Source: an optimization exercise on an open RTL-to-GDS flow (aim: small area and a short achievable clock period). Production flows keep margins and buffers that such runs may drop. Where RTL was checked, it was by simulation tests only, not by an equivalence proof against the original. Not every run is shown, and edits may drop behaviour that the tests do not exercise. For runs 11 and 12, only the layout was checked, not whether the RTL still works. Power and IR drop assume default switching activity.

### design/flow/run.sh
#!/bin/bash
# synth_recipe.tcl (not shown) runs the flow's synth.tcl, then flattens the netlist and writes it again
# the make line also repeats each setting of config.mk as NAME=value (left out here)
make -C /OpenROAD-flow-scripts/flow DESIGN_CONFIG=/design/flow/config.mk WORK_HOME=/design/flow/orfs CLKGATE_MAP_FILE= SYNTH_SCRIPT=/design/flow/synth_recipe.tcl finish
### design/flow/config.mk
export PLATFORM = sky130hd
export DESIGN_NAME = fpadd
export DESIGN_NICKNAME = fpadd
export VERILOG_FILES = /design/flow/design.v
export SDC_FILE = /design/flow/constraint.sdc
export NUM_CORES = 4
export LEC_CHECK = 0
export CAP_MARGIN = 20
export CORE_MARGIN = 2
export CORE_UTILIZATION = 40
export SLEW_MARGIN = 20
### design/flow/constraint.sdc
create_clock -name core_clock -period 13.0 [get_ports {clk}]
set_input_delay 2.6000 -clock core_clock [delete_from_list [all_inputs] [get_ports {clk}]]
set_output_delay 2.6000 -clock core_clock [all_outputs]
set_load 0.01 [all_outputs]
### design/flow/design.v
module cmpshift(e1,e2,s1,s2,m1,m2,clk,ex,ey,mx,my,s,sx1,sy1);  
input [7:0]e1,e2;
input [23:0]m1,m2;
input clk,s1,s2;
output reg[7:0]ex,ey;
output reg[23:0]mx,my;
output reg s,sx1,sy1;
reg [7:0]diff;
always@(posedge clk)
begin
sx1<=s1;
sy1<=s2;
if(e1==e2)
begin
ex<=e1+8'b10000001;
ey<=e2+8'b10000001;
mx<=m1;
my<=m2;
s<=1'b1;
end
else if(e1>e2)
begin
diff=e1-e2;
ex<=e1+8'b10000001;
ey<=e1+8'b10000001;
mx<=m1;
my<=m2>>diff;
s<=1'b1;
end
else
begin
diff=e2-e1;
ex<=e2+8'b10000001;
ey<=e2+8'b10000001;
mx<=m2;
my<=m1>>diff;
s<=1'b0;
end
end
endmodule
module buffer1(ex,ey,sx1,sy1,mx,my,s,clk,ex1,ey1,mx1,my1,sn,sn1,sn2);
input [7:0]ex,ey;
input [23:0]mx,my;
input s,clk,sx1,sy1;
output reg [7:0]ex1,ey1;
output reg [23:0]mx1,my1;
output reg sn,sn1,sn2;
always@(posedge clk)
begin
sn1<=sx1;
sn2<=sy1;
ex1<=ex;
ey1<=ey;
mx1<=mx;
my1<=my;
sn<=s;
end
endmodule
module faddsub(a,b,s1,s2,sn,ex1,clk,out,ex2,sn3,sn4,s,sr1);  
input [23:0]a,b;
input[7:0]ex1;
input s1,s2,clk,sn;
output reg [7:0]ex2;
output reg[24:0]out;
output reg s,sn3,sn4,sr1;
always@(posedge clk)
begin
ex2<=ex1;
sr1<=sn;
sn3<=s1;
sn4<=s2;
s<=s1^s2;
if(s)
begin
out<=a+b;
end
else
begin
out<=a+b;
end
end
endmodule
module buffer2(mxy1,s3,sr1,ex,sn3,sn4,clk,mxy2,ex3,sn5,sn6,s4,sr2);
input [24:0]mxy1;
input s3,clk,sr1,sn3,sn4;
input [7:0]ex;
output reg[24:0]mxy2;
output reg[7:0]ex3;
output reg s4,sn5,sn6,sr2;
always@(posedge clk)
begin
sr2<=sr1;
sn5<=sn3;
sn6<=sn4;
ex3<=ex;
mxy2<=mxy1;
s4<=s3;
end
endmodule
module normalized(mxy1,s,s1,s2,s3,clk,ex,sr,exy,mxy);
input[24:0]mxy1;
input s,s1,s2,s3,clk;
input[7:0]ex;
output reg sr;
output reg[7:0]exy;
output reg[23:0]mxy;
reg [24:0]mxy2;
reg [23:0]mxyt;
reg [7:0]exyt;
always@(posedge clk)
begin
sr<=s?s1^(mxy1[24]&s3):s2^(mxy1[24]&s3);
mxy2=(mxy1[24]&s3)?~mxy1+25'b1:mxy1;
mxyt=mxy2[24:1];
exyt=ex;
repeat(24)
begin
if(mxyt[23]==1'b0)
begin
mxyt=mxyt<<1'b1;
exyt=exyt-8'b1;
end
end
mxy<=mxyt;
exy<=exyt;
end
endmodule
module fpadd(a,b,clk,out);
input[31:0]a,b;
input clk;
output [31:0]out;
wire [7:0]e1,e2,ex,ey,exy,ex1,ey1,ex2,ex3;
wire s1,s2,s,s3,sr,sn,s4,sx1,sy1,sn1,sn2,sn3,sn4,sr1,sr2,sn5,sn6;
wire [23:0]m1,m2,mx,my,mxy,mx1,my1;
wire [24:0]mxy1,mxy2;
assign s1=a[31];
assign s2=b[31];
assign e1=a[30:23];
assign e2=b[30:23];
assign m1[23]=1'b1;
assign m2[23]=1'b1;
assign m1[22:0]=a[22:0];
assign m2[22:0]=b[22:0];
cmpshift cmp1(e1[7:0],e2[7:0],s1,s2,m1[23:0],m2[23:0],clk,ex,ey,mx,my,s,sx1,sy1);
buffer1 buff1(ex,ey,sx1,sy1,mx,my,s,clk,ex1,ey1,mx1,my1,sn,sn1,sn2);
faddsub add(mx1,my1,sn1,sn2,sn,ex1,clk,mxy1,ex2,sn3,sn4,s3,sr1);
buffer2 buff2(mxy1,s3,sr1,ex2,sn3,sn4,clk,mxy2,ex3,sn5,sn6,s4,sr2);
normalized norm(mxy2,sr2,sn5,sn6,s4,clk,ex3,sr,exy,mxy);
assign out={sr,exy,mxy[22:0]};
endmodule
### PDN straps and rails, run 1

Drawn at 1.5 px/um. Pins as bars on the die edge.
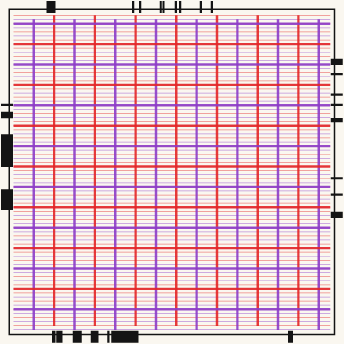
color	net
purple	VSS
red	VDD
met5 straps	15
met4 straps	15
core area: 44200 um2
die width: 216 um
Worst VDD drop: 95.5 uV

### Gate families picked out, run 1

Drawn at 3 px/um.
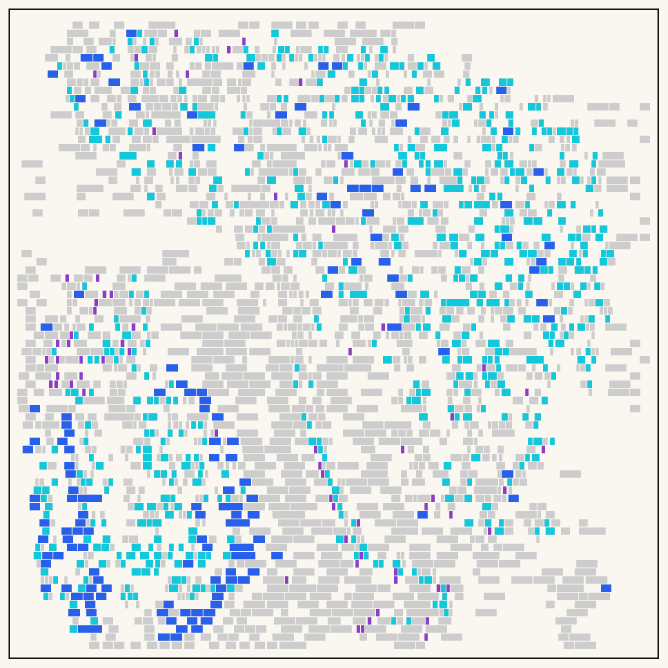
color	family	cells
purple	inverters	67
cyan	inverting AOI/OAI gates	555
blue	multiplexers	143
fin cells: 2926
fraction of area in multi-input gates: 62.6%
commonest non-fill, non-tap cell in the layout: dfxtp_1

### Placement density heat map, run 1

Drawn at 1.5 px/um. 22 x 22 tiles, from dark purple (low) to yellow (high), 0 to 100% covered.
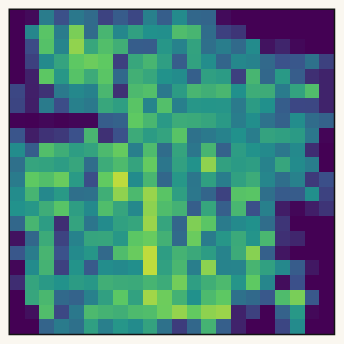
tiles over 75% full	6.2%
nearly empty tiles	11%
densest ninth of the die	south
fullest tile	90%
mean over tiles	43%
Final Core Density: 46.6%
Initial Util: 40.6%

### Signal wires by layer, run 1

Drawn at 3 px/um. Two of the layers only.
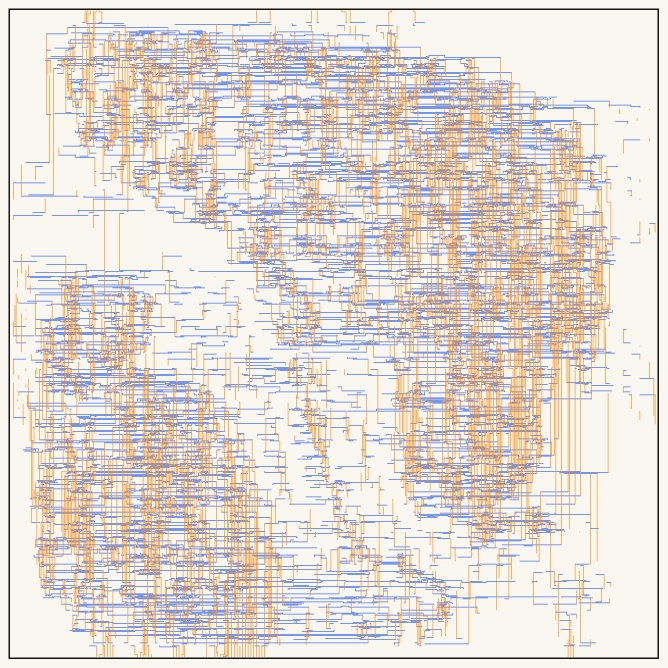
color	layer	wire length
orange	met2	24.9 mm
blue	met1	26.7 mm
routed wire length: 57000 um
Via Count: 17600
GRT Resource Usage Total: 23.8%

==> metrics.cfg, run 1 <==
[run_status]
status = complete, no violations

[synthesis]
yosysUniqueCellTypes = 114
ys.flop_type = dfxtp_1
synth-simple-area-share_pct = 23.0
synthXorXnorAreaFrac_pct = 9.60

[grt]
grt_max_degree = 61
grt-ovfl-total = 0

[timing]
finalClockSkew_ns = 0.0122
setup_viol = 0
fin_hold_ws_ns = 0.315
layout_setup_ws_ns = 0.603
fmax_mhz = 80.7

[layout]
final_nets = 2446
n_antenna_cell = 0
drive_gt1_share_pct = 11.9

[pwr]
p_leak_nw = 7.83
seqPwrFrac_pct = 28.7
p_clk_share_pct = 23.0
p_per_area_nw_per_um2 = 150

[setup_path]
critPathCapture = norm.exy[7]$_DFF_P_
start_kind = flop
cp.required_ns = 13.48
path_common_cell = ha_1
reg2reg_depth = 51

[route]
drtAntennaViolNets = 0

[floorplanning]
io_pins = 97

[clock_network]
cts_root_buf = clkbuf_16

[hold_path]
whs_endpoint = buff2.mxy2[24]$_DFF_P_

-- run 1: final cells by class --
type	count	area, um2	area share, %
sequential	222	4440	21.6
tap	592	741	3.60
clock buffer	28	656	3.18
timing repair buffer	157	1420	6.89
clock inverter	16	200	0.972
inverter	67	251	1.22
multi-input combinational	1844	12900	62.6
-- run 1: synthesized netlist by cell type, drive strengths merged (15+ instances only) --
library cell / instances
nor2: 196
dfxtp: 222
o22ai: 22
nor2b: 20
xnor2: 107
inv: 67
a211oi: 51
buf: 39
mux2: 56
o31ai: 15
a21o: 17
or3: 24
o221ai: 18
nand2b: 22
a22oi: 18
nand3: 64
nor4: 28
nor3: 89
o21a: 30
a21oi: 167
o21ai: 124
nand2: 211
mux2i: 81
o211ai: 29
and2: 23
xor2: 52
a31oi: 34
nand4: 31
or2: 21
and3: 25
ha: 62
clkbuf: 83
-- run 1: metal layers --
layer / track usage [%] / vias to the layer above / share of wire (%)
li1: - / 8452 / -
met3: 2.65 / 101 / 6.9
met1: 34.6 / 8261 / 47
met5: 0 / - / 0
met2: 36.6 / 740 / 44
met4: 7.29 / 0 / 2.7
### Path with the least slack, run 1

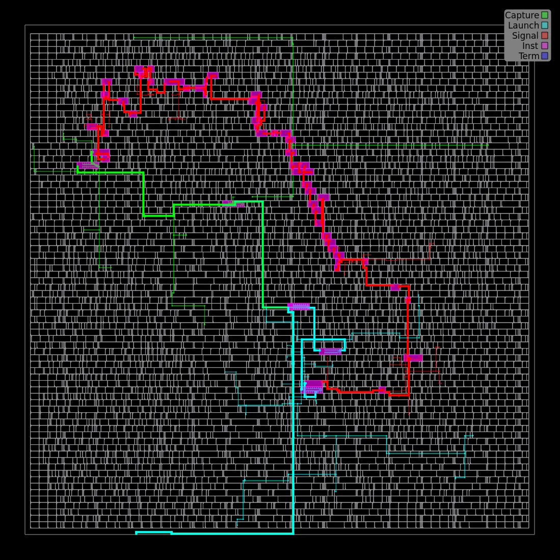

==> run 1 -> run 2 <==
==> design/flow/design.v (replaced) <==
module cmpshift(clk,a,b,ex,mx,my,sg,sx);
input clk;
input [31:0] a,b;
output reg [7:0] ex;
output reg [22:0] mx;
output reg [23:0] my;
output reg sg,sx;
wire [7:0] e1 = a[30:23];
wire [7:0] e2 = b[30:23];
wire [8:0] d12 = {1'b0,e1} - {1'b0,e2};
wire [7:0] d21 = e2 - e1;
wire ge = ~d12[8];
wire [7:0] diff = ge ? d12[7:0] : d21;
wire [23:0] ms = ge ? {1'b1,b[22:0]} : {1'b1,a[22:0]};
wire big = (|diff[7:5]) | (diff[4] & diff[3]);
wire [23:0] sh = ms >> diff[4:0];
always @(posedge clk) begin
  ex <= (ge ? e1 : e2) + 8'h81;
  mx <= ge ? a[22:0] : b[22:0];
  my <= big ? 24'd0 : sh;
  sg <= ge ? a[31] : b[31];
  sx <= a[31] ^ b[31];
end
endmodule
module faddsub(clk,ex,mx,my,sg,sx,t,ex_o,sg_o);
input clk;
input [7:0] ex;
input [22:0] mx;
input [23:0] my;
input sg,sx;
output reg [23:0] t;
output reg [7:0] ex_o;
output reg sg_o;
wire [24:0] sum = {2'b01,mx} + {1'b0,my};
wire neg = sum[24] & sx;
reg [24:0] low;
integer i;
always @* begin
  low[0] = 1'b0;
  for (i = 1; i < 25; i = i + 1)
    low[i] = low[i-1] | sum[i-1];
end
wire [24:0] m = sum ^ ({25{neg}} & low);
always @(posedge clk) begin
  t <= m[24:1];
  ex_o <= ex;
  sg_o <= sg ^ neg;
end
endmodule
module buffer2(clk,d,q);
input clk;
input [31:0] d;
output reg [31:0] q;
always @(posedge clk)
  q <= d;
endmodule
module normalized(clk,t,ex,sg,r);
input clk;
input [23:0] t;
input [7:0] ex;
input sg;
output reg [31:0] r;
wire z16 = ~|t[23:8];
wire [23:0] t1 = z16 ? {t[7:0],16'd0} : t;
wire z8 = ~|t1[23:16];
wire [23:0] t2 = z8 ? {t1[15:0],8'd0} : t1;
wire z4 = ~|t2[23:20];
wire [23:0] t3 = z4 ? {t2[19:0],4'd0} : t2;
wire z2 = ~|t3[23:22];
wire [23:0] t4 = z2 ? {t3[21:0],2'd0} : t3;
wire z1 = ~t4[23];
wire [23:0] t5 = z1 ? {t4[22:0],1'b0} : t4;
wire [4:0] lz = {z16,z8,z4,z2,z1};
always @(posedge clk)
  r <= {sg, ex - {3'd0,lz}, t5[22:0]};
endmodule
module fpadd(a,b,clk,out);
input [31:0] a,b;
input clk;
output [31:0] out;
reg [31:0] ra, rb;
always @(posedge clk) begin
  ra <= a;
  rb <= b;
end
wire [7:0] ex2;
wire [22:0] mx2;
wire [23:0] my2;
wire sg2, sx2;
cmpshift u_cmp(.clk(clk), .a(ra), .b(rb), .ex(ex2), .mx(mx2), .my(my2), .sg(sg2), .sx(sx2));
wire [23:0] t3;
wire [7:0] ex3;
wire sg3;
faddsub u_add(.clk(clk), .ex(ex2), .mx(mx2), .my(my2), .sg(sg2), .sx(sx2), .t(t3), .ex_o(ex3), .sg_o(sg3));
wire [31:0] r4;
normalized u_norm(.clk(clk), .t(t3), .ex(ex3), .sg(sg3), .r(r4));
buffer2 u_out(.clk(clk), .d(r4), .q(out));
endmodule
### Path with the least slack, run 2

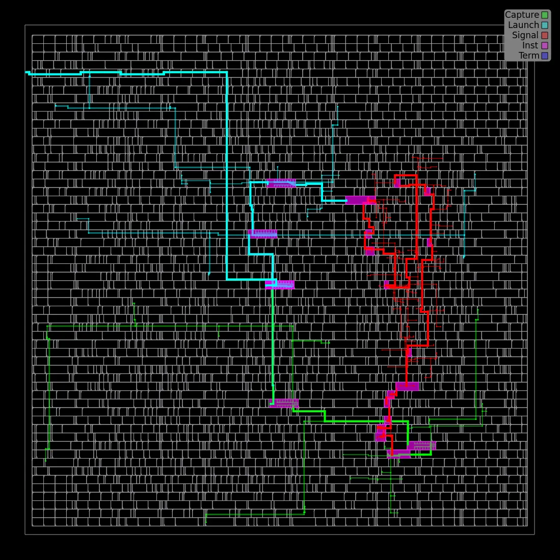
fin cells: 1516
final worst slack: 8.21 ns

### Placement density heat map, run 2

Drawn at 2 px/um. 16 x 16 tiles, from dark purple (low) to yellow (high), 0 to 100% covered.
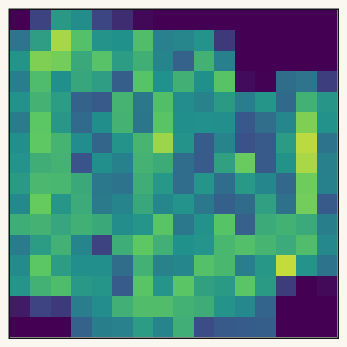
mean over tiles	45%
tiles over 75% full	5.1%
emptiest ninth of the die	north-east
fullest tile	91%
nearly empty tiles	12%
core area: 25100 um2
Initial Util: 40.7%
Final Core Density: 49.3%

### Gate families picked out, run 2

Drawn at 4 px/um.
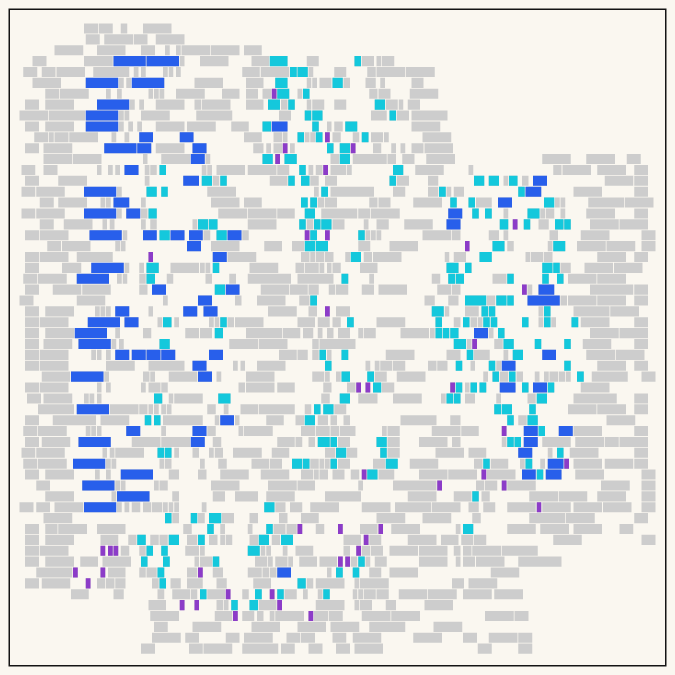
color	family	cells
blue	multiplexers	78
cyan	inverting AOI/OAI gates	197
purple	inverters	45
fraction of area in multi-input gates: 44.5%

### Signal wires by layer, run 2

Drawn at 4 px/um. Two of the layers only.
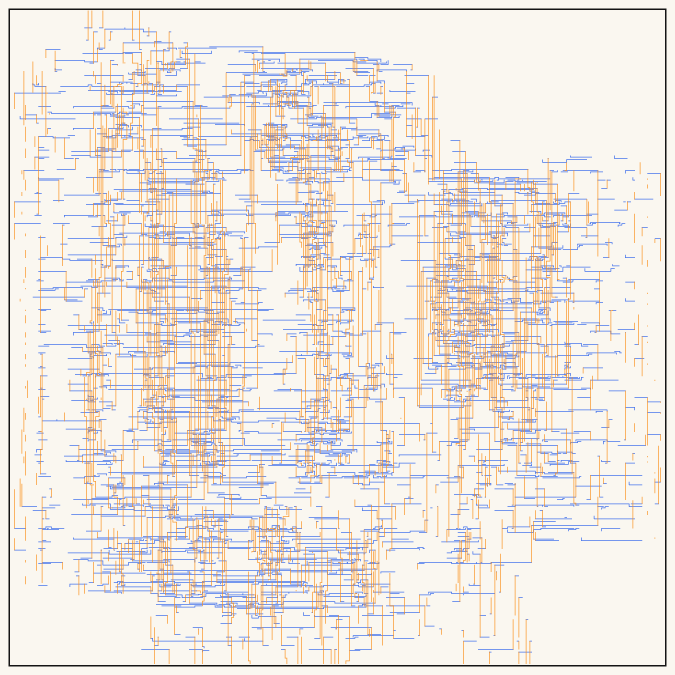
color	layer	wire length
orange	met2	10800 um
blue	met1	10600 um
WL/cell: 15.2 um
Via Count: 7908

==> metrics.cfg, run 2 <==
[clock_network]
cts_root_buf = clkbuf_16

[floorplanning]
die_w_um = 164
io_pins = 97

[setup_path]
reg2reg_depth = 14
start_kind = flop
critPathCapture = u_norm.r[29]$_DFF_P_
critPathLaunch = u_add.t[9]$_DFF_P_

[grt]
grt_max_degree = 44
grtUsageTotal_pct = 17.4
grt-ovfl-total = 0

[layout]
final_nets = 1282
nFillCells = 2432
n_antenna_cell = 0
drive_gt1_share_pct = 8.85
multi_input_area_um2 = 5510
final_common_cell = dfxtp_1
regArea_um2 = 4360

[synthesis]
synthXorXnorAreaFrac_pct = 4.46
yosysMostFrequentCell = dfxtp_1
synth-simple-area-share_pct = 16.8
ys.flop_type = dfxtp_1
yosys-top-cells-count = dfxtp_1 (218), nand2_1 (146), a21oi_1 (67), nor2_1 (62), o21ai_0 (48)
yosysUniqueCellTypes = 74

[pwr]
seqPwrFrac_pct = 39.3
p_clk_share_pct = 33.5
peakVddDrop_uv = 113

[timing]
fmax_mhz = 209
slew_headroom_pct = 30.8
finalClockSkew_ns = 0.0110

[run_status]
status = complete, no violations

-- run 2: changes by cell type in the layout (fill, tap and decap cells not counted), sizes merged, moves of 48 or more --
cell | before | now
mux2 | 56 | 8
buf | 61 | 7
nor2 | 196 | 63
xnor2 | 107 | 39
o21ai | 124 | 50
nor3 | 89 | 36
nand2 | 211 | 147
a21oi | 167 | 68
-- run 2: area by class of cell --
cell class | instances | share of cell area, %
multi-input combinational | 778 | 44.5
sequential | 218 | 35.3
timing repair buffer | 103 | 8.36
clock buffer | 25 | 4.79
tap | 330 | 3.34
clock inverter | 17 | 2.34
inverter | 45 | 1.37
-- run 2: stage by stage --
stage / utilization, % / instances / area, um2 / hold slack, ns
floorplan: - / 1088 / 10200 / 0.310
global placement: 45.6 / 1473 / 11500 / 0.311
detailed placement: 45.6 / 1473 / 11500 / 0.312
CTS: 49.2 / 1515 / 12300 / 0.325
global route: 49.3 / 1516 / 12400 / 0.331
finish: 49.3 / 1516 / 12400 / 0.324
-- run 2: layer usage --
layer | wire length (um) | global-route usage (%)
met3 | 1050 | 2.63
met4 | 643 | 5.98
met5 | 0 | 0
met1 | 10600 | 22.5
met2 | 10800 | 29.6
### PDN straps and rails, run 2

Drawn at 2 px/um. Pins as bars on the die edge.
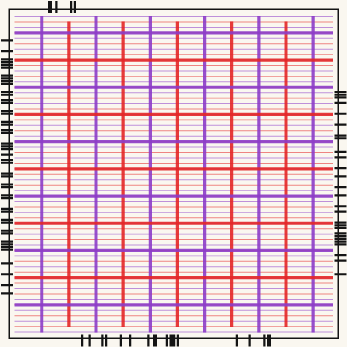

==> run 2 -> run 3 <==
--- a/design/flow/config.mk
+++ b/design/flow/config.mk
@@ -7,2 +7,3 @@
 export LEC_CHECK = 0
+export ABC_AREA = 1
 export CAP_MARGIN = 20
### PDN straps and rails, run 3

Drawn at 2 px/um. Pins as bars on the die edge.
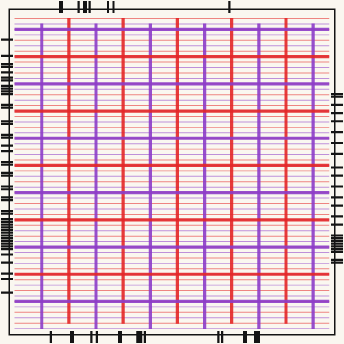
color	net
red	VDD
purple	VSS
met5 straps	11
met1 rails	58
met4 straps	11
rows	57
signal pins	97
core area: 24400 um2
Worst VDD drop: 108 uV
Die Span Y: 162 um
die width: 162 um

### Placement density heat map, run 3

Drawn at 2 px/um. 16 x 16 tiles, from dark purple (low) to yellow (high), 0 to 100% covered.
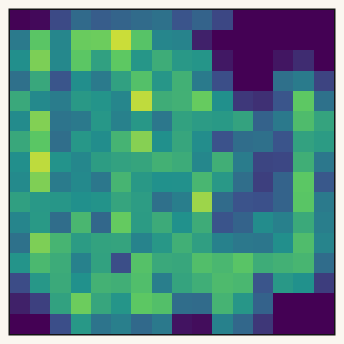
emptiest ninth of the die	north-east
tiles over 75% full	5.5%
fullest tile	92%
mean over tiles	44%
nearly empty tiles	9.8%
Final Core Density: 49.2%
Initial Util: 41.0%

### Path with the least slack, run 3

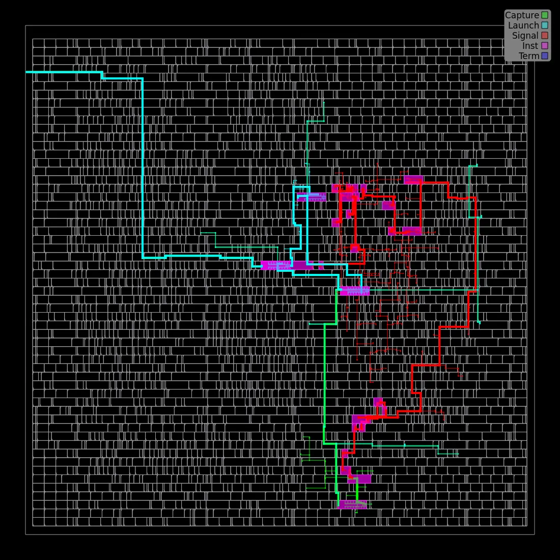
total negative slack: 0 ns
final worst slack: 8.15 ns
fin cells: 1745
fin crit period: 4.85 ns

### Signal wires by layer, run 3

Drawn at 4 px/um. Two of the layers only.
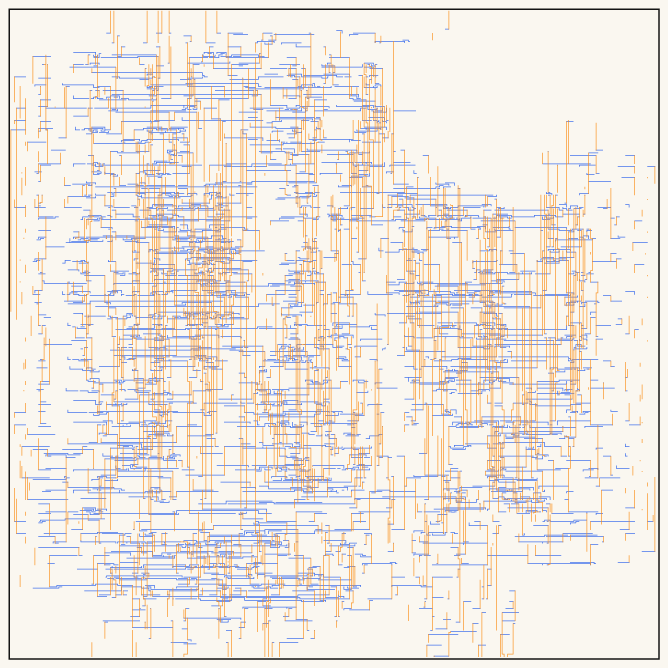
color	layer	wire length
blue	met1	9240 um
orange	met2	10200 um
Via Count: 8119
GRT Resource Usage Total: 15.8%
routed wire length: 20800 um
WL/cell: 11.9 um

==> metrics.cfg, run 3 <==
[run_status]
status = complete, no violations

[setup_path]
reg2reg_depth = 22
cp.required_ns = 13.44
critPathLaunch = u_add.t[10]$_DFF_P_
start_kind = flop

[placement]
dp.cells = 1702
place_area_um2 = 11100

[layout]
final_nets = 1517
nFillCells = 2478
multi_input_gates = 899
largestClassByArea = multi-input gates
inv_count = 161
buffers = 100
final_area_um2 = 12000
regArea_um2 = 4360
multi_input_area_um2 = 4780

[grt]
grt-ovfl-total = 0

[floorplanning]
io_pins = 97
n_tap_cell = 324

[synthesis]
yosysMostFrequentCell = nand2_1

[timing]
slew_headroom_pct = 33.4
fin_hold_ws_ns = 0.322

[pwr]
p_per_area_nw_per_um2 = 189
seqPwrFrac_pct = 38.7

[route]
drtAntennaViolNets = 0

==> run 3: kinds of logic after synthesis <==
family	share of synthesized area, %
adders and majority gates	6.31
DFF	43.7
buffers and inverters	8.50
and+or+nand+nor	23.4
AOI/OAI and AO/OA	12.8
xor gates and xnor gates	5.00
muxes	0.301
==> run 3: worst max-delay path, cell delays in order (launching register included) <==
cell      delay, ns
dfxtp_1        0.30
inv_1          0.06
nand4_1        0.10
nor2_1         0.07
nand2_4        0.12
inv_4          0.07
a21oi_1        0.19
nand2_1        0.07
nor3_1         0.14
nand2_1        0.52
o21ai_0        0.60
nor2_4         0.13
nand2_2        0.44
o21ai_4        0.12
a21oi_4        0.52
ha_1           0.31
nor2_1         0.06
a211oi_1       0.29
nor2_1         0.07
o21ai_0        0.14
nand2_1        0.10
nor3_1         0.18
xor2_1         0.15
==> run 3: per-layer routing <==
metal  vias up  track usage (%)  share of wire (%)
met5         -                0                  0
met4         0             4.38                2.8
met3        50             2.32                3.6
met2       169             29.4                 49
met1      3516             19.0                 44
li1       4384                -                  -
### Gate families picked out, run 3

Drawn at 4 px/um.
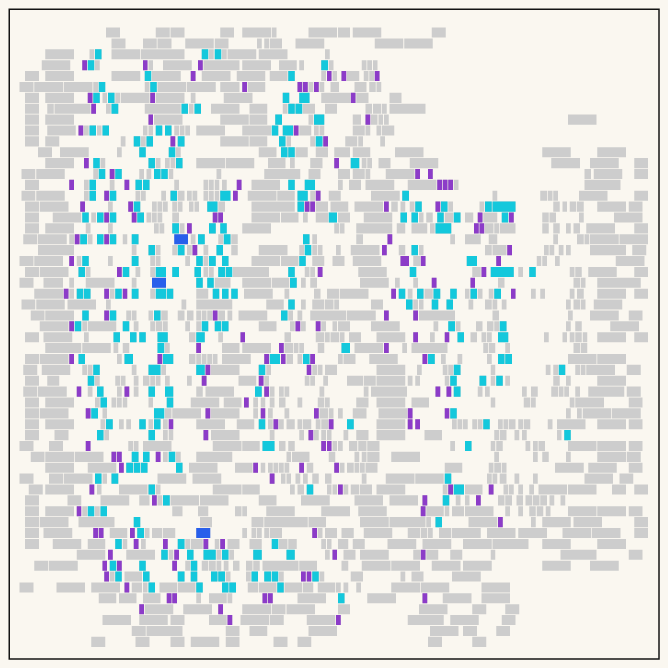

==> run 3 -> run 4 <==
--- a/design/flow/design.v
+++ b/design/flow/design.v
@@ -49,10 +49,3 @@
 endmodule
-module buffer2(clk,d,q);
-input clk;
-input [31:0] d;
-output reg [31:0] q;
-always @(posedge clk)
-  q <= d;
-endmodule
-module normalized(clk,t,ex,sg,r);
+module buffer2(clk,t,ex,sg,q);
 input clk;
@@ -61,3 +54,20 @@
 input sg;
-output reg [31:0] r;
+output reg [31:0] q;
+wire z4 = ~|t[23:20];
+wire [23:0] t3 = z4 ? {t[19:0],4'd0} : t;
+wire z2 = ~|t3[23:22];
+wire [23:0] t4 = z2 ? {t3[21:0],2'd0} : t3;
+wire z1 = ~t4[23];
+wire [22:0] t5 = z1 ? t4[21:0] << 1 : t4[22:0];
+always @(posedge clk)
+  q <= {sg, ex - {5'd0,z4,z2,z1}, t5};
+endmodule
+module normalized(clk,t,ex,sg,t_o,ex_o,sg_o);
+input clk;
+input [23:0] t;
+input [7:0] ex;
+input sg;
+output reg [23:0] t_o;
+output reg [7:0] ex_o;
+output reg sg_o;
 wire z16 = ~|t[23:8];
@@ -66,11 +76,7 @@
 wire [23:0] t2 = z8 ? {t1[15:0],8'd0} : t1;
-wire z4 = ~|t2[23:20];
-wire [23:0] t3 = z4 ? {t2[19:0],4'd0} : t2;
-wire z2 = ~|t3[23:22];
-wire [23:0] t4 = z2 ? {t3[21:0],2'd0} : t3;
-wire z1 = ~t4[23];
-wire [23:0] t5 = z1 ? {t4[22:0],1'b0} : t4;
-wire [4:0] lz = {z16,z8,z4,z2,z1};
-always @(posedge clk)
-  r <= {sg, ex - {3'd0,lz}, t5[22:0]};
+always @(posedge clk) begin
+  t_o <= t2;
+  ex_o <= {ex[7:3] - {3'd0,z16,z8}, ex[2:0]};
+  sg_o <= sg;
+end
 endmodule
@@ -94,5 +100,7 @@
 faddsub u_add(.clk(clk), .ex(ex2), .mx(mx2), .my(my2), .sg(sg2), .sx(sx2), .t(t3), .ex_o(ex3), .sg_o(sg3));
-wire [31:0] r4;
-normalized u_norm(.clk(clk), .t(t3), .ex(ex3), .sg(sg3), .r(r4));
-buffer2 u_out(.clk(clk), .d(r4), .q(out));
+wire [23:0] t4;
+wire [7:0] ex4;
+wire sg4;
+normalized u_norm(.clk(clk), .t(t3), .ex(ex3), .sg(sg3), .t_o(t4), .ex_o(ex4), .sg_o(sg4));
+buffer2 u_out(.clk(clk), .t(t4), .ex(ex4), .sg(sg4), .q(out));
 endmodule
==> design/flow/flow/run.sh (new file) <==
#!/bin/bash
# Standard ORFS layout, with plain buffers (not delay cells) on the ports.
set -euo pipefail
export BUFFER_PORTS_ARGS="-buffer_cell sky130_fd_sc_hd__buf_2"
bash standard.sh > standard.log 2>&1
==> design/flow/standard.sh (new file) <==
#!/bin/bash
# synth_recipe.tcl (not shown) runs the flow's synth.tcl, then flattens the netlist and writes it again
# the make line also repeats each setting of config.mk as NAME=value (left out here)
make -C /OpenROAD-flow-scripts/flow DESIGN_CONFIG=/design/flow/config.mk WORK_HOME=/design/flow/orfs CLKGATE_MAP_FILE= SYNTH_SCRIPT=/design/flow/synth_recipe.tcl "${@:-finish}"
removed: design/flow/run.sh
### Gate families picked out, run 4

Drawn at 4 px/um.
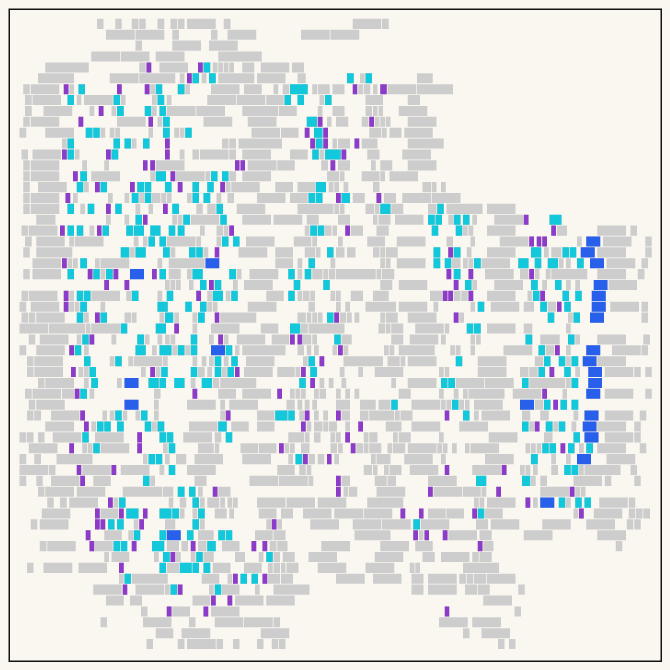
color	family	cells
blue	multiplexers	24
purple	inverters	157
cyan	inverting AOI/OAI gates	267
fraction of area in multi-input gates: 41.8%
commonest non-fill, non-tap cell in the layout: nand2_1
fin cells: 1698

### Placement density heat map, run 4

Drawn at 2 px/um. 16 x 16 tiles, from dark purple (low) to yellow (high), 0 to 100% covered.
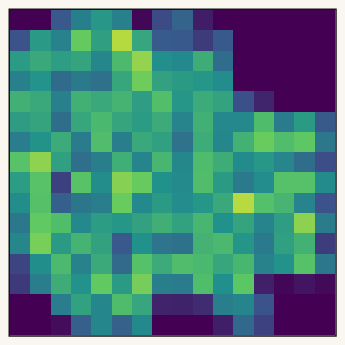
tiles over 75% full	5.9%
emptiest ninth of the die	north-east
nearly empty tiles	16%
fullest tile	89%
Initial Util: 40.3%
core area: 25000 um2
Final Core Density: 46.7%

### Path with the least slack, run 4

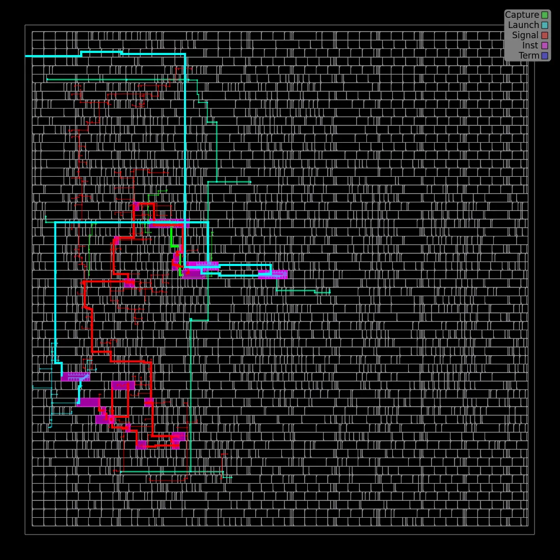
final worst slack: 8.83 ns
fin crit period: 4.17 ns

### PDN straps and rails, run 4

Drawn at 2 px/um. Pins as bars on the die edge.
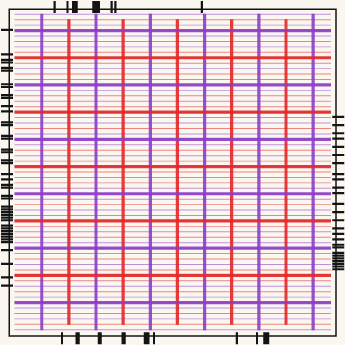
color	net
purple	VSS
red	VDD
rows	58
signal pins	97
met1 rails	59
Worst VDD drop: 168 uV
die width: 163 um
Die Span Y: 163 um

==> metrics.cfg, run 4 <==
[run_status]
status = complete, no violations

[placement]
place_area_um2 = 10800
dp_slack_ns = 8.92
dp.cells = 1653

[setup_path]
reg2reg_depth = 18
critPathCapture = u_cmp.my[0]$_SDFF_PP0_
path_common_cell = inv_1
crit_fanout = 93
cpPeakStageDelay_ns = 0.61
critPathLaunch = ra[23]$_DFF_P_
path_cells = inv_1, ha_1, inv_1, fa_1, inv_1, o21ai_2, nand4_1, nand2_4, buf_4, nand2_1, o21ai_1, inv_2, o21ai_0, mux2i_1, nand2_1, a21oi_1, o21ai_1, inv_1
cp_slowest_cell = buf_4
start_kind = flop

[synthesis]
yosysMostFrequentCell = nand2_1
yosysUniqueCellTypes = 52
netlist.area_leader.share_pct = 43.6
yosys-top-cells-count = nand2_1 (287), dfxtp_1 (219), inv_1 (146), o21ai_0 (137), nor2_1 (59)
netlist_top_cells_area = dfxtp_1 (44%), nand2_1 (11%), o21ai_0 (6.8%), ha_1 (5.5%), inv_1 (5.4%)

[pwr]
seqPwrFrac_pct = 39.9
p_clk_share_pct = 32.7
clk-power_w = 0.000727
p_seq_w = 0.000886

[route]
wire_per_inst_um = 12.0
routed_wl_um = 20400
vias = 7817
drtAntennaViolNets = 0

[layout]
final_area_um2 = 11700
drive_gt1_share_pct = 14.8
regArea_um2 = 4380
final_nets = 1464
n_antenna_cell = 0

[timing]
setup_viol = 0
fmax_mhz = 240
slew_headroom_pct = 45.6
finalClockSkew_ns = 0.0238
fin_hold_ws_ns = 0.326

[clock_network]
cts_root_buf = clkbuf_16

[grt]
grt-ovfl-total = 0

[floorplanning]
io_pins = 97

## run 4: final cells by class
| type | count | share of cell area (%) |
|---|---|---|
| flip-flops and latches | 219 | 37.6 |
| repair buffers | 102 | 4.50 |
| clock buffers | 29 | 5.66 |
| clock inverters | 16 | 1.82 |
| well taps | 330 | 3.54 |
| multi-input cells | 845 | 41.8 |
| inverters | 157 | 5.06 |
## run 4: cell families after synthesis
logic type	synth area share (%)
buffers and inverters	8.00
AO/OA/AOI/OAI	14.6
AND/OR/NAND/NOR	19.4
flip-flops	43.6
XOR/XNOR	5.61
adder cells (fa/ha/maj)	6.47
multiplexers	2.39
## run 4: worst max-delay path, delay by kind of cell (launching register included)
kind | cells | cell delay, ns
adder cells (fa/ha/maj) | 2 | 0.38
flip-flops | 1 | 0.35
AND/OR/NAND/NOR | 4 | 0.65
multiplexers | 1 | 0.17
AO/OA/AOI/OAI | 5 | 1.21
buffers and inverters | 6 | 1.28
## run 4: metal layers
metal  vias up  wire, um  part of all wire (%)  global-route usage (%)
li1       4247         -                     -                       -
met1      3360      9340                    46                    19.5
met2       173      9470                    47                    26.8
met3        37       835                   4.1                    2.32
met4         0       702                   3.4                    5.83
met5         -         0                     0                       0
### Signal wires by layer, run 4

Drawn at 4 px/um. Two of the layers only.
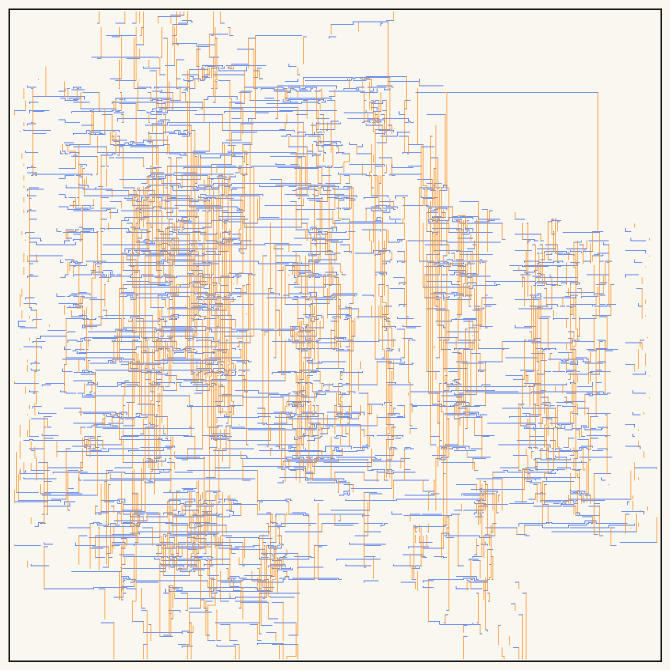

==> run 4 -> run 5 <==
--- a/design/flow/design.v
+++ b/design/flow/design.v
@@ -1,4 +1,5 @@
-module cmpshift(clk,a,b,ex,mx,my,sg,sx);
+module cmpshift(clk,a,b,ge_m,ge_x,ex,mx,my,sg,sx);
 input clk;
 input [31:0] a,b;
+input ge_m,ge_x;
 output reg [7:0] ex;
@@ -9,7 +10,6 @@
 wire [7:0] e2 = b[30:23];
-wire [8:0] d12 = {1'b0,e1} - {1'b0,e2};
+wire [7:0] d12 = e1 - e2;
 wire [7:0] d21 = e2 - e1;
-wire ge = ~d12[8];
-wire [7:0] diff = ge ? d12[7:0] : d21;
-wire [23:0] ms = ge ? {1'b1,b[22:0]} : {1'b1,a[22:0]};
+wire [7:0] diff = ge_x ? d12 : d21;
+wire [23:0] ms = ge_m ? {1'b1,b[22:0]} : {1'b1,a[22:0]};
 wire big = (|diff[7:5]) | (diff[4] & diff[3]);
@@ -17,6 +17,6 @@
 always @(posedge clk) begin
-  ex <= (ge ? e1 : e2) + 8'h81;
-  mx <= ge ? a[22:0] : b[22:0];
+  ex <= (ge_x ? e1 : e2) + 8'h81;
+  mx <= ge_x ? a[22:0] : b[22:0];
   my <= big ? 24'd0 : sh;
-  sg <= ge ? a[31] : b[31];
+  sg <= ge_x ? a[31] : b[31];
   sx <= a[31] ^ b[31];
@@ -55,10 +55,10 @@
 output reg [31:0] q;
-wire z4 = ~|t[23:20];
-wire [23:0] t3 = z4 ? {t[19:0],4'd0} : t;
-wire z2 = ~|t3[23:22];
-wire [23:0] t4 = z2 ? {t3[21:0],2'd0} : t3;
-wire z1 = ~t4[23];
-wire [22:0] t5 = z1 ? t4[21:0] << 1 : t4[22:0];
+wire [7:0] h = t[23:16];
+wire [2:0] lz;
+assign lz[2] = ~|h[7:4];
+assign lz[1] = lz[2] ? ~|h[3:2] : ~|h[7:6];
+assign lz[0] = lz[2] ? (lz[1] ? ~h[1] : ~h[3]) : (lz[1] ? ~h[5] : ~h[7]);
+wire [23:0] tn = t << lz;
 always @(posedge clk)
-  q <= {sg, ex - {5'd0,z4,z2,z1}, t5};
+  q <= {sg, ex - {5'd0,lz}, tn[22:0]};
 endmodule
@@ -87,2 +87,3 @@
 reg [31:0] ra, rb;
+reg ge_m, ge_x;
 always @(posedge clk) begin
@@ -90,2 +91,4 @@
   rb <= b;
+  ge_m <= a[30:23] >= b[30:23];
+  ge_x <= ~(b[30:23] > a[30:23]);
 end
@@ -95,3 +98,3 @@
 wire sg2, sx2;
-cmpshift u_cmp(.clk(clk), .a(ra), .b(rb), .ex(ex2), .mx(mx2), .my(my2), .sg(sg2), .sx(sx2));
+cmpshift u_cmp(.clk(clk), .a(ra), .b(rb), .ge_m(ge_m), .ge_x(ge_x), .ex(ex2), .mx(mx2), .my(my2), .sg(sg2), .sx(sx2));
 wire [23:0] t3;
--- a/design/flow/config.mk
+++ b/design/flow/config.mk
@@ -11,2 +11,3 @@
 export CORE_UTILIZATION = 40
+export CTS_BUF_LIST = sky130_fd_sc_hd__clkbuf_4
 export SLEW_MARGIN = 20
### Signal wires by layer, run 5

Drawn at 4 px/um. Two of the layers only.
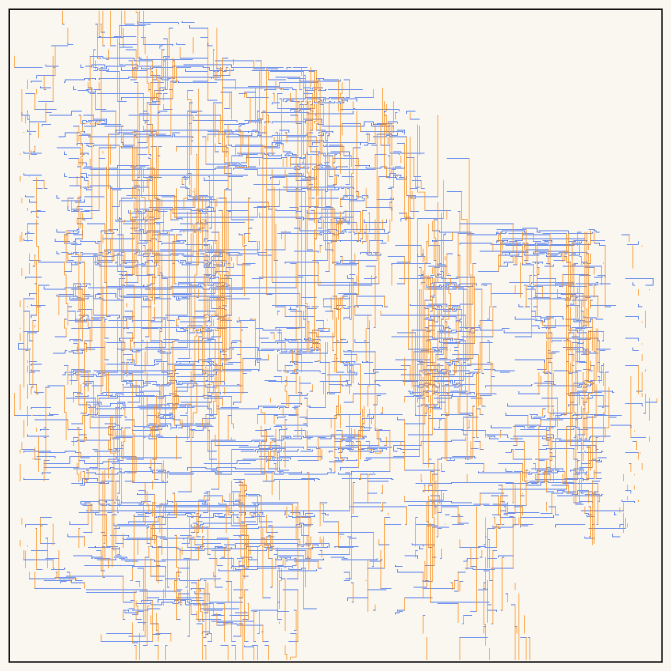
color	layer	wire length
blue	met1	9270 um
orange	met2	9940 um
Via Count: 8114
GRT Resource Usage Total: 15.8%
WL/cell: 12.0 um

### Placement density heat map, run 5

Drawn at 2 px/um. 16 x 16 tiles, from dark purple (low) to yellow (high), 0 to 100% covered.
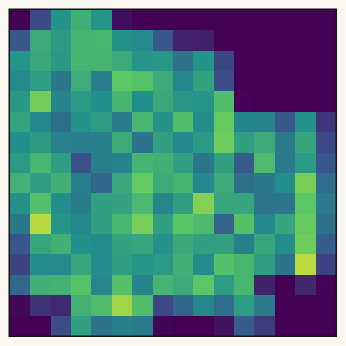
nearly empty tiles	18%
densest ninth of the die	center
tiles over 75% full	4.7%
emptiest ninth of the die	north-east
mean over tiles	42%
fullest tile	89%
Final Core Density: 46.1%
Initial Util: 40.4%

### PDN straps and rails, run 5

Drawn at 2 px/um. Pins as bars on the die edge.
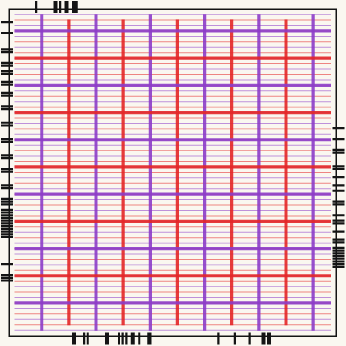
color	net
purple	VSS
red	VDD
met1 rails	59
rows	58
signal pins	97
Die Span Y: 163 um
die width: 163 um

### Path with the least slack, run 5

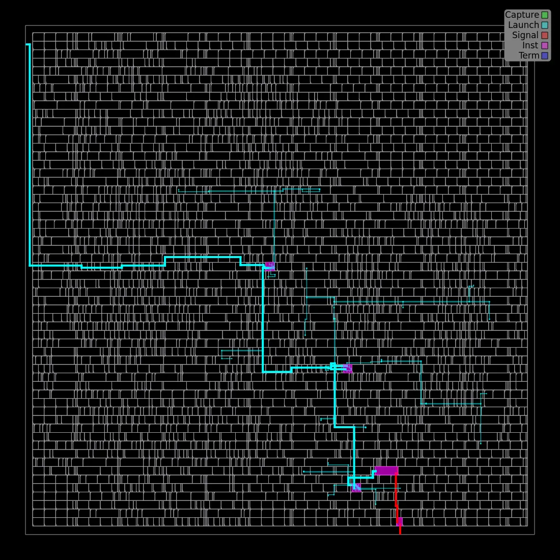
final worst slack: 9.28 ns
fin crit period: 3.72 ns
fin cells: 1743

==> metrics.cfg, run 5 <==
[floorplanning]
placeableCoreArea_um2 = 25000
io_pins = 97

[synthesis]
yosys-top-cells-count = nand2_1 (310), dfxtp_1 (220), o21ai_0 (134), inv_1 (131), nor2_1 (58)
yosysUniqueCellTypes = 55
netlist.area_leader.share_pct = 43.7
yosysMostFrequentCell = nand2_1
ys.flop_type = dfxtp_1

[pwr]
peakVddDrop_uv = 105
p_leak_nw = 5.65
p_clk_share_pct = 27.2
p_per_area_nw_per_um2 = 174
p_seq_w = 0.000870
seqPwrFrac_pct = 43.5

[grt]
globalRouteMet2Util_pct = 27.5
grt_use_met3_pct = 3.57
grt_max_degree = 69
top_usage_layer = met2
use_met1_pct = 18.8
grt-ovfl-total = 0

[route]
top_layer_used = met4
wl_met2_um = 9940
drtAntennaViolNets = 0
routed_wl_um = 20900
wl_met3_um = 1100
met1_length_um = 9270

[setup_path]
critPathCapture = out[30]
cp_slowest_cell = dfxtp_1
reg2reg_depth = 8
path_cells = buf_2
critPathLaunch = u_out.q[30]$_DFF_P_
critPathTopFamily = flip-flops
cp_num_cells = 1
r2r-start = ge_m$_DFF_P_
path_buf_inv = 1
cp.required_ns = 10.40
start_kind = flop

[clock_network]
cts_root_buf = clkbuf_4

[timing]
slew_headroom_pct = 38.8
finalClockSkew_ns = 0.0789
fmax_mhz = 269
setup_viol = 0
tns_ns = 0

[hold_path]
whs_endpoint = u_add.ex_o[4]$_DFF_P_

[layout]
final_nets = 1496
final_common_cell = nand2_1

[run_status]
status = complete, no violations

run 5: cell types whose count changed after synthesis, sizes merged, moves of 7 or more:
cell / delta
buf: -9
o21ai: -45
nand3: +16
o211ai: -8
o21a: +7
mux2i: +10
ha: +7
nand2: +21
a21oi: +9
inv: -18
clkbuf: +9
run 5: cell type report:
| type | instances | area [um2] |
|---|---|---|
| multi-input combinational | 857 | 4980 |
| antenna | 2 | 5.00 |
| inverter | 139 | 522 |
| tap | 330 | 413 |
| clock inverter | 22 | 124 |
| clock buffer | 72 | 541 |
| fill | 2628 | 13500 |
| sequential | 220 | 4410 |
| timing repair buffer | 101 | 518 |
run 5: kinds of logic (layout without fill, tap and decap cells):
family,count (synthesis),after routing,share of synthesized area (%)
simple gates,476,476,20.8
compound gates,232,232,12.5
flops,220,220,43.7
buf+inv,182,334,7.00
xor+xnor,59,59,5.38
fa+ha+maj,56,56,7.32
mux,34,34,3.37
other cells,0,2,0
run 5: per-stage QoR:
stage	power [W]	hold WS (ns)	instances
3_5_place_dp	0.00147	0.312	1647
2_1_floorplan	0.00130	0.310	1259
6_report	0.00200	0.309	1743
4_1_cts	0.00203	0.312	1741
3_3_place_gp	0.00147	0.311	1647
5_1_grt	0.00216	0.305	1743
### Gate families picked out, run 5

Drawn at 4 px/um.
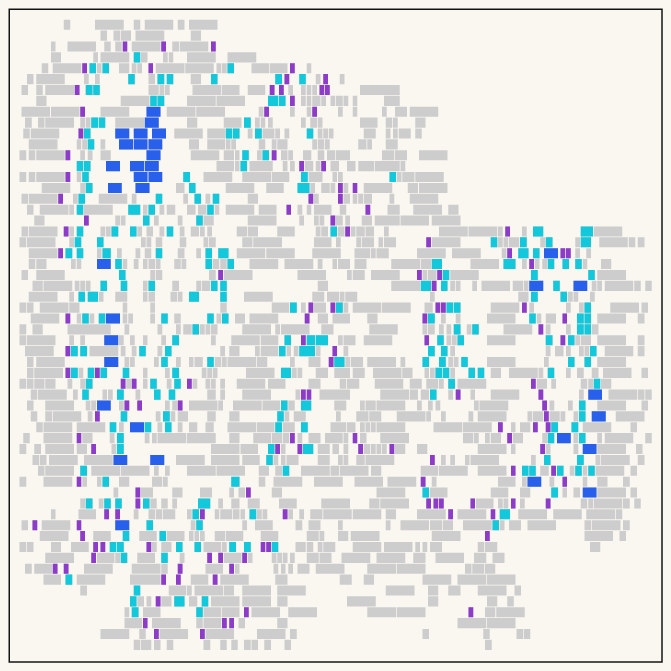

==> run 5 -> run 6 <==
--- a/design/flow/config.mk
+++ b/design/flow/config.mk
@@ -11,3 +11,3 @@
 export CORE_UTILIZATION = 40
-export CTS_BUF_LIST = sky130_fd_sc_hd__clkbuf_4
+export CTS_BUF_LIST = sky130_fd_sc_hd__clkbuf_8
 export SLEW_MARGIN = 20
### Gate families picked out, run 6

Drawn at 4 px/um.
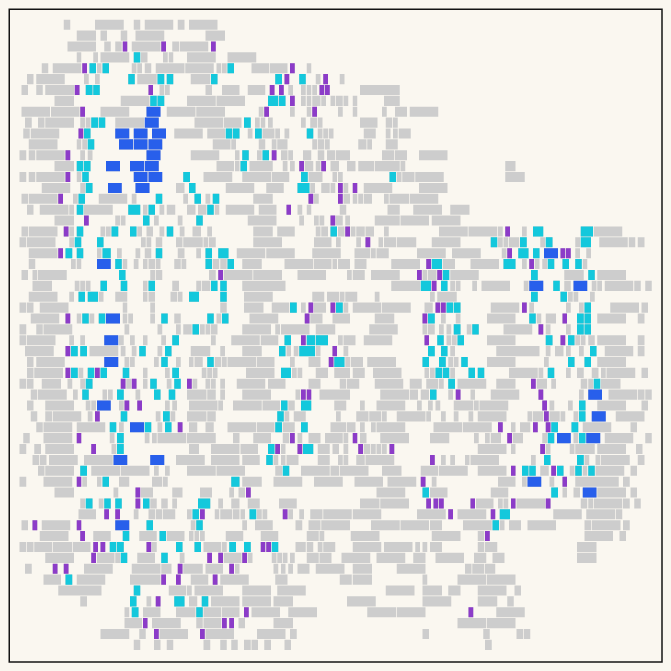
color	family	cells
cyan	inverting AOI/OAI gates	222
purple	inverters	139
blue	multiplexers	34
fin cells: 1713
fraction of area in multi-input gates: 42.7%

### Signal wires by layer, run 6

Drawn at 4 px/um. Two of the layers only.
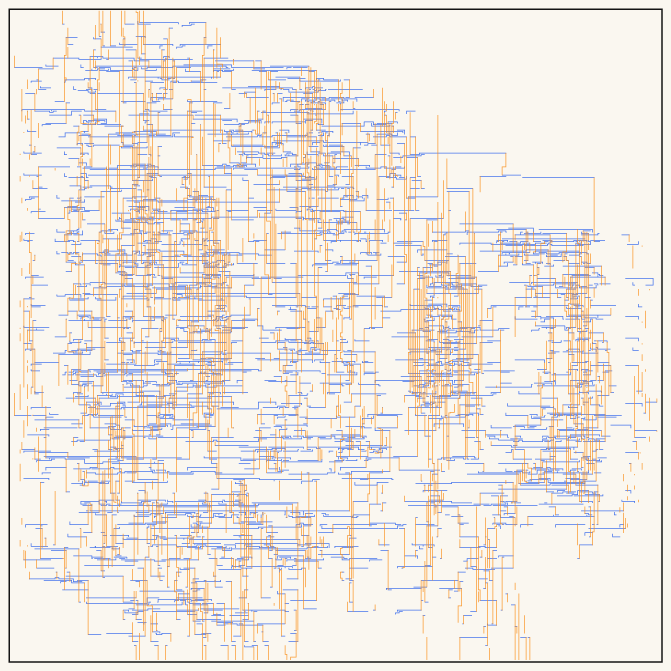
color	layer	wire length
orange	met2	9900 um
blue	met1	9370 um
routed wire length: 20700 um
WL/cell: 12.1 um

==> metrics.cfg, run 6 <==
[clock_network]
cts_root_buf = clkbuf_8
numCtsBuffers = 37

[route]
top_layer_used = met4
drtAntennaViolNets = 0
vias = 7956
met1_length_um = 9370
wl_met2_um = 9900
wl_met3_um = 911

[setup_path]
cp.required_ns = 10.40
path_cells = buf_2
start_kind = flop
reg2reg_depth = 13
cp_num_cells = 1
critPathTopFamily = flip-flops
cpPeakStageDelay_ns = 0.31
critPathLaunch = u_out.q[30]$_DFF_P_
cp_slowest_cell = dfxtp_1
r2r-start = u_add.t[17]$_DFF_P_
crit_type = reg2out
critPathCapture = out[30]
crit_fanout = 1
crit_path_end_kind = primary output

[pwr]
p_clk_share_pct = 31.4
clk-power_w = 0.000668
p_per_area_nw_per_um2 = 182
p_leak_nw = 5.71
p_seq_w = 0.000871

[layout]
final_common_cell = nand2_1
final_nets = 1477
drive_gt1_share_pct = 14.9
n_antenna_cell = 0

[timing]
tns_ns = 0
fin_hold_ws_ns = 0.324
finalClockSkew_ns = 0.0203
fmax_mhz = 283
setup_viol = 0

[synthesis]
yosysMostFrequentCell = nand2_1
netlist_top_cells_area = dfxtp_1 (44%), nand2_1 (12%), o21ai_0 (6.6%), ha_1 (6.3%), inv_1 (4.9%)
netlist.area_leader.share_pct = 43.7
yosys-top-cells-count = nand2_1 (310), dfxtp_1 (220), o21ai_0 (134), inv_1 (131), nor2_1 (58)
ys.flop_type = dfxtp_1
yosysUniqueCellTypes = 55

[placement]
place_congestion = 0.896
place.port_buffers = 96

[grt]
grt_use_met3_pct = 2.93
use_met1_pct = 19.1
grt_max_degree = 69
top_usage_layer = met2
grt-ovfl-total = 0
globalRouteMet2Util_pct = 27.5
grtUsageTotal_pct = 15.6

[job]
maxCapViolCount = 0

[floorplanning]
die_h_um = 163
rows = 58
placeableCoreArea_um2 = 25000
die_w_um = 163
start_util_pct = 40.4

[run_status]
status = complete, no violations

[hold_path]
whs_endpoint = u_out.q[31]$_DFF_P_

### Path with the least slack, run 6

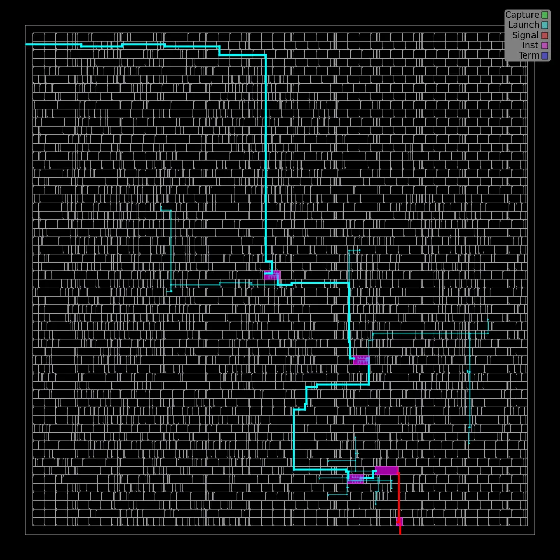
final worst slack: 9.46 ns
fin crit period: 3.54 ns
Final Core Density: 46.7%

### Placement density heat map, run 6

Drawn at 2 px/um. 16 x 16 tiles, from dark purple (low) to yellow (high), 0 to 100% covered.
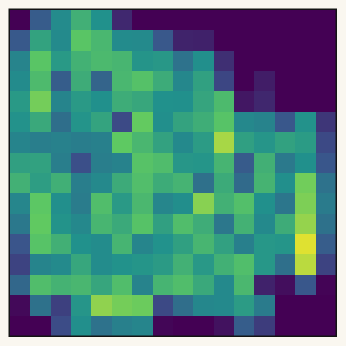
emptiest ninth of the die	north-east
mean over tiles	43%
tiles over 75% full	5.1%
fullest tile	95%
densest ninth of the die	center
nearly empty tiles	16%

==> run 6: layout make-up <==
| type | instances | area, um2 |
|---|---|---|
| Clock buffer | 46 | 633 |
| Fill cell | 2595 | 13300 |
| Multi-Input combinational cell | 857 | 4980 |
| Clock inverter | 20 | 200 |
| Tap cell | 330 | 413 |
| Timing Repair Buffer | 101 | 518 |
| Sequential cell | 220 | 4410 |
| Inverter | 139 | 522 |
==> run 6: kinds of logic after synthesis <==
logic type,count (synthesis),synth area share (%)
AOI/OAI and AO/OA,232,12.5
muxes,34,3.37
adders and majority gates,56,7.32
DFF,220,43.7
xor gates and xnor gates,59,5.38
buffers and inverters,182,7.00
and+or+nand+nor,476,20.8
==> run 6: stage by stage <==
stage	instances	worst slack (ns)	instance area (um2)	total power [W]	util [%]
after global placement	1647	9.36	10800	0.00147	43.4
after detailed placement	1647	9.37	10800	0.00147	43.4
final	1713	9.46	11700	0.00213	46.7
after CTS	1713	9.42	11700	0.00215	46.7
after floorplan	1259	9.58	10100	0.00130	-
after global routing	1713	9.16	11700	0.00227	46.7
==> run 6 -> run 7 <==
--- a/design/flow/config.mk
+++ b/design/flow/config.mk
@@ -11,3 +11,4 @@
 export CORE_UTILIZATION = 40
-export CTS_BUF_LIST = sky130_fd_sc_hd__clkbuf_8
+export CTS_CLUSTER_DIAMETER = 200
+export CTS_CLUSTER_SIZE = 30
 export SLEW_MARGIN = 20
### Path with the least slack, run 7

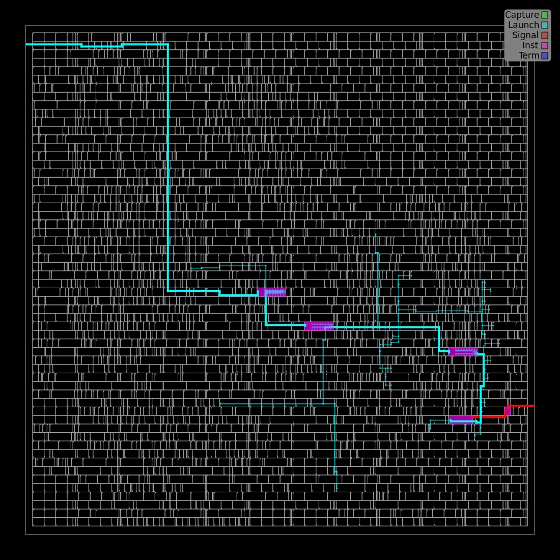
fin crit period: 3.51 ns
Final Core Density: 44.6%

### Placement density heat map, run 7

Drawn at 2 px/um. 16 x 16 tiles, from dark purple (low) to yellow (high), 0 to 100% covered.
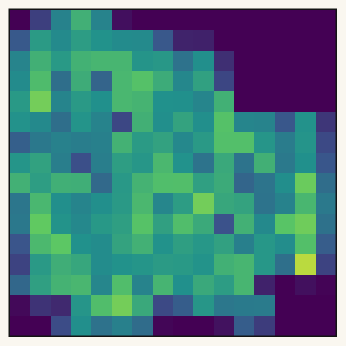
mean over tiles	40%
densest ninth of the die	center
nearly empty tiles	18%

==> metrics.cfg, run 7 <==
[synthesis]
ys.flop_type = dfxtp_1
synthXorXnorAreaFrac_pct = 5.38
synth-simple-area-share_pct = 20.8
yosys-mux-area-fraction_pct = 3.37
yosysMostFrequentCell = nand2_1
synth_top_family_by_area = simple AND/OR/NAND/NOR gates
yosys-top-cells-count = nand2_1 (310), dfxtp_1 (220), o21ai_0 (134), inv_1 (131), nor2_1 (58)
netlist_top_cells_area = dfxtp_1 (44%), nand2_1 (12%), o21ai_0 (6.6%), ha_1 (6.3%), inv_1 (4.9%)
synth_compound_area_share_pct = 12.5

[setup_path]
cpPeakStageDelay_ns = 0.33
crit_fanout = 1
cp_slowest_cell = dfxtp_1
critPathLaunch = u_out.q[24]$_DFF_P_
reg2reg_depth = 14
crit_path_end_kind = primary output
start_kind = flop
r2r-start = u_norm.t_o[21]$_DFF_P_

[floorplanning]
die_h_um = 163
die_w_um = 163
io_pins = 97
placeableCoreArea_um2 = 25000
rows = 58

[grt]
globalRouteMet2Util_pct = 27.5
grt_max_degree = 69
top_usage_layer = met2
grt_use_met3_pct = 1.81
grt-ovfl-total = 0
use_met1_pct = 19.2

[layout]
n_antenna_cell = 0
drive_gt1_share_pct = 12.0
reg_top3 = ra: 32 flops, rb: 32 flops, u_out.q: 32 flops
final_nets = 1451

[run_status]
status = complete, no violations

[pwr]
p_leak_nw = 5.40
p_per_area_nw_per_um2 = 164
peakVddDrop_uv = 122

[timing]
slew_headroom_pct = 38.7
layout_setup_ws_ns = 9.49
fmax_mhz = 285
finalClockSkew_ns = 0.0186
tns_ns = 0
fin_hold_ws_ns = 0.336
setup_viol = 0

[route]
met1_length_um = 9340
wl_met3_um = 726
top_layer_used = met4
wl_met2_um = 9710

[clock_network]
numCtsBuffers = 11

[job]
maxCapViolCount = 0

[hold_path]
whs_endpoint = u_norm.ex_o[0]$_DFF_P_

[placement]
dp_slack_ns = 9.37

### Gate families picked out, run 7

Drawn at 4 px/um.
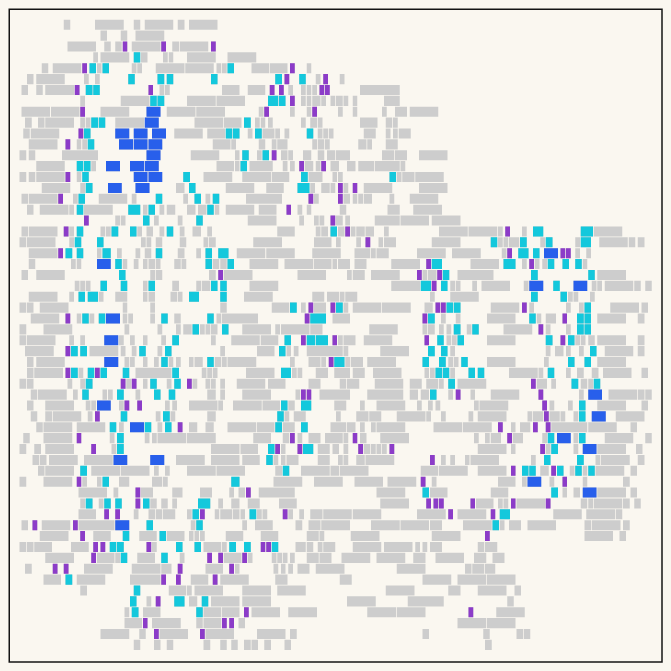
color	family	cells
cyan	inverting AOI/OAI gates	222
blue	multiplexers	34
purple	inverters	139
fraction of area in multi-input gates: 44.7%
fin cells: 1659

### Signal wires by layer, run 7

Drawn at 4 px/um. Two of the layers only.
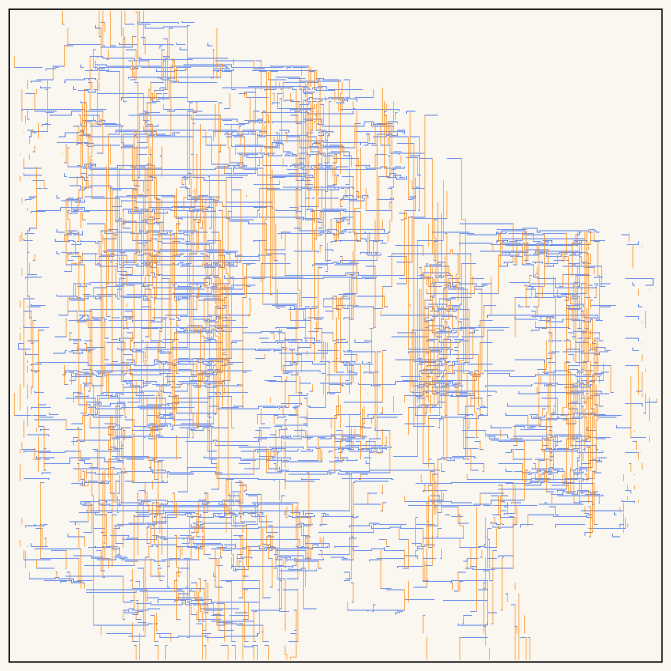
color	layer	wire length
blue	met1	9340 um
orange	met2	9710 um
Via Count: 7789
WL/cell: 12.2 um
routed wire length: 20300 um
GRT Resource Usage Total: 15.3%

## run 7: layout make-up
type / instances / area [um2]
Fill cell: 2624 / 13800
Multi-Input combinational cell: 857 / 4980
Sequential cell: 220 / 4410
Inverter: 139 / 522
Timing Repair Buffer: 101 / 518
Tap cell: 330 / 413
Clock buffer: 11 / 275
Clock inverter: 1 / 20.0
## run 7: power groups by stage
stage	Sequential, W	Combinational, W	Clock, W
finish	0.000869	0.000588	0.000365
global route	0.000883	0.000668	0.000406
CTS	0.000870	0.000590	0.000382
detailed placement	0.000886	0.000587	0
global placement	0.000885	0.000585	0
floorplan	0.000891	0.000413	0
## run 7: worst max-delay path by stage
stage / to / slack (ns) / cells past startpoint
CTS: out[10] / 9.46 / 1
detailed placement: ge_m$_DFF_P_ / 9.37 / 8
finish: out[24] / 9.49 / 1
global route: u_out.q[30]$_DFF_P_ / 9.13 / 14
global placement: ge_m$_DFF_P_ / 9.36 / 8
floorplan: ge_m$_DFF_P_ / 9.58 / 7
## run 7: stage by stage
stage | total power, W | cells
after global placement | 0.00147 | 1647
after CTS | 0.00184 | 1659
after floorplan | 0.00130 | 1259
after detailed placement | 0.00147 | 1647
final | 0.00182 | 1659
after global routing | 0.00196 | 1659
==> run 7 -> run 8 <==
--- a/design/flow/config.mk
+++ b/design/flow/config.mk
@@ -11,4 +11,2 @@
 export CORE_UTILIZATION = 40
-export CTS_CLUSTER_DIAMETER = 200
-export CTS_CLUSTER_SIZE = 30
 export SLEW_MARGIN = 20
### Signal wires by layer, run 8

Drawn at 4 px/um. Two of the layers only.
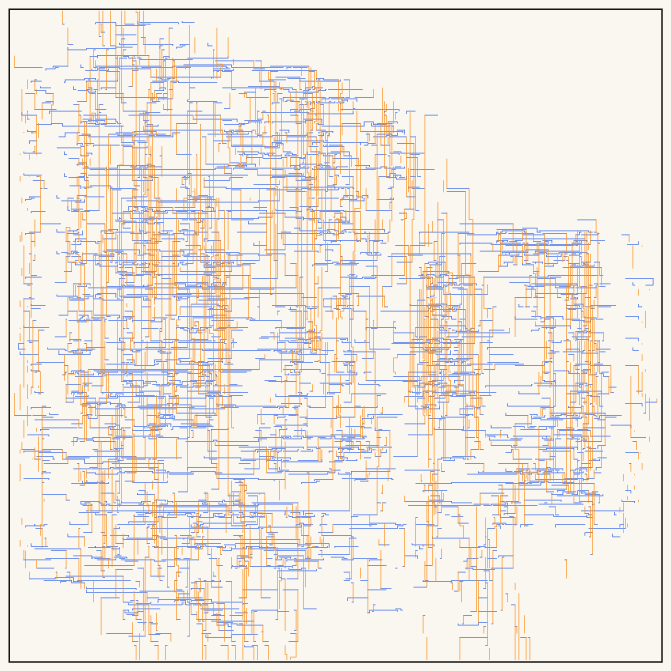
color	layer	wire length
orange	met2	9800 um
blue	met1	9330 um
Via Count: 7903
WL/cell: 12.1 um
GRT Resource Usage Total: 15.4%
routed wire length: 20500 um

### Gate families picked out, run 8

Drawn at 4 px/um.
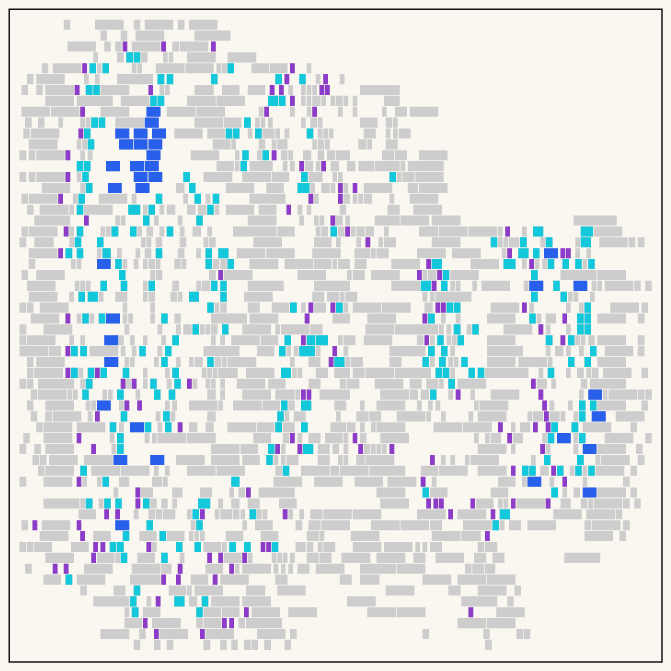
color	family	cells
blue	multiplexers	34
purple	inverters	139
cyan	inverting AOI/OAI gates	222
fraction of area in multi-input gates: 42.3%
fin cells: 1693

==> metrics.cfg, run 8 <==
[placement]
place_congestion = 0.896
place.port_buffers = 96
place_area_um2 = 10800

[pwr]
p_leak_nw = 5.70
p_seq_w = 0.000870
pg_comb_w = 0.000587
p_clk_share_pct = 33.9
power_w = 0.00220
peakVddDrop_uv = 112

[layout]
final_area_um2 = 11800
reg_top3 = ra: 32 flops, rb: 32 flops, u_out.q: 32 flops
buffers = 101
seq_cells = 220
final_common_cell = nand2_1
drive_gt1_share_pct = 14.0
nClkBuffers = 35
buf_share_pct = 4.41
regArea_um2 = 4410
clock_area_share_pct = 7.81

[synthesis]
netlist.area_leader.share_pct = 43.7
yosysUniqueCellTypes = 55
synth_compound_area_share_pct = 12.5
yosys-mux-area-fraction_pct = 3.37
yosysMostFrequentCell = nand2_1
synthAdderAreaFrac_pct = 7.32
synthXorXnorAreaFrac_pct = 5.38
synth-simple-area-share_pct = 20.8
ys.flop_type = dfxtp_1
synth_top_family_by_area = simple AND/OR/NAND/NOR gates

[setup_path]
cp_slowest_cell = dfxtp_1
crit_path_end_kind = primary output
r2r-start = u_norm.t_o[21]$_DFF_P_
cpPeakStageDelay_ns = 0.31
cp.required_ns = 10.40
path_cells = buf_2
critPathTopFamily = flip-flops
reg2reg_depth = 14
crit_fanout = 1
crit_type = reg2out
critPathCapture = out[24]
path_buf_inv = 1
cp_num_cells = 1

[timing]
fin_hold_ws_ns = 0.325
finalClockSkew_ns = 0.0243
tns_ns = 0
fmax_mhz = 283
slew_headroom_pct = 38.1

[floorplanning]
start_util_pct = 40.4
rows = 58
io_pins = 97
die_h_um = 163
die_w_um = 163

[grt]
grt_max_degree = 69

[run_status]
status = complete, no violations

[clock_network]
cts_root_buf = clkbuf_16

[route]
drtAntennaViolNets = 0

### Placement density heat map, run 8

Drawn at 2 px/um. 16 x 16 tiles, from dark purple (low) to yellow (high), 0 to 100% covered.
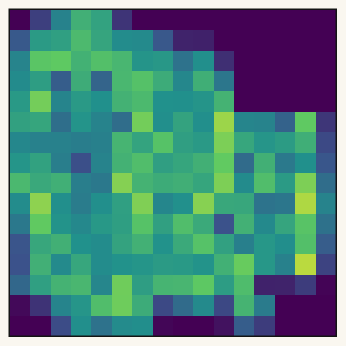
mean over tiles	43%
nearly empty tiles	17%
densest ninth of the die	center
tiles over 75% full	7.0%
fullest tile	89%
emptiest ninth of the die	north-east
Final Core Density: 47.1%

### Path with the least slack, run 8

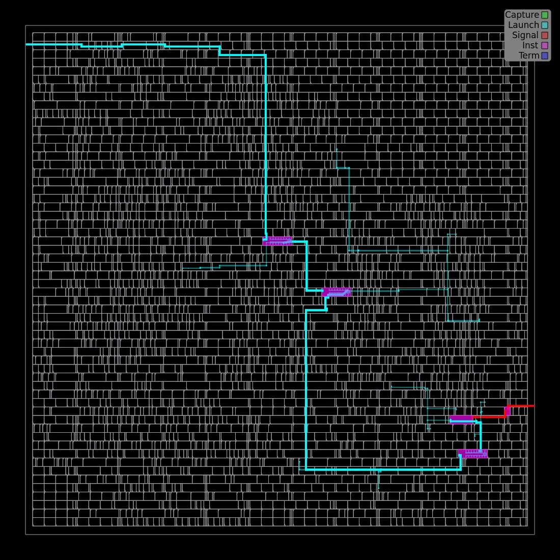
final worst slack: 9.46 ns
fin crit period: 3.54 ns

## run 8: cell counts after synthesis
Identical to the previous run, type by type.
## run 8: how the worst min path moves through the flow
stage | endpoint | slack [ns] | cells past startpoint
2_1_floorplan | u_add.ex_o[0]$_DFF_P_ | 0.31 | 0
3_3_place_gp | u_norm.ex_o[0]$_DFF_P_ | 0.31 | 0
3_5_place_dp | u_out.q[31]$_DFF_P_ | 0.31 | 0
4_1_cts | u_add.ex_o[2]$_DFF_P_ | 0.32 | 0
5_1_grt | u_norm.ex_o[0]$_DFF_P_ | 0.33 | 0
6_report | u_norm.ex_o[0]$_DFF_P_ | 0.32 | 0
## run 8: stage by stage
stage | instances | utilization (%)
global placement | 1647 | 43.4
CTS | 1693 | 47.1
floorplan | 1259 | -
finish | 1693 | 47.1
global route | 1693 | 47.1
detailed placement | 1647 | 43.4
## run 8: routing by layer
metal  GRT usage (%)  vias up  wire length [um]
li1                -     4234                 -
met1            19.0     3473              9330
met2            27.3      160              9800
met3            2.32       36               785
met4            5.31        0               590
met5               0        -                 0
==> run 8 -> run 9 <==
--- a/design/flow/config.mk
+++ b/design/flow/config.mk
@@ -11,2 +11,4 @@
 export CORE_UTILIZATION = 40
+export CTS_CLUSTER_DIAMETER = 150
+export CTS_CLUSTER_SIZE = 24
 export SLEW_MARGIN = 20
### Signal wires by layer, run 9

Drawn at 4 px/um. Two of the layers only.
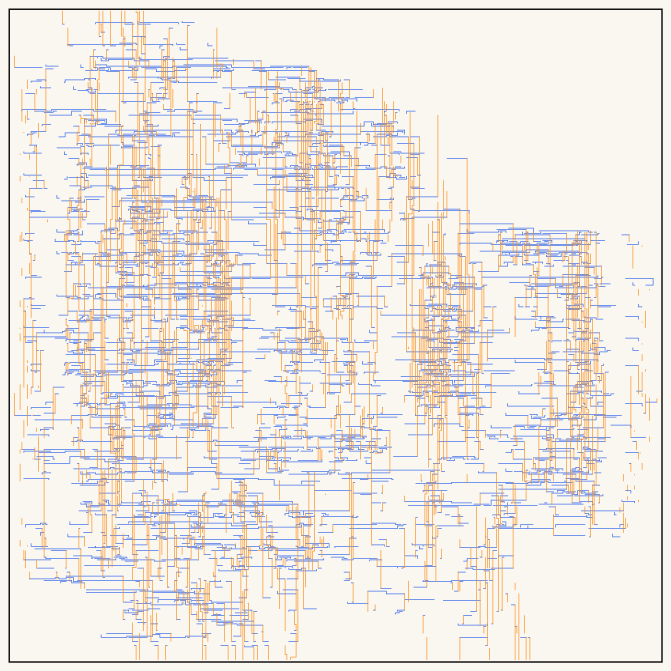
color	layer	wire length
orange	met2	9660 um
blue	met1	9300 um
GRT Resource Usage Total: 15.1%
WL/cell: 12.2 um
routed wire length: 20200 um
Via Count: 7767

### Placement density heat map, run 9

Drawn at 2 px/um. 16 x 16 tiles, from dark purple (low) to yellow (high), 0 to 100% covered.
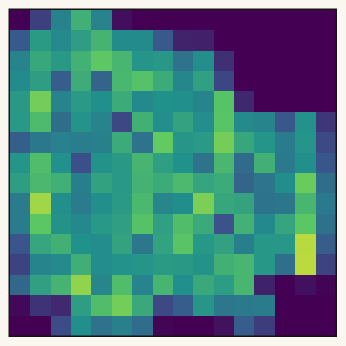
mean over tiles	41%
nearly empty tiles	17%
densest ninth of the die	center
fullest tile	89%
tiles over 75% full	3.9%
emptiest ninth of the die	north-east
Final Core Density: 44.8%

### Gate families picked out, run 9

Drawn at 4 px/um.
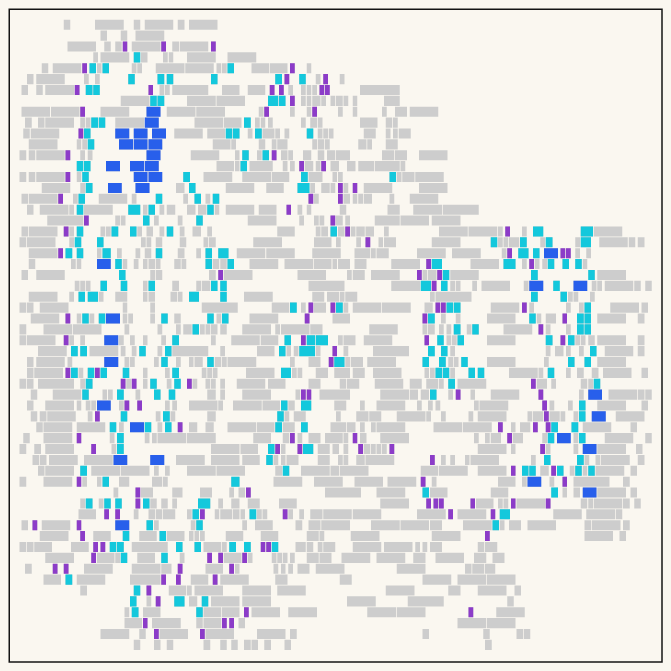
color	family	cells
cyan	inverting AOI/OAI gates	222
blue	multiplexers	34
purple	inverters	139
fraction of area in multi-input gates: 44.5%
fin cells: 1661

### Path with the least slack, run 9

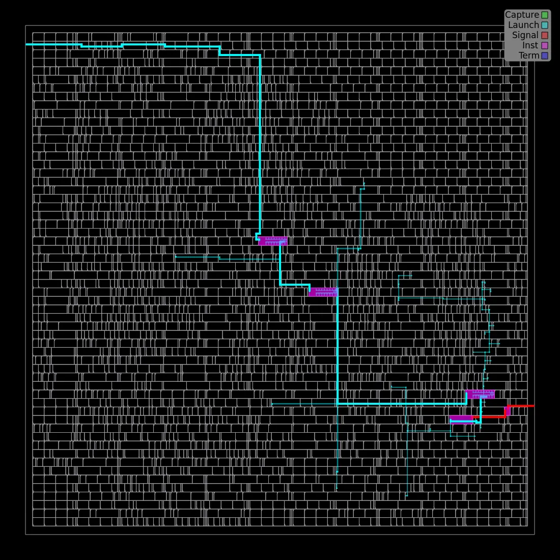
fin crit period: 3.51 ns
final worst slack: 9.49 ns

==> metrics.cfg, run 9 <==
[setup_path]
crit_path_end_kind = primary output
path_cells = buf_2
crit_fanout = 1
start_kind = flop
cp.required_ns = 10.40
reg2reg_depth = 14
critPathTopFamily = flip-flops
r2r-start = u_norm.t_o[21]$_DFF_P_

[layout]
n_antenna_cell = 0
final_common_cell = nand2_1
nFillCells = 2614
reg_top3 = ra: 32 flops, rb: 32 flops, u_out.q: 32 flops
final_area_um2 = 11200

[route]
wl_met3_um = 731
drtAntennaViolNets = 0
top_layer_used = met4

[pwr]
p_seq_w = 0.000869
top_power_group = sequential cells
peakVddDrop_uv = 124

[placement]
place_area_um2 = 10800
place_congestion = 0.896
dp.cells = 1647
place.port_buffers = 96

[synthesis]
yosysUniqueCellTypes = 55
synthXorXnorAreaFrac_pct = 5.38
netlist.area_leader.share_pct = 43.7
synth-simple-area-share_pct = 20.8
yosys-top-cells-count = nand2_1 (310), dfxtp_1 (220), o21ai_0 (134), inv_1 (131), nor2_1 (58)
yosysMostFrequentCell = nand2_1
ys.flop_type = dfxtp_1
yosys-mux-area-fraction_pct = 3.37
netlist_top_cells_area = dfxtp_1 (44%), nand2_1 (12%), o21ai_0 (6.6%), ha_1 (6.3%), inv_1 (4.9%)
synth_compound_area_share_pct = 12.5

[grt]
grt_max_degree = 69
grt_use_met3_pct = 1.83

[floorplanning]
rows = 58
placeableCoreArea_um2 = 25000
die_h_um = 163
io_pins = 97
die_w_um = 163

[hold_path]
whs_endpoint = u_norm.ex_o[2]$_DFF_P_

[clock_network]
cts_root_buf = clkbuf_16

[timing]
fmax_mhz = 285
setup_viol = 0
finalClockSkew_ns = 0.0202

[run_status]
status = complete, no violations

[job]
maxCapViolCount = 0

[run 9: worst max-delay path by stage]
stage	start	endpoint	slack [ns]	cells after the start
floorplan	a[26]	ge_m$_DFF_P_	9.58	7
global route	u_norm.t_o[21]$_DFF_P_	u_out.q[30]$_DFF_P_	9.14	14
global placement	a[24]	ge_m$_DFF_P_	9.36	8
finish	u_out.q[24]$_DFF_P_	out[24]	9.49	1
CTS	u_out.q[10]$_DFF_P_	out[10]	9.46	1
detailed placement	a[24]	ge_m$_DFF_P_	9.37	8
[run 9: per-stage QoR]
stage                     hold WS, ns  setup slack (ns)
after global placement          0.311              9.36
after floorplan                 0.310              9.58
final                           0.331              9.49
after global routing            0.336              9.14
after detailed placement        0.312              9.37
after CTS                       0.334              9.46
[run 9: cell type report]
cell class	count	area [um2]	share of cell area [%]
Clock buffer	13	325	2.91
Clock inverter	1	20.0	0.179
Inverter	139	522	4.67
Multi-Input combinational cell	857	4980	44.5
Sequential cell	220	4410	39.4
Tap cell	330	413	3.69
Timing Repair Buffer	101	518	4.63
==> run 9 -> run 10 <==
==> design/flow/flow/run.sh (replaced) <==
#!/bin/bash
# Standard ORFS layout, with plain buffers (not delay cells) on the ports,
# and timing repair asked to leave extra setup slack.
set -euo pipefail
export BUFFER_PORTS_ARGS="-buffer_cell sky130_fd_sc_hd__buf_2"
export SETUP_SLACK_MARGIN=9.5
bash standard.sh > standard.log 2>&1
--- a/design/flow/config.mk
+++ b/design/flow/config.mk
@@ -11,4 +11,2 @@
 export CORE_UTILIZATION = 40
-export CTS_CLUSTER_DIAMETER = 150
-export CTS_CLUSTER_SIZE = 24
 export SLEW_MARGIN = 20
### Path with the least slack, run 10

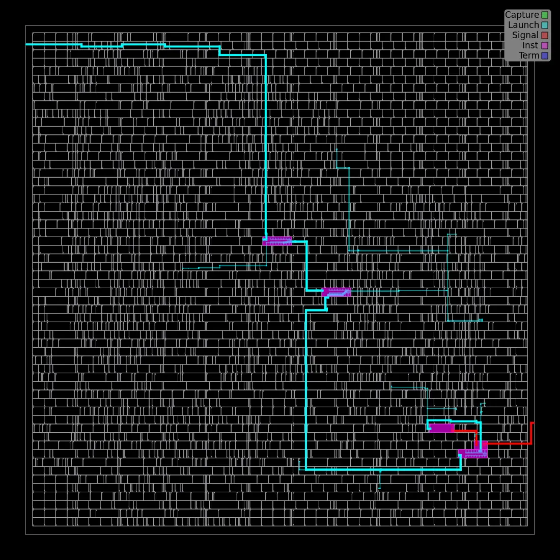
Final Core Density: 47.4%
fin crit period: 3.53 ns
fin cells: 1694
final worst slack: 9.47 ns

### Gate families picked out, run 10

Drawn at 4 px/um.
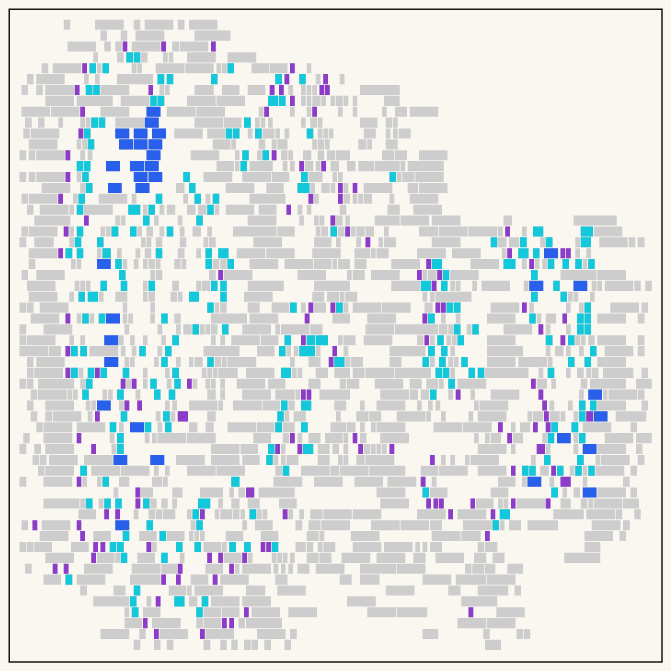
color	family	cells
purple	inverters	140
blue	multiplexers	34
cyan	inverting AOI/OAI gates	222
fraction of area in multi-input gates: 42.2%

### Signal wires by layer, run 10

Drawn at 4 px/um. Two of the layers only.
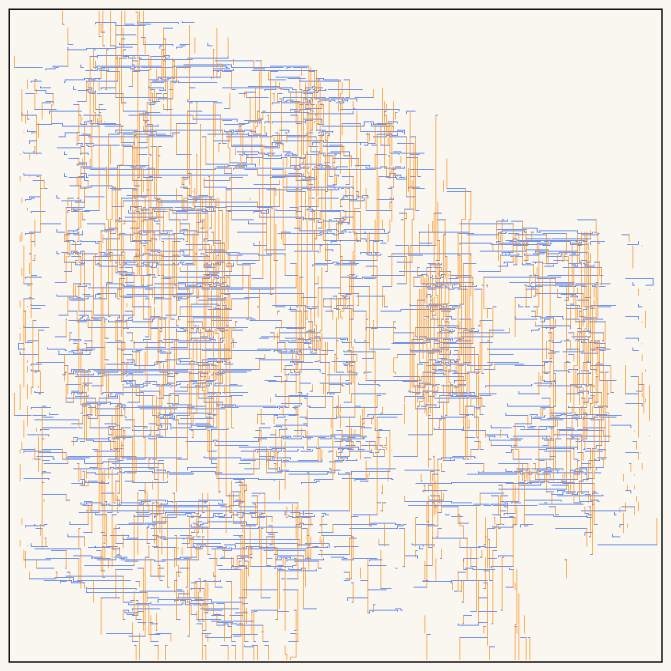
color	layer	wire length
blue	met1	9310 um
orange	met2	9840 um
GRT Resource Usage Total: 15.4%
WL/cell: 12.1 um
Via Count: 7931
routed wire length: 20600 um

### Placement density heat map, run 10

Drawn at 2 px/um. 16 x 16 tiles, from dark purple (low) to yellow (high), 0 to 100% covered.
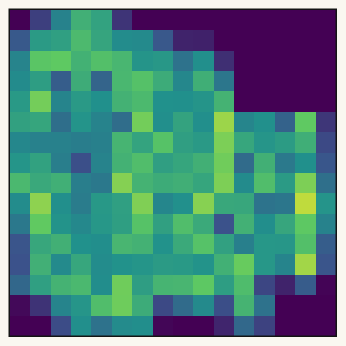
mean over tiles	43%
emptiest ninth of the die	north-east
fullest tile	90%
tiles over 75% full	7.0%
densest ninth of the die	center
nearly empty tiles	17%

==> metrics.cfg, run 10 <==
[run_status]
status = complete, no violations

[layout]
drive_gt1_share_pct = 15.0
clock_area_share_pct = 7.75
final_area_um2 = 11800
n_antenna_cell = 0
buf_share_pct = 4.78

[placement]
place_congestion = 0.896
place_area_um2 = 10800

[timing]
fin_hold_ws_ns = 0.325
tns_ns = 0
finalClockSkew_ns = 0.0259

[floorplanning]
n_tap_cell = 330
rows = 58
die_h_um = 163

[pwr]
pg_comb_w = 0.000600
seqPwrFrac_pct = 39.4
p_leak_nw = 5.71

[setup_path]
path_cells = buf_6
critPathLaunch = u_out.q[25]$_DFF_P_
path_buf_inv = 1

[route]
drtAntennaViolNets = 0
met1_length_um = 9310

[synthesis]
netlist.area_leader.share_pct = 43.7
yosysMostFrequentCell = nand2_1

[clock_network]
cts_root_buf = clkbuf_16

## run 10: cell count changes in the layout (fill, tap and decap cells not counted), sizes merged
cell | previous run | this run
clkbuf | 13 | 35
clkinvlp | 0 | 5
bufinv | 0 | 4
clkinv | 2 | 5
inv | 138 | 137
## run 10: logic make-up (layout without fill, tap and decap cells)
family                   count (synthesis)  count (layout)  synth area share, %
AND/OR/NAND/NOR                        476             476                 20.8
AO/OA/AOI/OAI                          232             232                 12.5
flip-flops                             220             220                 43.7
buffers and inverters                  182             287                 7.00
XOR/XNOR                                59              59                 5.38
adder cells (fa/ha/maj)                 56              56                 7.32
multiplexers                            34              34                 3.37
## run 10: what timing repair did
item,4_1_cts,5_1_grt
cloned,0,1
setup endpoints to repair,32,69
resized for setup,4,21
## run 10: path summary, 6_finish.rpt
kind	to	slack [ns]	depth (start not counted)
worst min-delay path	u_norm.ex_o[0]$_DFF_P_	0.32	0
worst min register to register	u_norm.ex_o[0]$_DFF_P_	0.32	0
worst max-delay path	out[25]	9.47	1
worst max register to register	u_cmp.my[1]$_SDFF_PP0_	9.81	10
==> run 10 -> run 11 <==
--- a/design/flow/design.v
+++ b/design/flow/design.v
@@ -10,5 +10,5 @@
 wire [7:0] e2 = b[30:23];
-wire [7:0] d12 = e1 - e2;
-wire [7:0] d21 = e2 - e1;
-wire [7:0] diff = ge_x ? d12 : d21;
+wire [7:0] emax = ge_x ? e1 : e2;
+wire [7:0] emin = ge_x ? e2 : e1;
+wire [7:0] diff = emax - emin;
 wire [23:0] ms = ge_m ? {1'b1,b[22:0]} : {1'b1,a[22:0]};
@@ -17,3 +17,3 @@
 always @(posedge clk) begin
-  ex <= (ge_x ? e1 : e2) + 8'h81;
+  ex <= emax + 8'h81;
   mx <= ge_x ? a[22:0] : b[22:0];
==> design/flow/flow/run.sh (replaced) <==
#!/bin/bash
# Standard ORFS layout, with plain buffers (not delay cells) on the ports.
set -euo pipefail
export BUFFER_PORTS_ARGS="-buffer_cell sky130_fd_sc_hd__buf_2"
bash standard.sh > standard.log 2>&1
--- a/design/flow/config.mk
+++ b/design/flow/config.mk
@@ -10,3 +10,6 @@
 export CORE_MARGIN = 2
-export CORE_UTILIZATION = 40
+export CORE_UTILIZATION = 60
+export CTS_CLUSTER_DIAMETER = 150
+export CTS_CLUSTER_SIZE = 24
+export PLACE_DENSITY = 0.7
 export SLEW_MARGIN = 20
### PDN straps and rails, run 11

Drawn at 3 px/um. Pins as bars on the die edge.
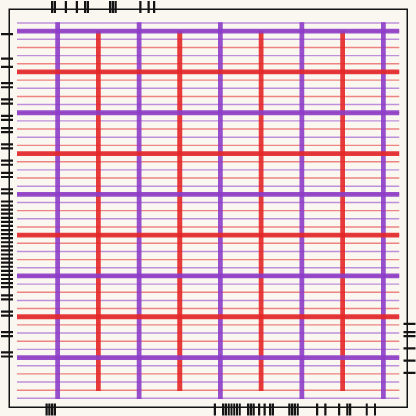
color	net
red	VDD
purple	VSS
rows	46
met4 straps	9
signal pins	97
met5 straps	9
Worst VDD drop: 129 uV
core area: 15900 um2
Die Span Y: 132 um

### Signal wires by layer, run 11

Drawn at 4 px/um. Two of the layers only.
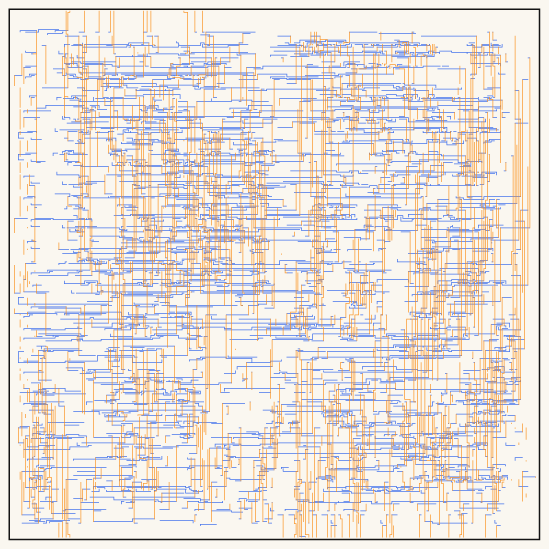
color	layer	wire length
blue	met1	9870 um
orange	met2	9320 um
GRT Resource Usage Total: 22.7%
Via Count: 7656
routed wire length: 20300 um
WL/cell: 13.4 um

==> metrics.cfg, run 11 <==
[pwr]
p_seq_w = 0.000903
pg_comb_w = 0.000740
top_power_group = sequential cells
p_per_area_nw_per_um2 = 189
clk-power_w = 0.000400

[setup_path]
cp.required_ns = 13.34
crit_type = reg2reg

[timing]
fmax_mhz = 225
period_minus_slack_ns = 4.45
finalClockSkew_ns = 0.0179
setup_viol = 0
tns_ns = 0

[run_status]
status = complete, no violations

[synthesis]
netlist_top_cells_area = dfxtp_1 (45%), nand2_1 (11%), o21ai_0 (7.4%), ha_1 (5.5%), inv_1 (4.8%)
yosys-top-cells-count = nand2_1 (287), dfxtp_1 (220), o21ai_0 (146), inv_1 (125), nor2_1 (69)
yosysMostFrequentCell = nand2_1
ys.flop_type = dfxtp_1

[route]
top_layer_used = met4
met1_length_um = 9870

[layout]
multi_input_area_um2 = 4780
n_antenna_cell = 0
drive_gt1_share_pct = 12.0
final_common_cell = nand2_1
regArea_um2 = 4410

[grt]
use_met1_pct = 32.1

[job]
maxCapViolCount = 0

[clock_network]
cts_resized = 0

### Gate families picked out, run 11

Drawn at 4 px/um.
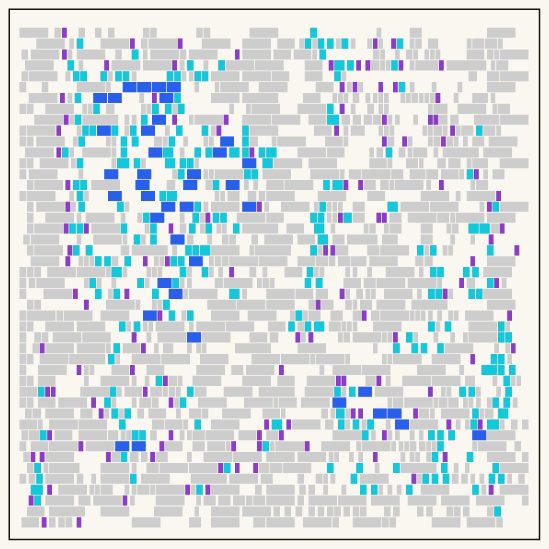
color	family	cells
purple	inverters	132
blue	multiplexers	40
cyan	inverting AOI/OAI gates	228
fraction of area in multi-input gates: 44.2%
fin cells: 1513

### Placement density heat map, run 11

Drawn at 3 px/um. 13 x 13 tiles, from dark purple (low) to yellow (high), 0 to 100% covered.
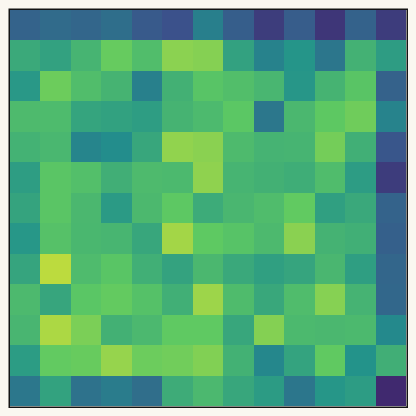
fullest tile	90%
mean over tiles	60%
tiles over 75% full	17%
Initial Util: 61.8%
Final Core Density: 67.8%

## run 11: changes by cell type after synthesis, moves of 7 or more
cell | before | now
ha_1 | 51 | 43
nand2_1 | 310 | 287
o21ai_0 | 134 | 146
nand3_1 | 48 | 32
nor3_1 | 8 | 15
nor2_1 | 58 | 69
## run 11: logic make-up after synthesis
logic type	share of synthesized area (%)
buffers and inverters	6.87
DFF	44.7
and+or+nand+nor	19.8
AOI/OAI and AO/OA	12.8
adders and majority gates	6.27
muxes	4.06
xor gates and xnor gates	5.51
## run 11: final cells by class
type	count	share of cell area, %
repair buffers	99	4.65
flip-flops and latches	220	40.8
inverters	132	4.58
clock inverters	2	0.266
clock buffers	13	3.01
multi-input cells	831	44.2
well taps	216	2.50
## run 11: worst paths after layout
| path | from | endpoint | cells after the start |
|---|---|---|---|
| hold / removal | u_add.ex_o[2]$_DFF_P_ | u_norm.ex_o[2]$_DFF_P_ | 0 |
| setup reg to reg | ge_m$_DFF_P_ | u_cmp.my[4]$_SDFF_PP0_ | 11 |
| setup / recovery | ge_m$_DFF_P_ | u_cmp.my[4]$_SDFF_PP0_ | 11 |
| hold reg to reg | u_add.ex_o[2]$_DFF_P_ | u_norm.ex_o[2]$_DFF_P_ | 0 |
### Path with the least slack, run 11

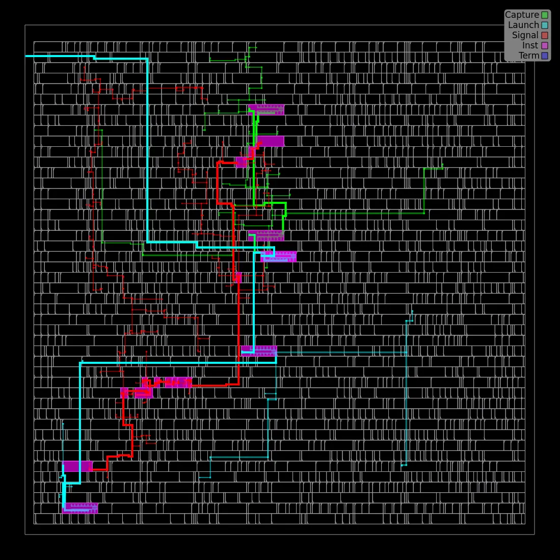

==> run 11 -> run 12 <==
--- a/design/flow/config.mk
+++ b/design/flow/config.mk
@@ -10,6 +10,6 @@
 export CORE_MARGIN = 2
-export CORE_UTILIZATION = 60
+export CORE_UTILIZATION = 70
 export CTS_CLUSTER_DIAMETER = 150
 export CTS_CLUSTER_SIZE = 24
-export PLACE_DENSITY = 0.7
+export PLACE_DENSITY = 0.8
 export SLEW_MARGIN = 20
### Path with the least slack, run 12

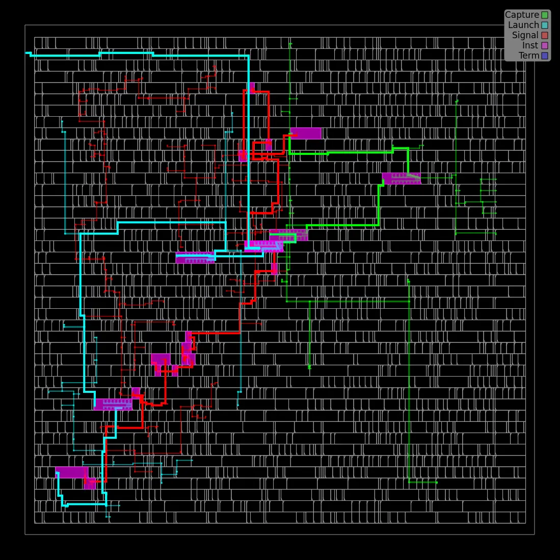
fin crit period: 4.17 ns
final worst slack: 8.83 ns
Final Core Density: 77.9%

### Signal wires by layer, run 12

Drawn at 6 px/um. Two of the layers only.
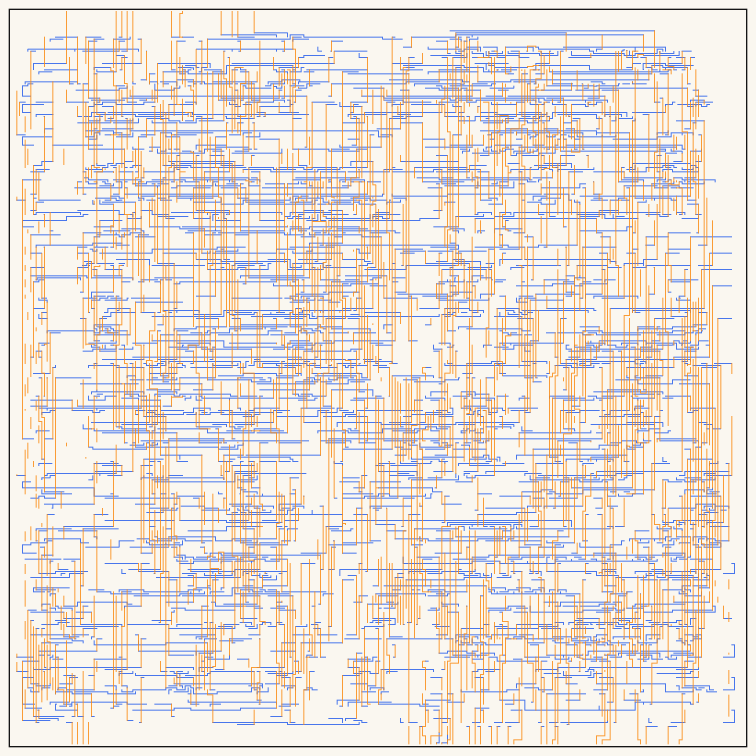
color	layer	wire length
blue	met1	9530 um
orange	met2	10200 um
WL/cell: 14.4 um
GRT Resource Usage Total: 28.0%
Via Count: 7995
routed wire length: 21200 um

==> metrics.cfg, run 12 <==
[run_status]
status = complete, no violations

[pwr]
seqPwrFrac_pct = 43.6
top_power_group = sequential cells
p_seq_w = 0.000895
p_leak_nw = 5.32

[floorplanning]
rows = 43

[synthesis]
yosys-mux-area-fraction_pct = 4.06
netlist.area_leader.share_pct = 44.7
synthAdderAreaFrac_pct = 6.27
synth_compound_area_share_pct = 12.8
yosysUniqueCellTypes = 47
ys.flop_type = dfxtp_1
yosysMostFrequentCell = nand2_1

[grt]
top_usage_layer = met2
grt_use_met3_pct = 3.58

[route]
wl_met2_um = 10200
wl_met3_um = 1040

[clock_network]
cts_root_buf = clkbuf_16

[setup_path]
start_kind = flop
critPathTopFamily = simple AND/OR/NAND/NOR gates
crit_path_end_kind = flop
path_common_cell = nand2_1
path_cells = buf_4, o21ai_0, ha_1, nand2_1, nand2_1, a21oi_1, inv_1, or2_2, nand2_1, clkinv_1, nor2_1, nand2_1, a21oi_1

[timing]
setup_viol = 0
fmax_mhz = 240
fin_hold_ws_ns = 0.331

[layout]
drive_gt1_share_pct = 12.0
final_nets = 1410

[placement]
place_congestion = 0.889

### PDN straps and rails, run 12

Drawn at 3 px/um. Pins as bars on the die edge.
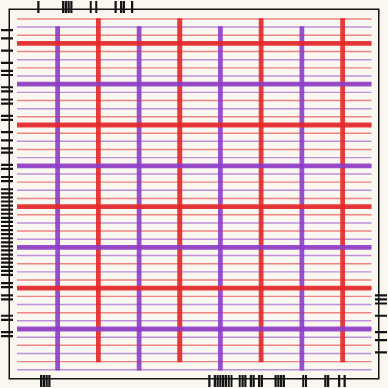
color	net
purple	VSS
red	VDD
rows	43
signal pins	97
met5 straps	8
met4 straps	8
Die Span Y: 123 um
Worst VDD drop: 139 uV
core area: 13800 um2
die width: 123 um

### Gate families picked out, run 12

Drawn at 6 px/um.
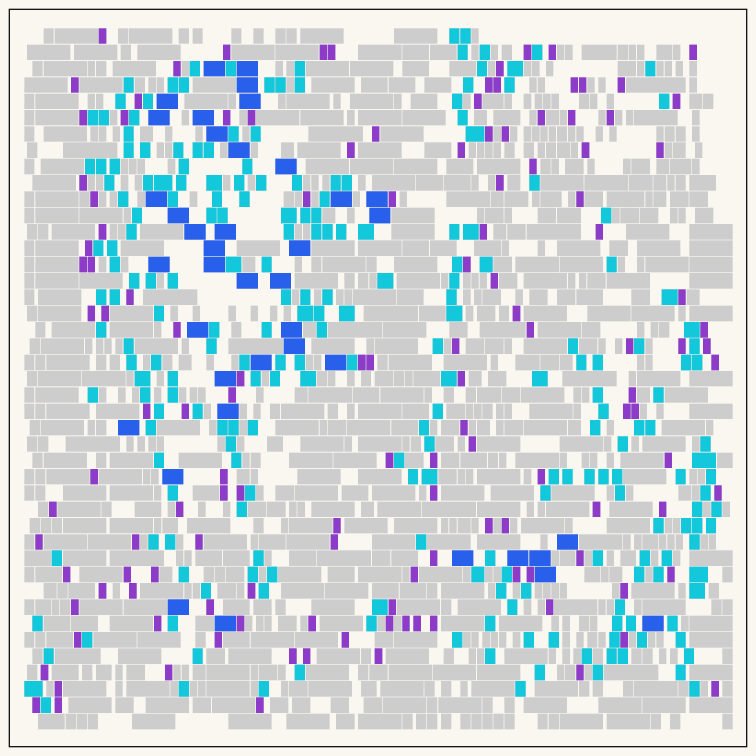
color	family	cells
blue	multiplexers	40
purple	inverters	132
cyan	inverting AOI/OAI gates	228
fin cells: 1478
fraction of area in multi-input gates: 44.4%

[run 12: worst paths after layout]
| check | start | end | depth (start not counted) |
|---|---|---|---|
| worst max-delay path | ge_m$_DFF_P_ | u_cmp.my[1]$_SDFF_PP0_ | 13 |
| worst min-delay path | u_cmp.ex[3]$_DFF_P_ | u_add.ex_o[3]$_DFF_P_ | 0 |
| worst max register to register | ge_m$_DFF_P_ | u_cmp.my[1]$_SDFF_PP0_ | 13 |
| worst min register to register | u_cmp.ex[3]$_DFF_P_ | u_add.ex_o[3]$_DFF_P_ | 0 |
[run 12: stage by stage]
step / cells / power [W] / worst slack [ns] / cell area, um2
after detailed placement: 1463 / 0.00166 / 8.91 / 10400
after floorplan: 1227 / 0.00145 / 9.03 / 9860
final: 1478 / 0.00205 / 8.83 / 10800
after CTS: 1478 / 0.00205 / 8.83 / 10800
after global routing: 1478 / 0.00218 / 8.44 / 10800
after global placement: 1463 / 0.00164 / 8.98 / 10400
[run 12: layout make-up]
cell class              instances  area [um2]  area share [%]
multi-input cells             831        4780            44.4
flip-flops and latches        220        4410            40.9
repair buffers                100         510            4.74
inverters                     132         495            4.60
clock buffers                  13         325            3.02
well taps                     180         225            2.09
clock inverters                 2        28.8           0.267
### Placement density heat map, run 12

Drawn at 3 px/um. 12 x 12 tiles, from dark purple (low) to yellow (high), 0 to 100% covered.
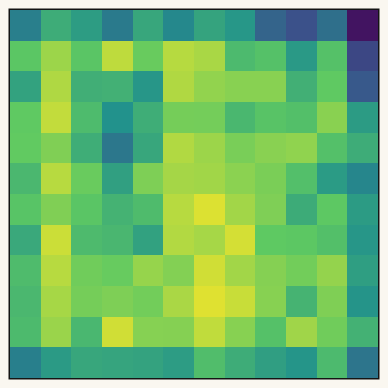

==> run 12 -> run 13 <==
--- a/design/flow/design.v
+++ b/design/flow/design.v
@@ -1,5 +1,5 @@
-module cmpshift(clk,a,b,ge_m,ge_x,ex,mx,my,sg,sx);
+module cmpshift(clk,a,b,ge_m,lt_x,ex,mx,my,sg,sx);
 input clk;
 input [31:0] a,b;
-input ge_m,ge_x;
+input ge_m,lt_x;
 output reg [7:0] ex;
@@ -10,4 +10,4 @@
 wire [7:0] e2 = b[30:23];
-wire [7:0] emax = ge_x ? e1 : e2;
-wire [7:0] emin = ge_x ? e2 : e1;
+wire [7:0] emax = lt_x ? e2 : e1;
+wire [7:0] emin = lt_x ? e1 : e2;
 wire [7:0] diff = emax - emin;
@@ -18,5 +18,5 @@
   ex <= emax + 8'h81;
-  mx <= ge_x ? a[22:0] : b[22:0];
+  mx <= lt_x ? b[22:0] : a[22:0];
   my <= big ? 24'd0 : sh;
-  sg <= ge_x ? a[31] : b[31];
+  sg <= lt_x ? b[31] : a[31];
   sx <= a[31] ^ b[31];
@@ -87,3 +87,3 @@
 reg [31:0] ra, rb;
-reg ge_m, ge_x;
+reg ge_m, lt_x;
 always @(posedge clk) begin
@@ -92,3 +92,3 @@
   ge_m <= a[30:23] >= b[30:23];
-  ge_x <= ~(b[30:23] > a[30:23]);
+  lt_x <= a[30:23] < b[30:23];
 end
@@ -98,3 +98,3 @@
 wire sg2, sx2;
-cmpshift u_cmp(.clk(clk), .a(ra), .b(rb), .ge_m(ge_m), .ge_x(ge_x), .ex(ex2), .mx(mx2), .my(my2), .sg(sg2), .sx(sx2));
+cmpshift u_cmp(.clk(clk), .a(ra), .b(rb), .ge_m(ge_m), .lt_x(lt_x), .ex(ex2), .mx(mx2), .my(my2), .sg(sg2), .sx(sx2));
 wire [23:0] t3;
--- a/design/flow/config.mk
+++ b/design/flow/config.mk
@@ -10,6 +10,6 @@
 export CORE_MARGIN = 2
-export CORE_UTILIZATION = 70
+export CORE_UTILIZATION = 60
 export CTS_CLUSTER_DIAMETER = 150
 export CTS_CLUSTER_SIZE = 24
-export PLACE_DENSITY = 0.8
+export PLACE_DENSITY = 0.7
 export SLEW_MARGIN = 20
### Placement density heat map, run 13

Drawn at 3 px/um. 13 x 13 tiles, from dark purple (low) to yellow (high), 0 to 100% covered.
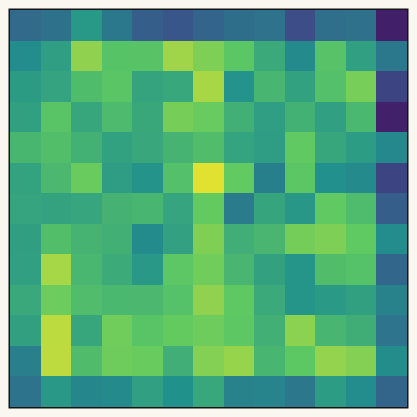
mean over tiles	60%
fullest tile	95%
tiles over 75% full	20%
emptiest ninth of the die	north-east
Final Core Density: 67.7%
Initial Util: 61.7%
core area: 16000 um2

### Signal wires by layer, run 13

Drawn at 4 px/um. Two of the layers only.
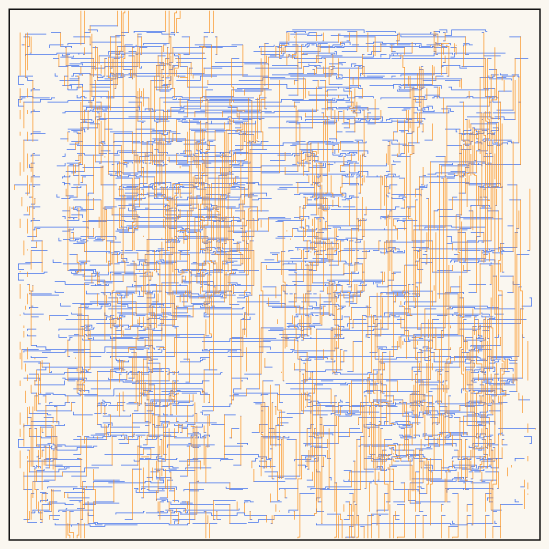
color	layer	wire length
blue	met1	9320 um
orange	met2	9590 um
GRT Resource Usage Total: 23.3%
routed wire length: 20400 um
Via Count: 7726
WL/cell: 13.4 um

### Path with the least slack, run 13

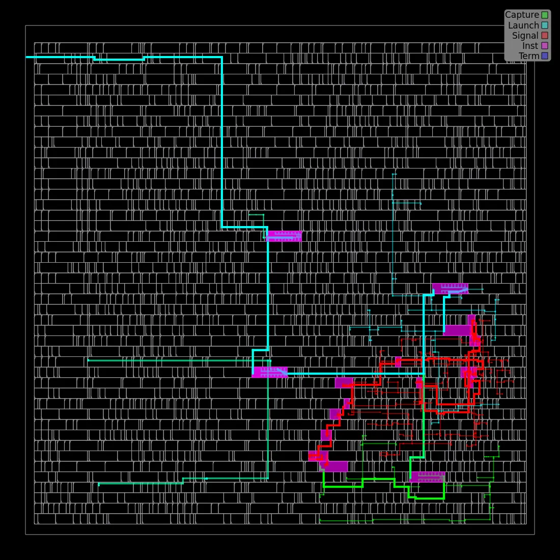
fin crit period: 4.41 ns
final worst slack: 8.59 ns
fin cells: 1519

### PDN straps and rails, run 13

Drawn at 3 px/um. Pins as bars on the die edge.
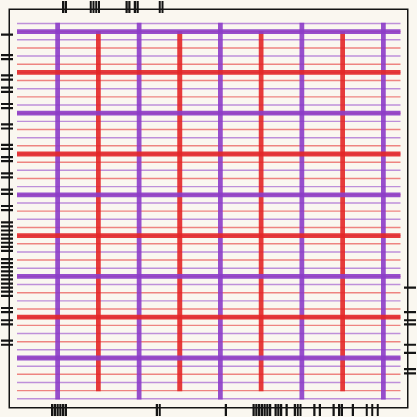
color	net
red	VDD
purple	VSS
met4 straps	9
met1 rails	47
rows	46
met5 straps	9
Worst VDD drop: 117 uV
Die Span Y: 132 um

==> metrics.cfg, run 13 <==
[run_status]
status = complete, no violations

[setup_path]
crit_type = reg2reg
regToRegSetupSlack_ns = 8.59
start_kind = flop
crit_fanout = 28
cp.required_ns = 13.41
path_common_cell = nand2_1
path_cells = nor2_1, o21ai_0, nand2_1, clkinv_1, nand2_1, nand2_1, nand2_1, nand2_1, inv_1, ha_1, nor2_1, a211oi_1, nand3b_1, nor3_1, xor2_1
cpPeakStageDelay_ns = 0.76
cp_slowest_cell = clkinv_1
crit_path_end_kind = flop
path_buf_inv = 2

[layout]
final_area_um2 = 10800
reg_top3 = ra: 32 flops, rb: 32 flops, u_out.q: 32 flops
clock_area_share_pct = 3.27
multi_input_area_share_pct = 44.1
multi_input_area_um2 = 4770
multi_input_gates = 835
regArea_um2 = 4430
n_antenna_cell = 0
seq_cells = 221
seq-cell-share_pct = 40.9
largestClassByArea = multi-input gates
inv_count = 133
buffers = 99
nFillCells = 1421
nClkBuffers = 13

[synthesis]
yosysUniqueCellTypes = 53
netlist.area_leader.share_pct = 44.8
yosysMostFrequentCell = nand2_1
netlist_top_cells_area = dfxtp_1 (45%), nand2_1 (11%), o21ai_0 (7.6%), ha_1 (5.4%), inv_1 (4.7%)
ys.flop_type = dfxtp_1
yosys-top-cells-count = nand2_1 (290), dfxtp_1 (221), o21ai_0 (151), inv_1 (125), nor2_1 (73)

[pwr]
p_leak_nw = 5.27
p_per_area_nw_per_um2 = 187

[clock_network]
cts_root_buf = clkbuf_16
numCtsBuffers = 13

[floorplanning]
io_pins = 97
n_tap_cell = 216
die_w_um = 132

[grt]
grt_max_degree = 66
grt-ovfl-total = 0

[timing]
finalClockSkew_ns = 0.0156
fmax_mhz = 227
fin_hold_ws_ns = 0.332
setup_viol = 0

[placement]
dp_slack_ns = 8.69
place_area_um2 = 10500
place_congestion = 0.854

[route]
drtAntennaViolNets = 0

[job]
maxCapViolCount = 0

-- run 13: worst paths after layout --
path,start,end,depth (start not counted)
min reg2reg,u_add.sg_o$_DFF_P_,u_norm.sg_o$_DFF_P_,0
max,u_norm.t_o[21]$_DFF_P_,u_out.q[30]$_DFF_P_,15
min,u_add.sg_o$_DFF_P_,u_norm.sg_o$_DFF_P_,0
max reg2reg,u_norm.t_o[21]$_DFF_P_,u_out.q[30]$_DFF_P_,15
-- run 13: layer usage --
layer | part of all wire, % | up-vias | global-route usage [%]
li1 | - | 4116 | -
met1 | 46 | 3398 | 31.0
met2 | 47 | 181 | 39.6
met3 | 4.4 | 31 | 3.27
met4 | 2.7 | 0 | 6.63
met5 | 0 | - | 0
-- run 13: cells by family after synthesis --
kind of cell	Yosys count	synth area share [%]
mux	35	3.55
buf+inv	177	6.90
compound gates	243	13.4
xor+xnor	59	5.50
fa+ha+maj	47	6.26
simple gates	451	19.7
flops	221	44.8
-- run 13: report_power, final --
group	internal, W	total (W)	switching, W
Clock	0.000186	0.000401	0.000215
Sequential	0.000825	0.000897	0.0000723
Combinational	0.000265	0.000721	0.000456
Total	0.00128	0.00202	0.000744
### Gate families picked out, run 13

Drawn at 4 px/um.
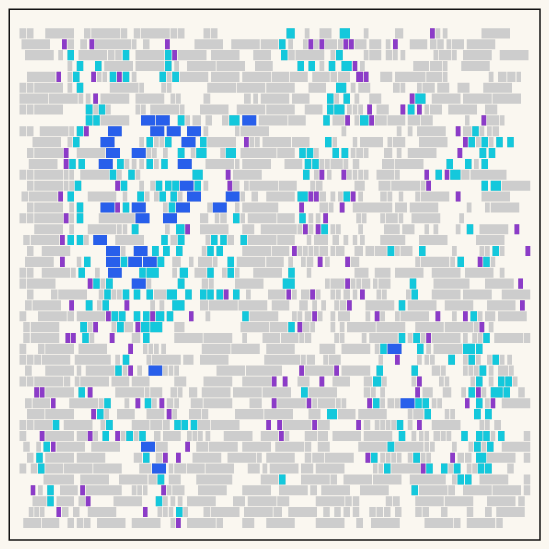

==> run 13 -> run 14 <==
--- a/design/flow/flow/run.sh
+++ b/design/flow/flow/run.sh
@@ -4,2 +4,3 @@
 export BUFFER_PORTS_ARGS="-buffer_cell sky130_fd_sc_hd__buf_2"
+export SETUP_SLACK_MARGIN=9.6
 bash standard.sh > standard.log 2>&1
### Gate families picked out, run 14

Drawn at 4 px/um.
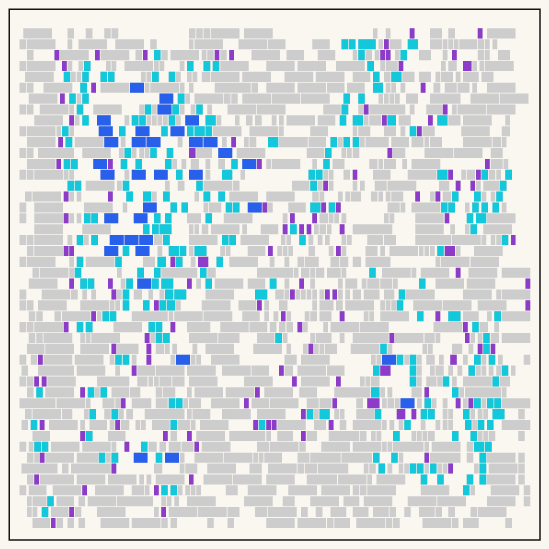
color	family	cells
cyan	inverting AOI/OAI gates	233
blue	multiplexers	35
purple	inverters	134
fin cells: 1527
fraction of area in multi-input gates: 44.0%

### Signal wires by layer, run 14

Drawn at 4 px/um. Two of the layers only.
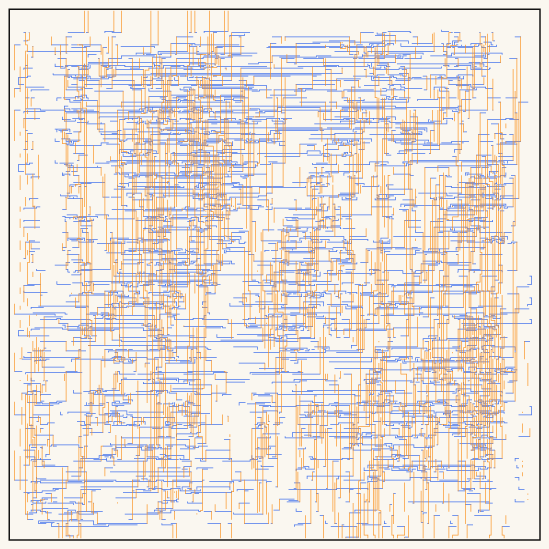
color	layer	wire length
orange	met2	9930 um
blue	met1	9710 um
WL/cell: 13.8 um
routed wire length: 21100 um
GRT Resource Usage Total: 23.2%
Via Count: 7841

### PDN straps and rails, run 14

Drawn at 3 px/um. Pins as bars on the die edge.
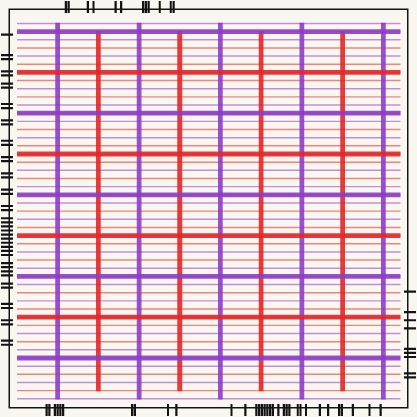
color	net
red	VDD
purple	VSS
met1 rails	47
rows	46
met4 straps	9
met5 straps	9
signal pins	97
Worst VDD drop: 162 uV
die width: 132 um

### Path with the least slack, run 14

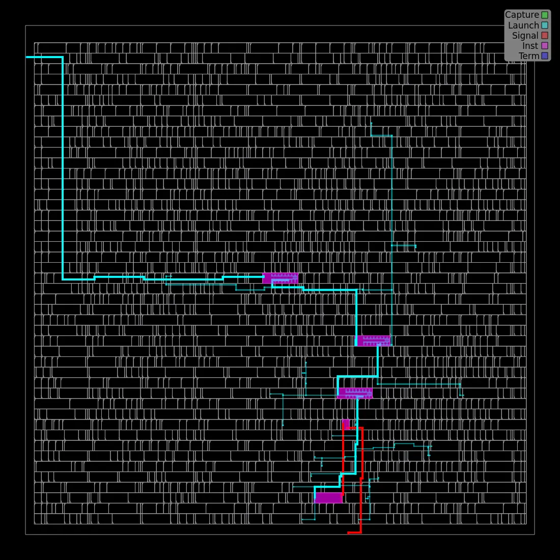
Final Core Density: 69.3%
fin crit period: 3.53 ns
final worst slack: 9.47 ns

==> metrics.cfg, run 14 <==
[layout]
clock_area_share_pct = 3.19
seq-cell-share_pct = 40.0
regArea_um2 = 4440
final_nets = 1423
multi_input_gates = 836
drive_gt1_share_pct = 14.3
seq_cells = 221
nFillCells = 1375
n_antenna_cell = 0
buf_share_pct = 5.64
final_common_cell = nand2_1
nClkBuffers = 13

[grt]
globalRouteMet2Util_pct = 39.8
grt_max_degree = 42
grt_use_met3_pct = 3.19
use_met1_pct = 30.6

[synthesis]
ys.flop_type = dfxtp_1
netlist.area_leader.share_pct = 44.8

[pwr]
p_seq_w = 0.000898
intPower_w = 0.00130
p_switching_w = 0.000761
clk-power_w = 0.000399
seqPwrFrac_pct = 43.6
combPwrFrac_pct = 37.1
pg_comb_w = 0.000765
p_per_area_nw_per_um2 = 186
p_leak_nw = 5.37

[placement]
place.port_buffers = 96

[setup_path]
cp.required_ns = 10.40
regToRegSetupSlack_ns = 9.78
crit_path_end_kind = primary output
critPathTopFamily = flip-flops

[route]
met1_length_um = 9710
wl_met3_um = 853
drtAntennaViolNets = 0

[run_status]
status = complete, no violations

[floorplanning]
rows = 46
start_util_pct = 61.7
n_tap_cell = 216
io_pins = 97

[timing]
slew_headroom_pct = 53.8
setup_viol = 0

[run 14: path summary, 6_finish.rpt]
| kind | from | to | cells past startpoint |
|---|---|---|---|
| setup / recovery | u_out.q[27]$_DFF_P_ | out[27] | 1 |
| hold / removal | u_cmp.ex[4]$_DFF_P_ | u_add.ex_o[4]$_DFF_P_ | 0 |
| setup reg to reg | lt_x$_DFF_P_ | u_cmp.my[22]$_SDFF_PP0_ | 13 |
| hold reg to reg | u_cmp.ex[4]$_DFF_P_ | u_add.ex_o[4]$_DFF_P_ | 0 |
[run 14: logic make-up after synthesis]
logic type / after synthesis / share of synthesized area, %
multiplexers: 35 / 3.55
buffers and inverters: 177 / 6.90
AND/OR/NAND/NOR: 451 / 19.7
flip-flops: 221 / 44.8
AO/OA/AOI/OAI: 243 / 13.4
XOR/XNOR: 59 / 5.50
adder cells (fa/ha/maj): 47 / 6.26
[run 14: through the flow]
step	total power (W)	std cells	hold slack (ns)	setup slack [ns]
after global routing	0.00220	1527	0.343	9.43
final	0.00206	1527	0.330	9.47
after floorplan	0.00143	1233	0.310	9.62
after CTS	0.00204	1521	0.333	9.48
after global placement	0.00162	1504	0.310	8.80
after detailed placement	0.00163	1504	0.313	8.64
==> run 14 -> run 15 <==
==> design/flow/flow/run.sh (replaced) <==
#!/bin/bash
# Standard ORFS layout, with plain buffers (not delay cells) on the ports,
# and timing repair asked to leave more setup slack than the clock needs
# so that it buffers and sizes the slowest paths.
set -euo pipefail
export BUFFER_PORTS_ARGS="-buffer_cell sky130_fd_sc_hd__buf_2"
export SETUP_SLACK_MARGIN=9.6
bash standard.sh > standard.log 2>&1
### Placement density heat map, run 15

Drawn at 3 px/um. 13 x 13 tiles, from dark purple (low) to yellow (high), 0 to 100% covered.
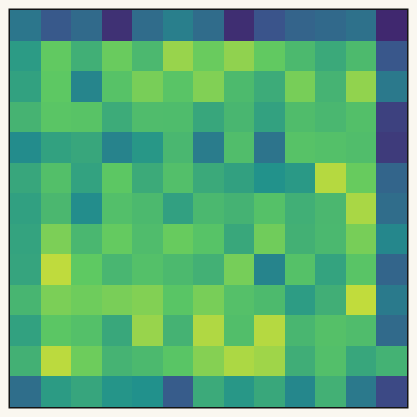
tiles over 75% full	21%
fullest tile	91%
mean over tiles	62%

==> metrics.cfg, run 15 <==
[run_status]
status = complete, no violations

[pwr]
p_sw_share_pct = 36.9
p_clk_share_pct = 19.3
clk-power_w = 0.000399
peakVddDrop_uv = 162
seqPwrFrac_pct = 43.6
top_power_group = sequential cells
p_per_area_nw_per_um2 = 186
pg_comb_w = 0.000765
p_seq_w = 0.000898
intPower_w = 0.00130

[synthesis]
netlist.area_leader.share_pct = 44.8
ys.flop_type = dfxtp_1
yosysMostFrequentCell = nand2_1
yosysUniqueCellTypes = 53

[route]
wl_met2_um = 9930
wire_per_inst_um = 13.8
top_layer_used = met4
routed_wl_um = 21100
vias = 7841
drtAntennaViolNets = 0

[setup_path]
cp_num_cells = 1
reg2reg_depth = 13
crit_type = reg2out
r2r-start = lt_x$_DFF_P_
r2r_end = u_cmp.my[22]$_SDFF_PP0_
path_cells = buf_2
cp.required_ns = 10.40
regToRegSetupSlack_ns = 9.78
cpPeakStageDelay_ns = 0.32
critPathLaunch = u_out.q[27]$_DFF_P_
path_buf_inv = 1
cp_slowest_cell = dfxtp_1

[layout]
multi_input_area_um2 = 4880
reg_top3 = ra: 32 flops, rb: 32 flops, u_out.q: 32 flops
regArea_um2 = 4440
drive_gt1_share_pct = 14.3
final_nets = 1423
nFillCells = 1375

[job]
maxCapViolCount = 0

[floorplanning]
die_h_um = 132
die_w_um = 132
start_util_pct = 61.7

[grt]
globalRouteMet2Util_pct = 39.8
grt_use_met3_pct = 3.19
grt-ovfl-total = 0
use_met1_pct = 30.6

[hold_path]
whs_endpoint = u_add.ex_o[4]$_DFF_P_
min_from = u_cmp.ex[4]$_DFF_P_

[timing]
period_minus_slack_ns = 3.53
fmax_mhz = 284
setup_viol = 0
tns_ns = 0

[clock_network]
numCtsBuffers = 13

[placement]
dp_slack_ns = 8.64

## run 15: cell counts in the layout (fill, tap and decap cells not counted)
No cell type changed its count.
## run 15: stage by stage
step	instance area [um2]	power, W	util [%]	hold slack, ns	std cells
2_1_floorplan	9910	0.00143	-	0.310	1233
3_3_place_gp	10500	0.00162	65.7	0.310	1504
3_5_place_dp	10500	0.00163	65.7	0.313	1504
4_1_cts	11000	0.00204	68.6	0.333	1521
5_1_grt	11100	0.00220	69.3	0.343	1527
6_report	11100	0.00206	69.3	0.330	1527
## run 15: cells by family after synthesis
logic type,count (synthesis),share of synthesized area (%)
flops,221,44.8
mux,35,3.55
fa+ha+maj,47,6.26
compound gates,243,13.4
xor+xnor,59,5.50
buf+inv,177,6.90
simple gates,451,19.7
## run 15: area by class of cell
type / instances / area share (%)
inverters: 133 / 4.70
repair inverters: 1 / 0.0451
clock buffers: 13 / 2.93
repair buffers: 105 / 5.64
well taps: 216 / 2.44
flip-flops and latches: 221 / 40.0
clock inverters: 2 / 0.259
multi-input cells: 836 / 44.0
## run 15: what timing repair did
item,4_1_cts,5_1_grt
endpoints found under the setup margin,93,70
cloned,1,1
setup buffers,1,5
pin swaps,0,2
gates resized for setup,27,17

==> what the ideal ports hide <==
The results above use ideal ports. As a check the final layouts listed here were re-extracted and re-timed, cells and wires unchanged. Step 1 sets driving cells, clkbuf_16 on the clock port and buf_2 on the other inputs (assumed; they add their load-dependent delay and slew). Step 2 moves the port delays by t, midway between the first and last clock arrival at a register: inputs arrive t later, outputs are due t later. That takes back most of the time a late clock gives input paths. Three values: ideal ports, drivers, drivers and shift; two values: the first two.
| run | t, ns | slack for setup (ns) | worst register clock-pin slew, ns | worst data-port slew with drivers (ns) | pins driven straight from the clock port |
|---|---|---|---|---|---|
| run 1 | 0.589 | 0.603 / 0.603 / 0.603 | 0.07 / 0.07 | 0.04 | 1 |
| run 2 | 0.559 | 8.209 / 8.209 / 8.209 | 0.07 / 0.07 | 0.04 | 1 |
| run 3 | 0.554 | 8.150 / 8.150 / 8.150 | 0.06 / 0.06 | 0.05 | 1 |
| run 4 | 0.558 | 8.831 / 8.831 / 8.831 | 0.06 / 0.06 | 0.04 | 1 |
| run 5 | 0.690 | 9.278 / 9.236 / 9.388 | 0.07 / 0.07 | 0.03 | 1 |
| run 6 | 0.550 | 9.460 / 9.417 / 9.368 | 0.07 / 0.07 | 0.03 | 1 |
| run 7 | 0.510 | 9.492 / 9.442 / 9.387 | 0.11 / 0.11 | 0.03 | 1 |
| run 8 | 0.555 | 9.463 / 9.418 / 9.370 | 0.06 / 0.06 | 0.03 | 1 |
| run 9 | 0.506 | 9.493 / 9.447 / 9.376 | 0.09 / 0.09 | 0.03 | 1 |
| run 10 | 0.555 | 9.471 / 9.425 / 9.371 | 0.06 / 0.06 | 0.03 | 1 |
| run 11 | 0.514 | 8.551 / 8.551 / 8.551 | 0.09 / 0.09 | 0.04 | 1 |
| run 12 | 0.506 | 8.832 / 8.832 / 8.832 | 0.10 / 0.10 | 0.04 | 1 |
| run 13 | 0.510 | 8.591 / 8.591 / 8.591 | 0.09 / 0.09 | 0.03 | 1 |
| run 14 | 0.515 | 9.474 / 9.433 / 9.405 | 0.09 / 0.09 | 0.04 | 1 |
| run 15 | 0.515 | 9.474 / 9.433 / 9.405 | 0.09 / 0.09 | 0.04 | 1 |
After both steps every run listed still meets setup and hold. The setup slack of run 9, which loses most, moves by -0.046 ns with the drivers and by -0.117 ns with both steps.
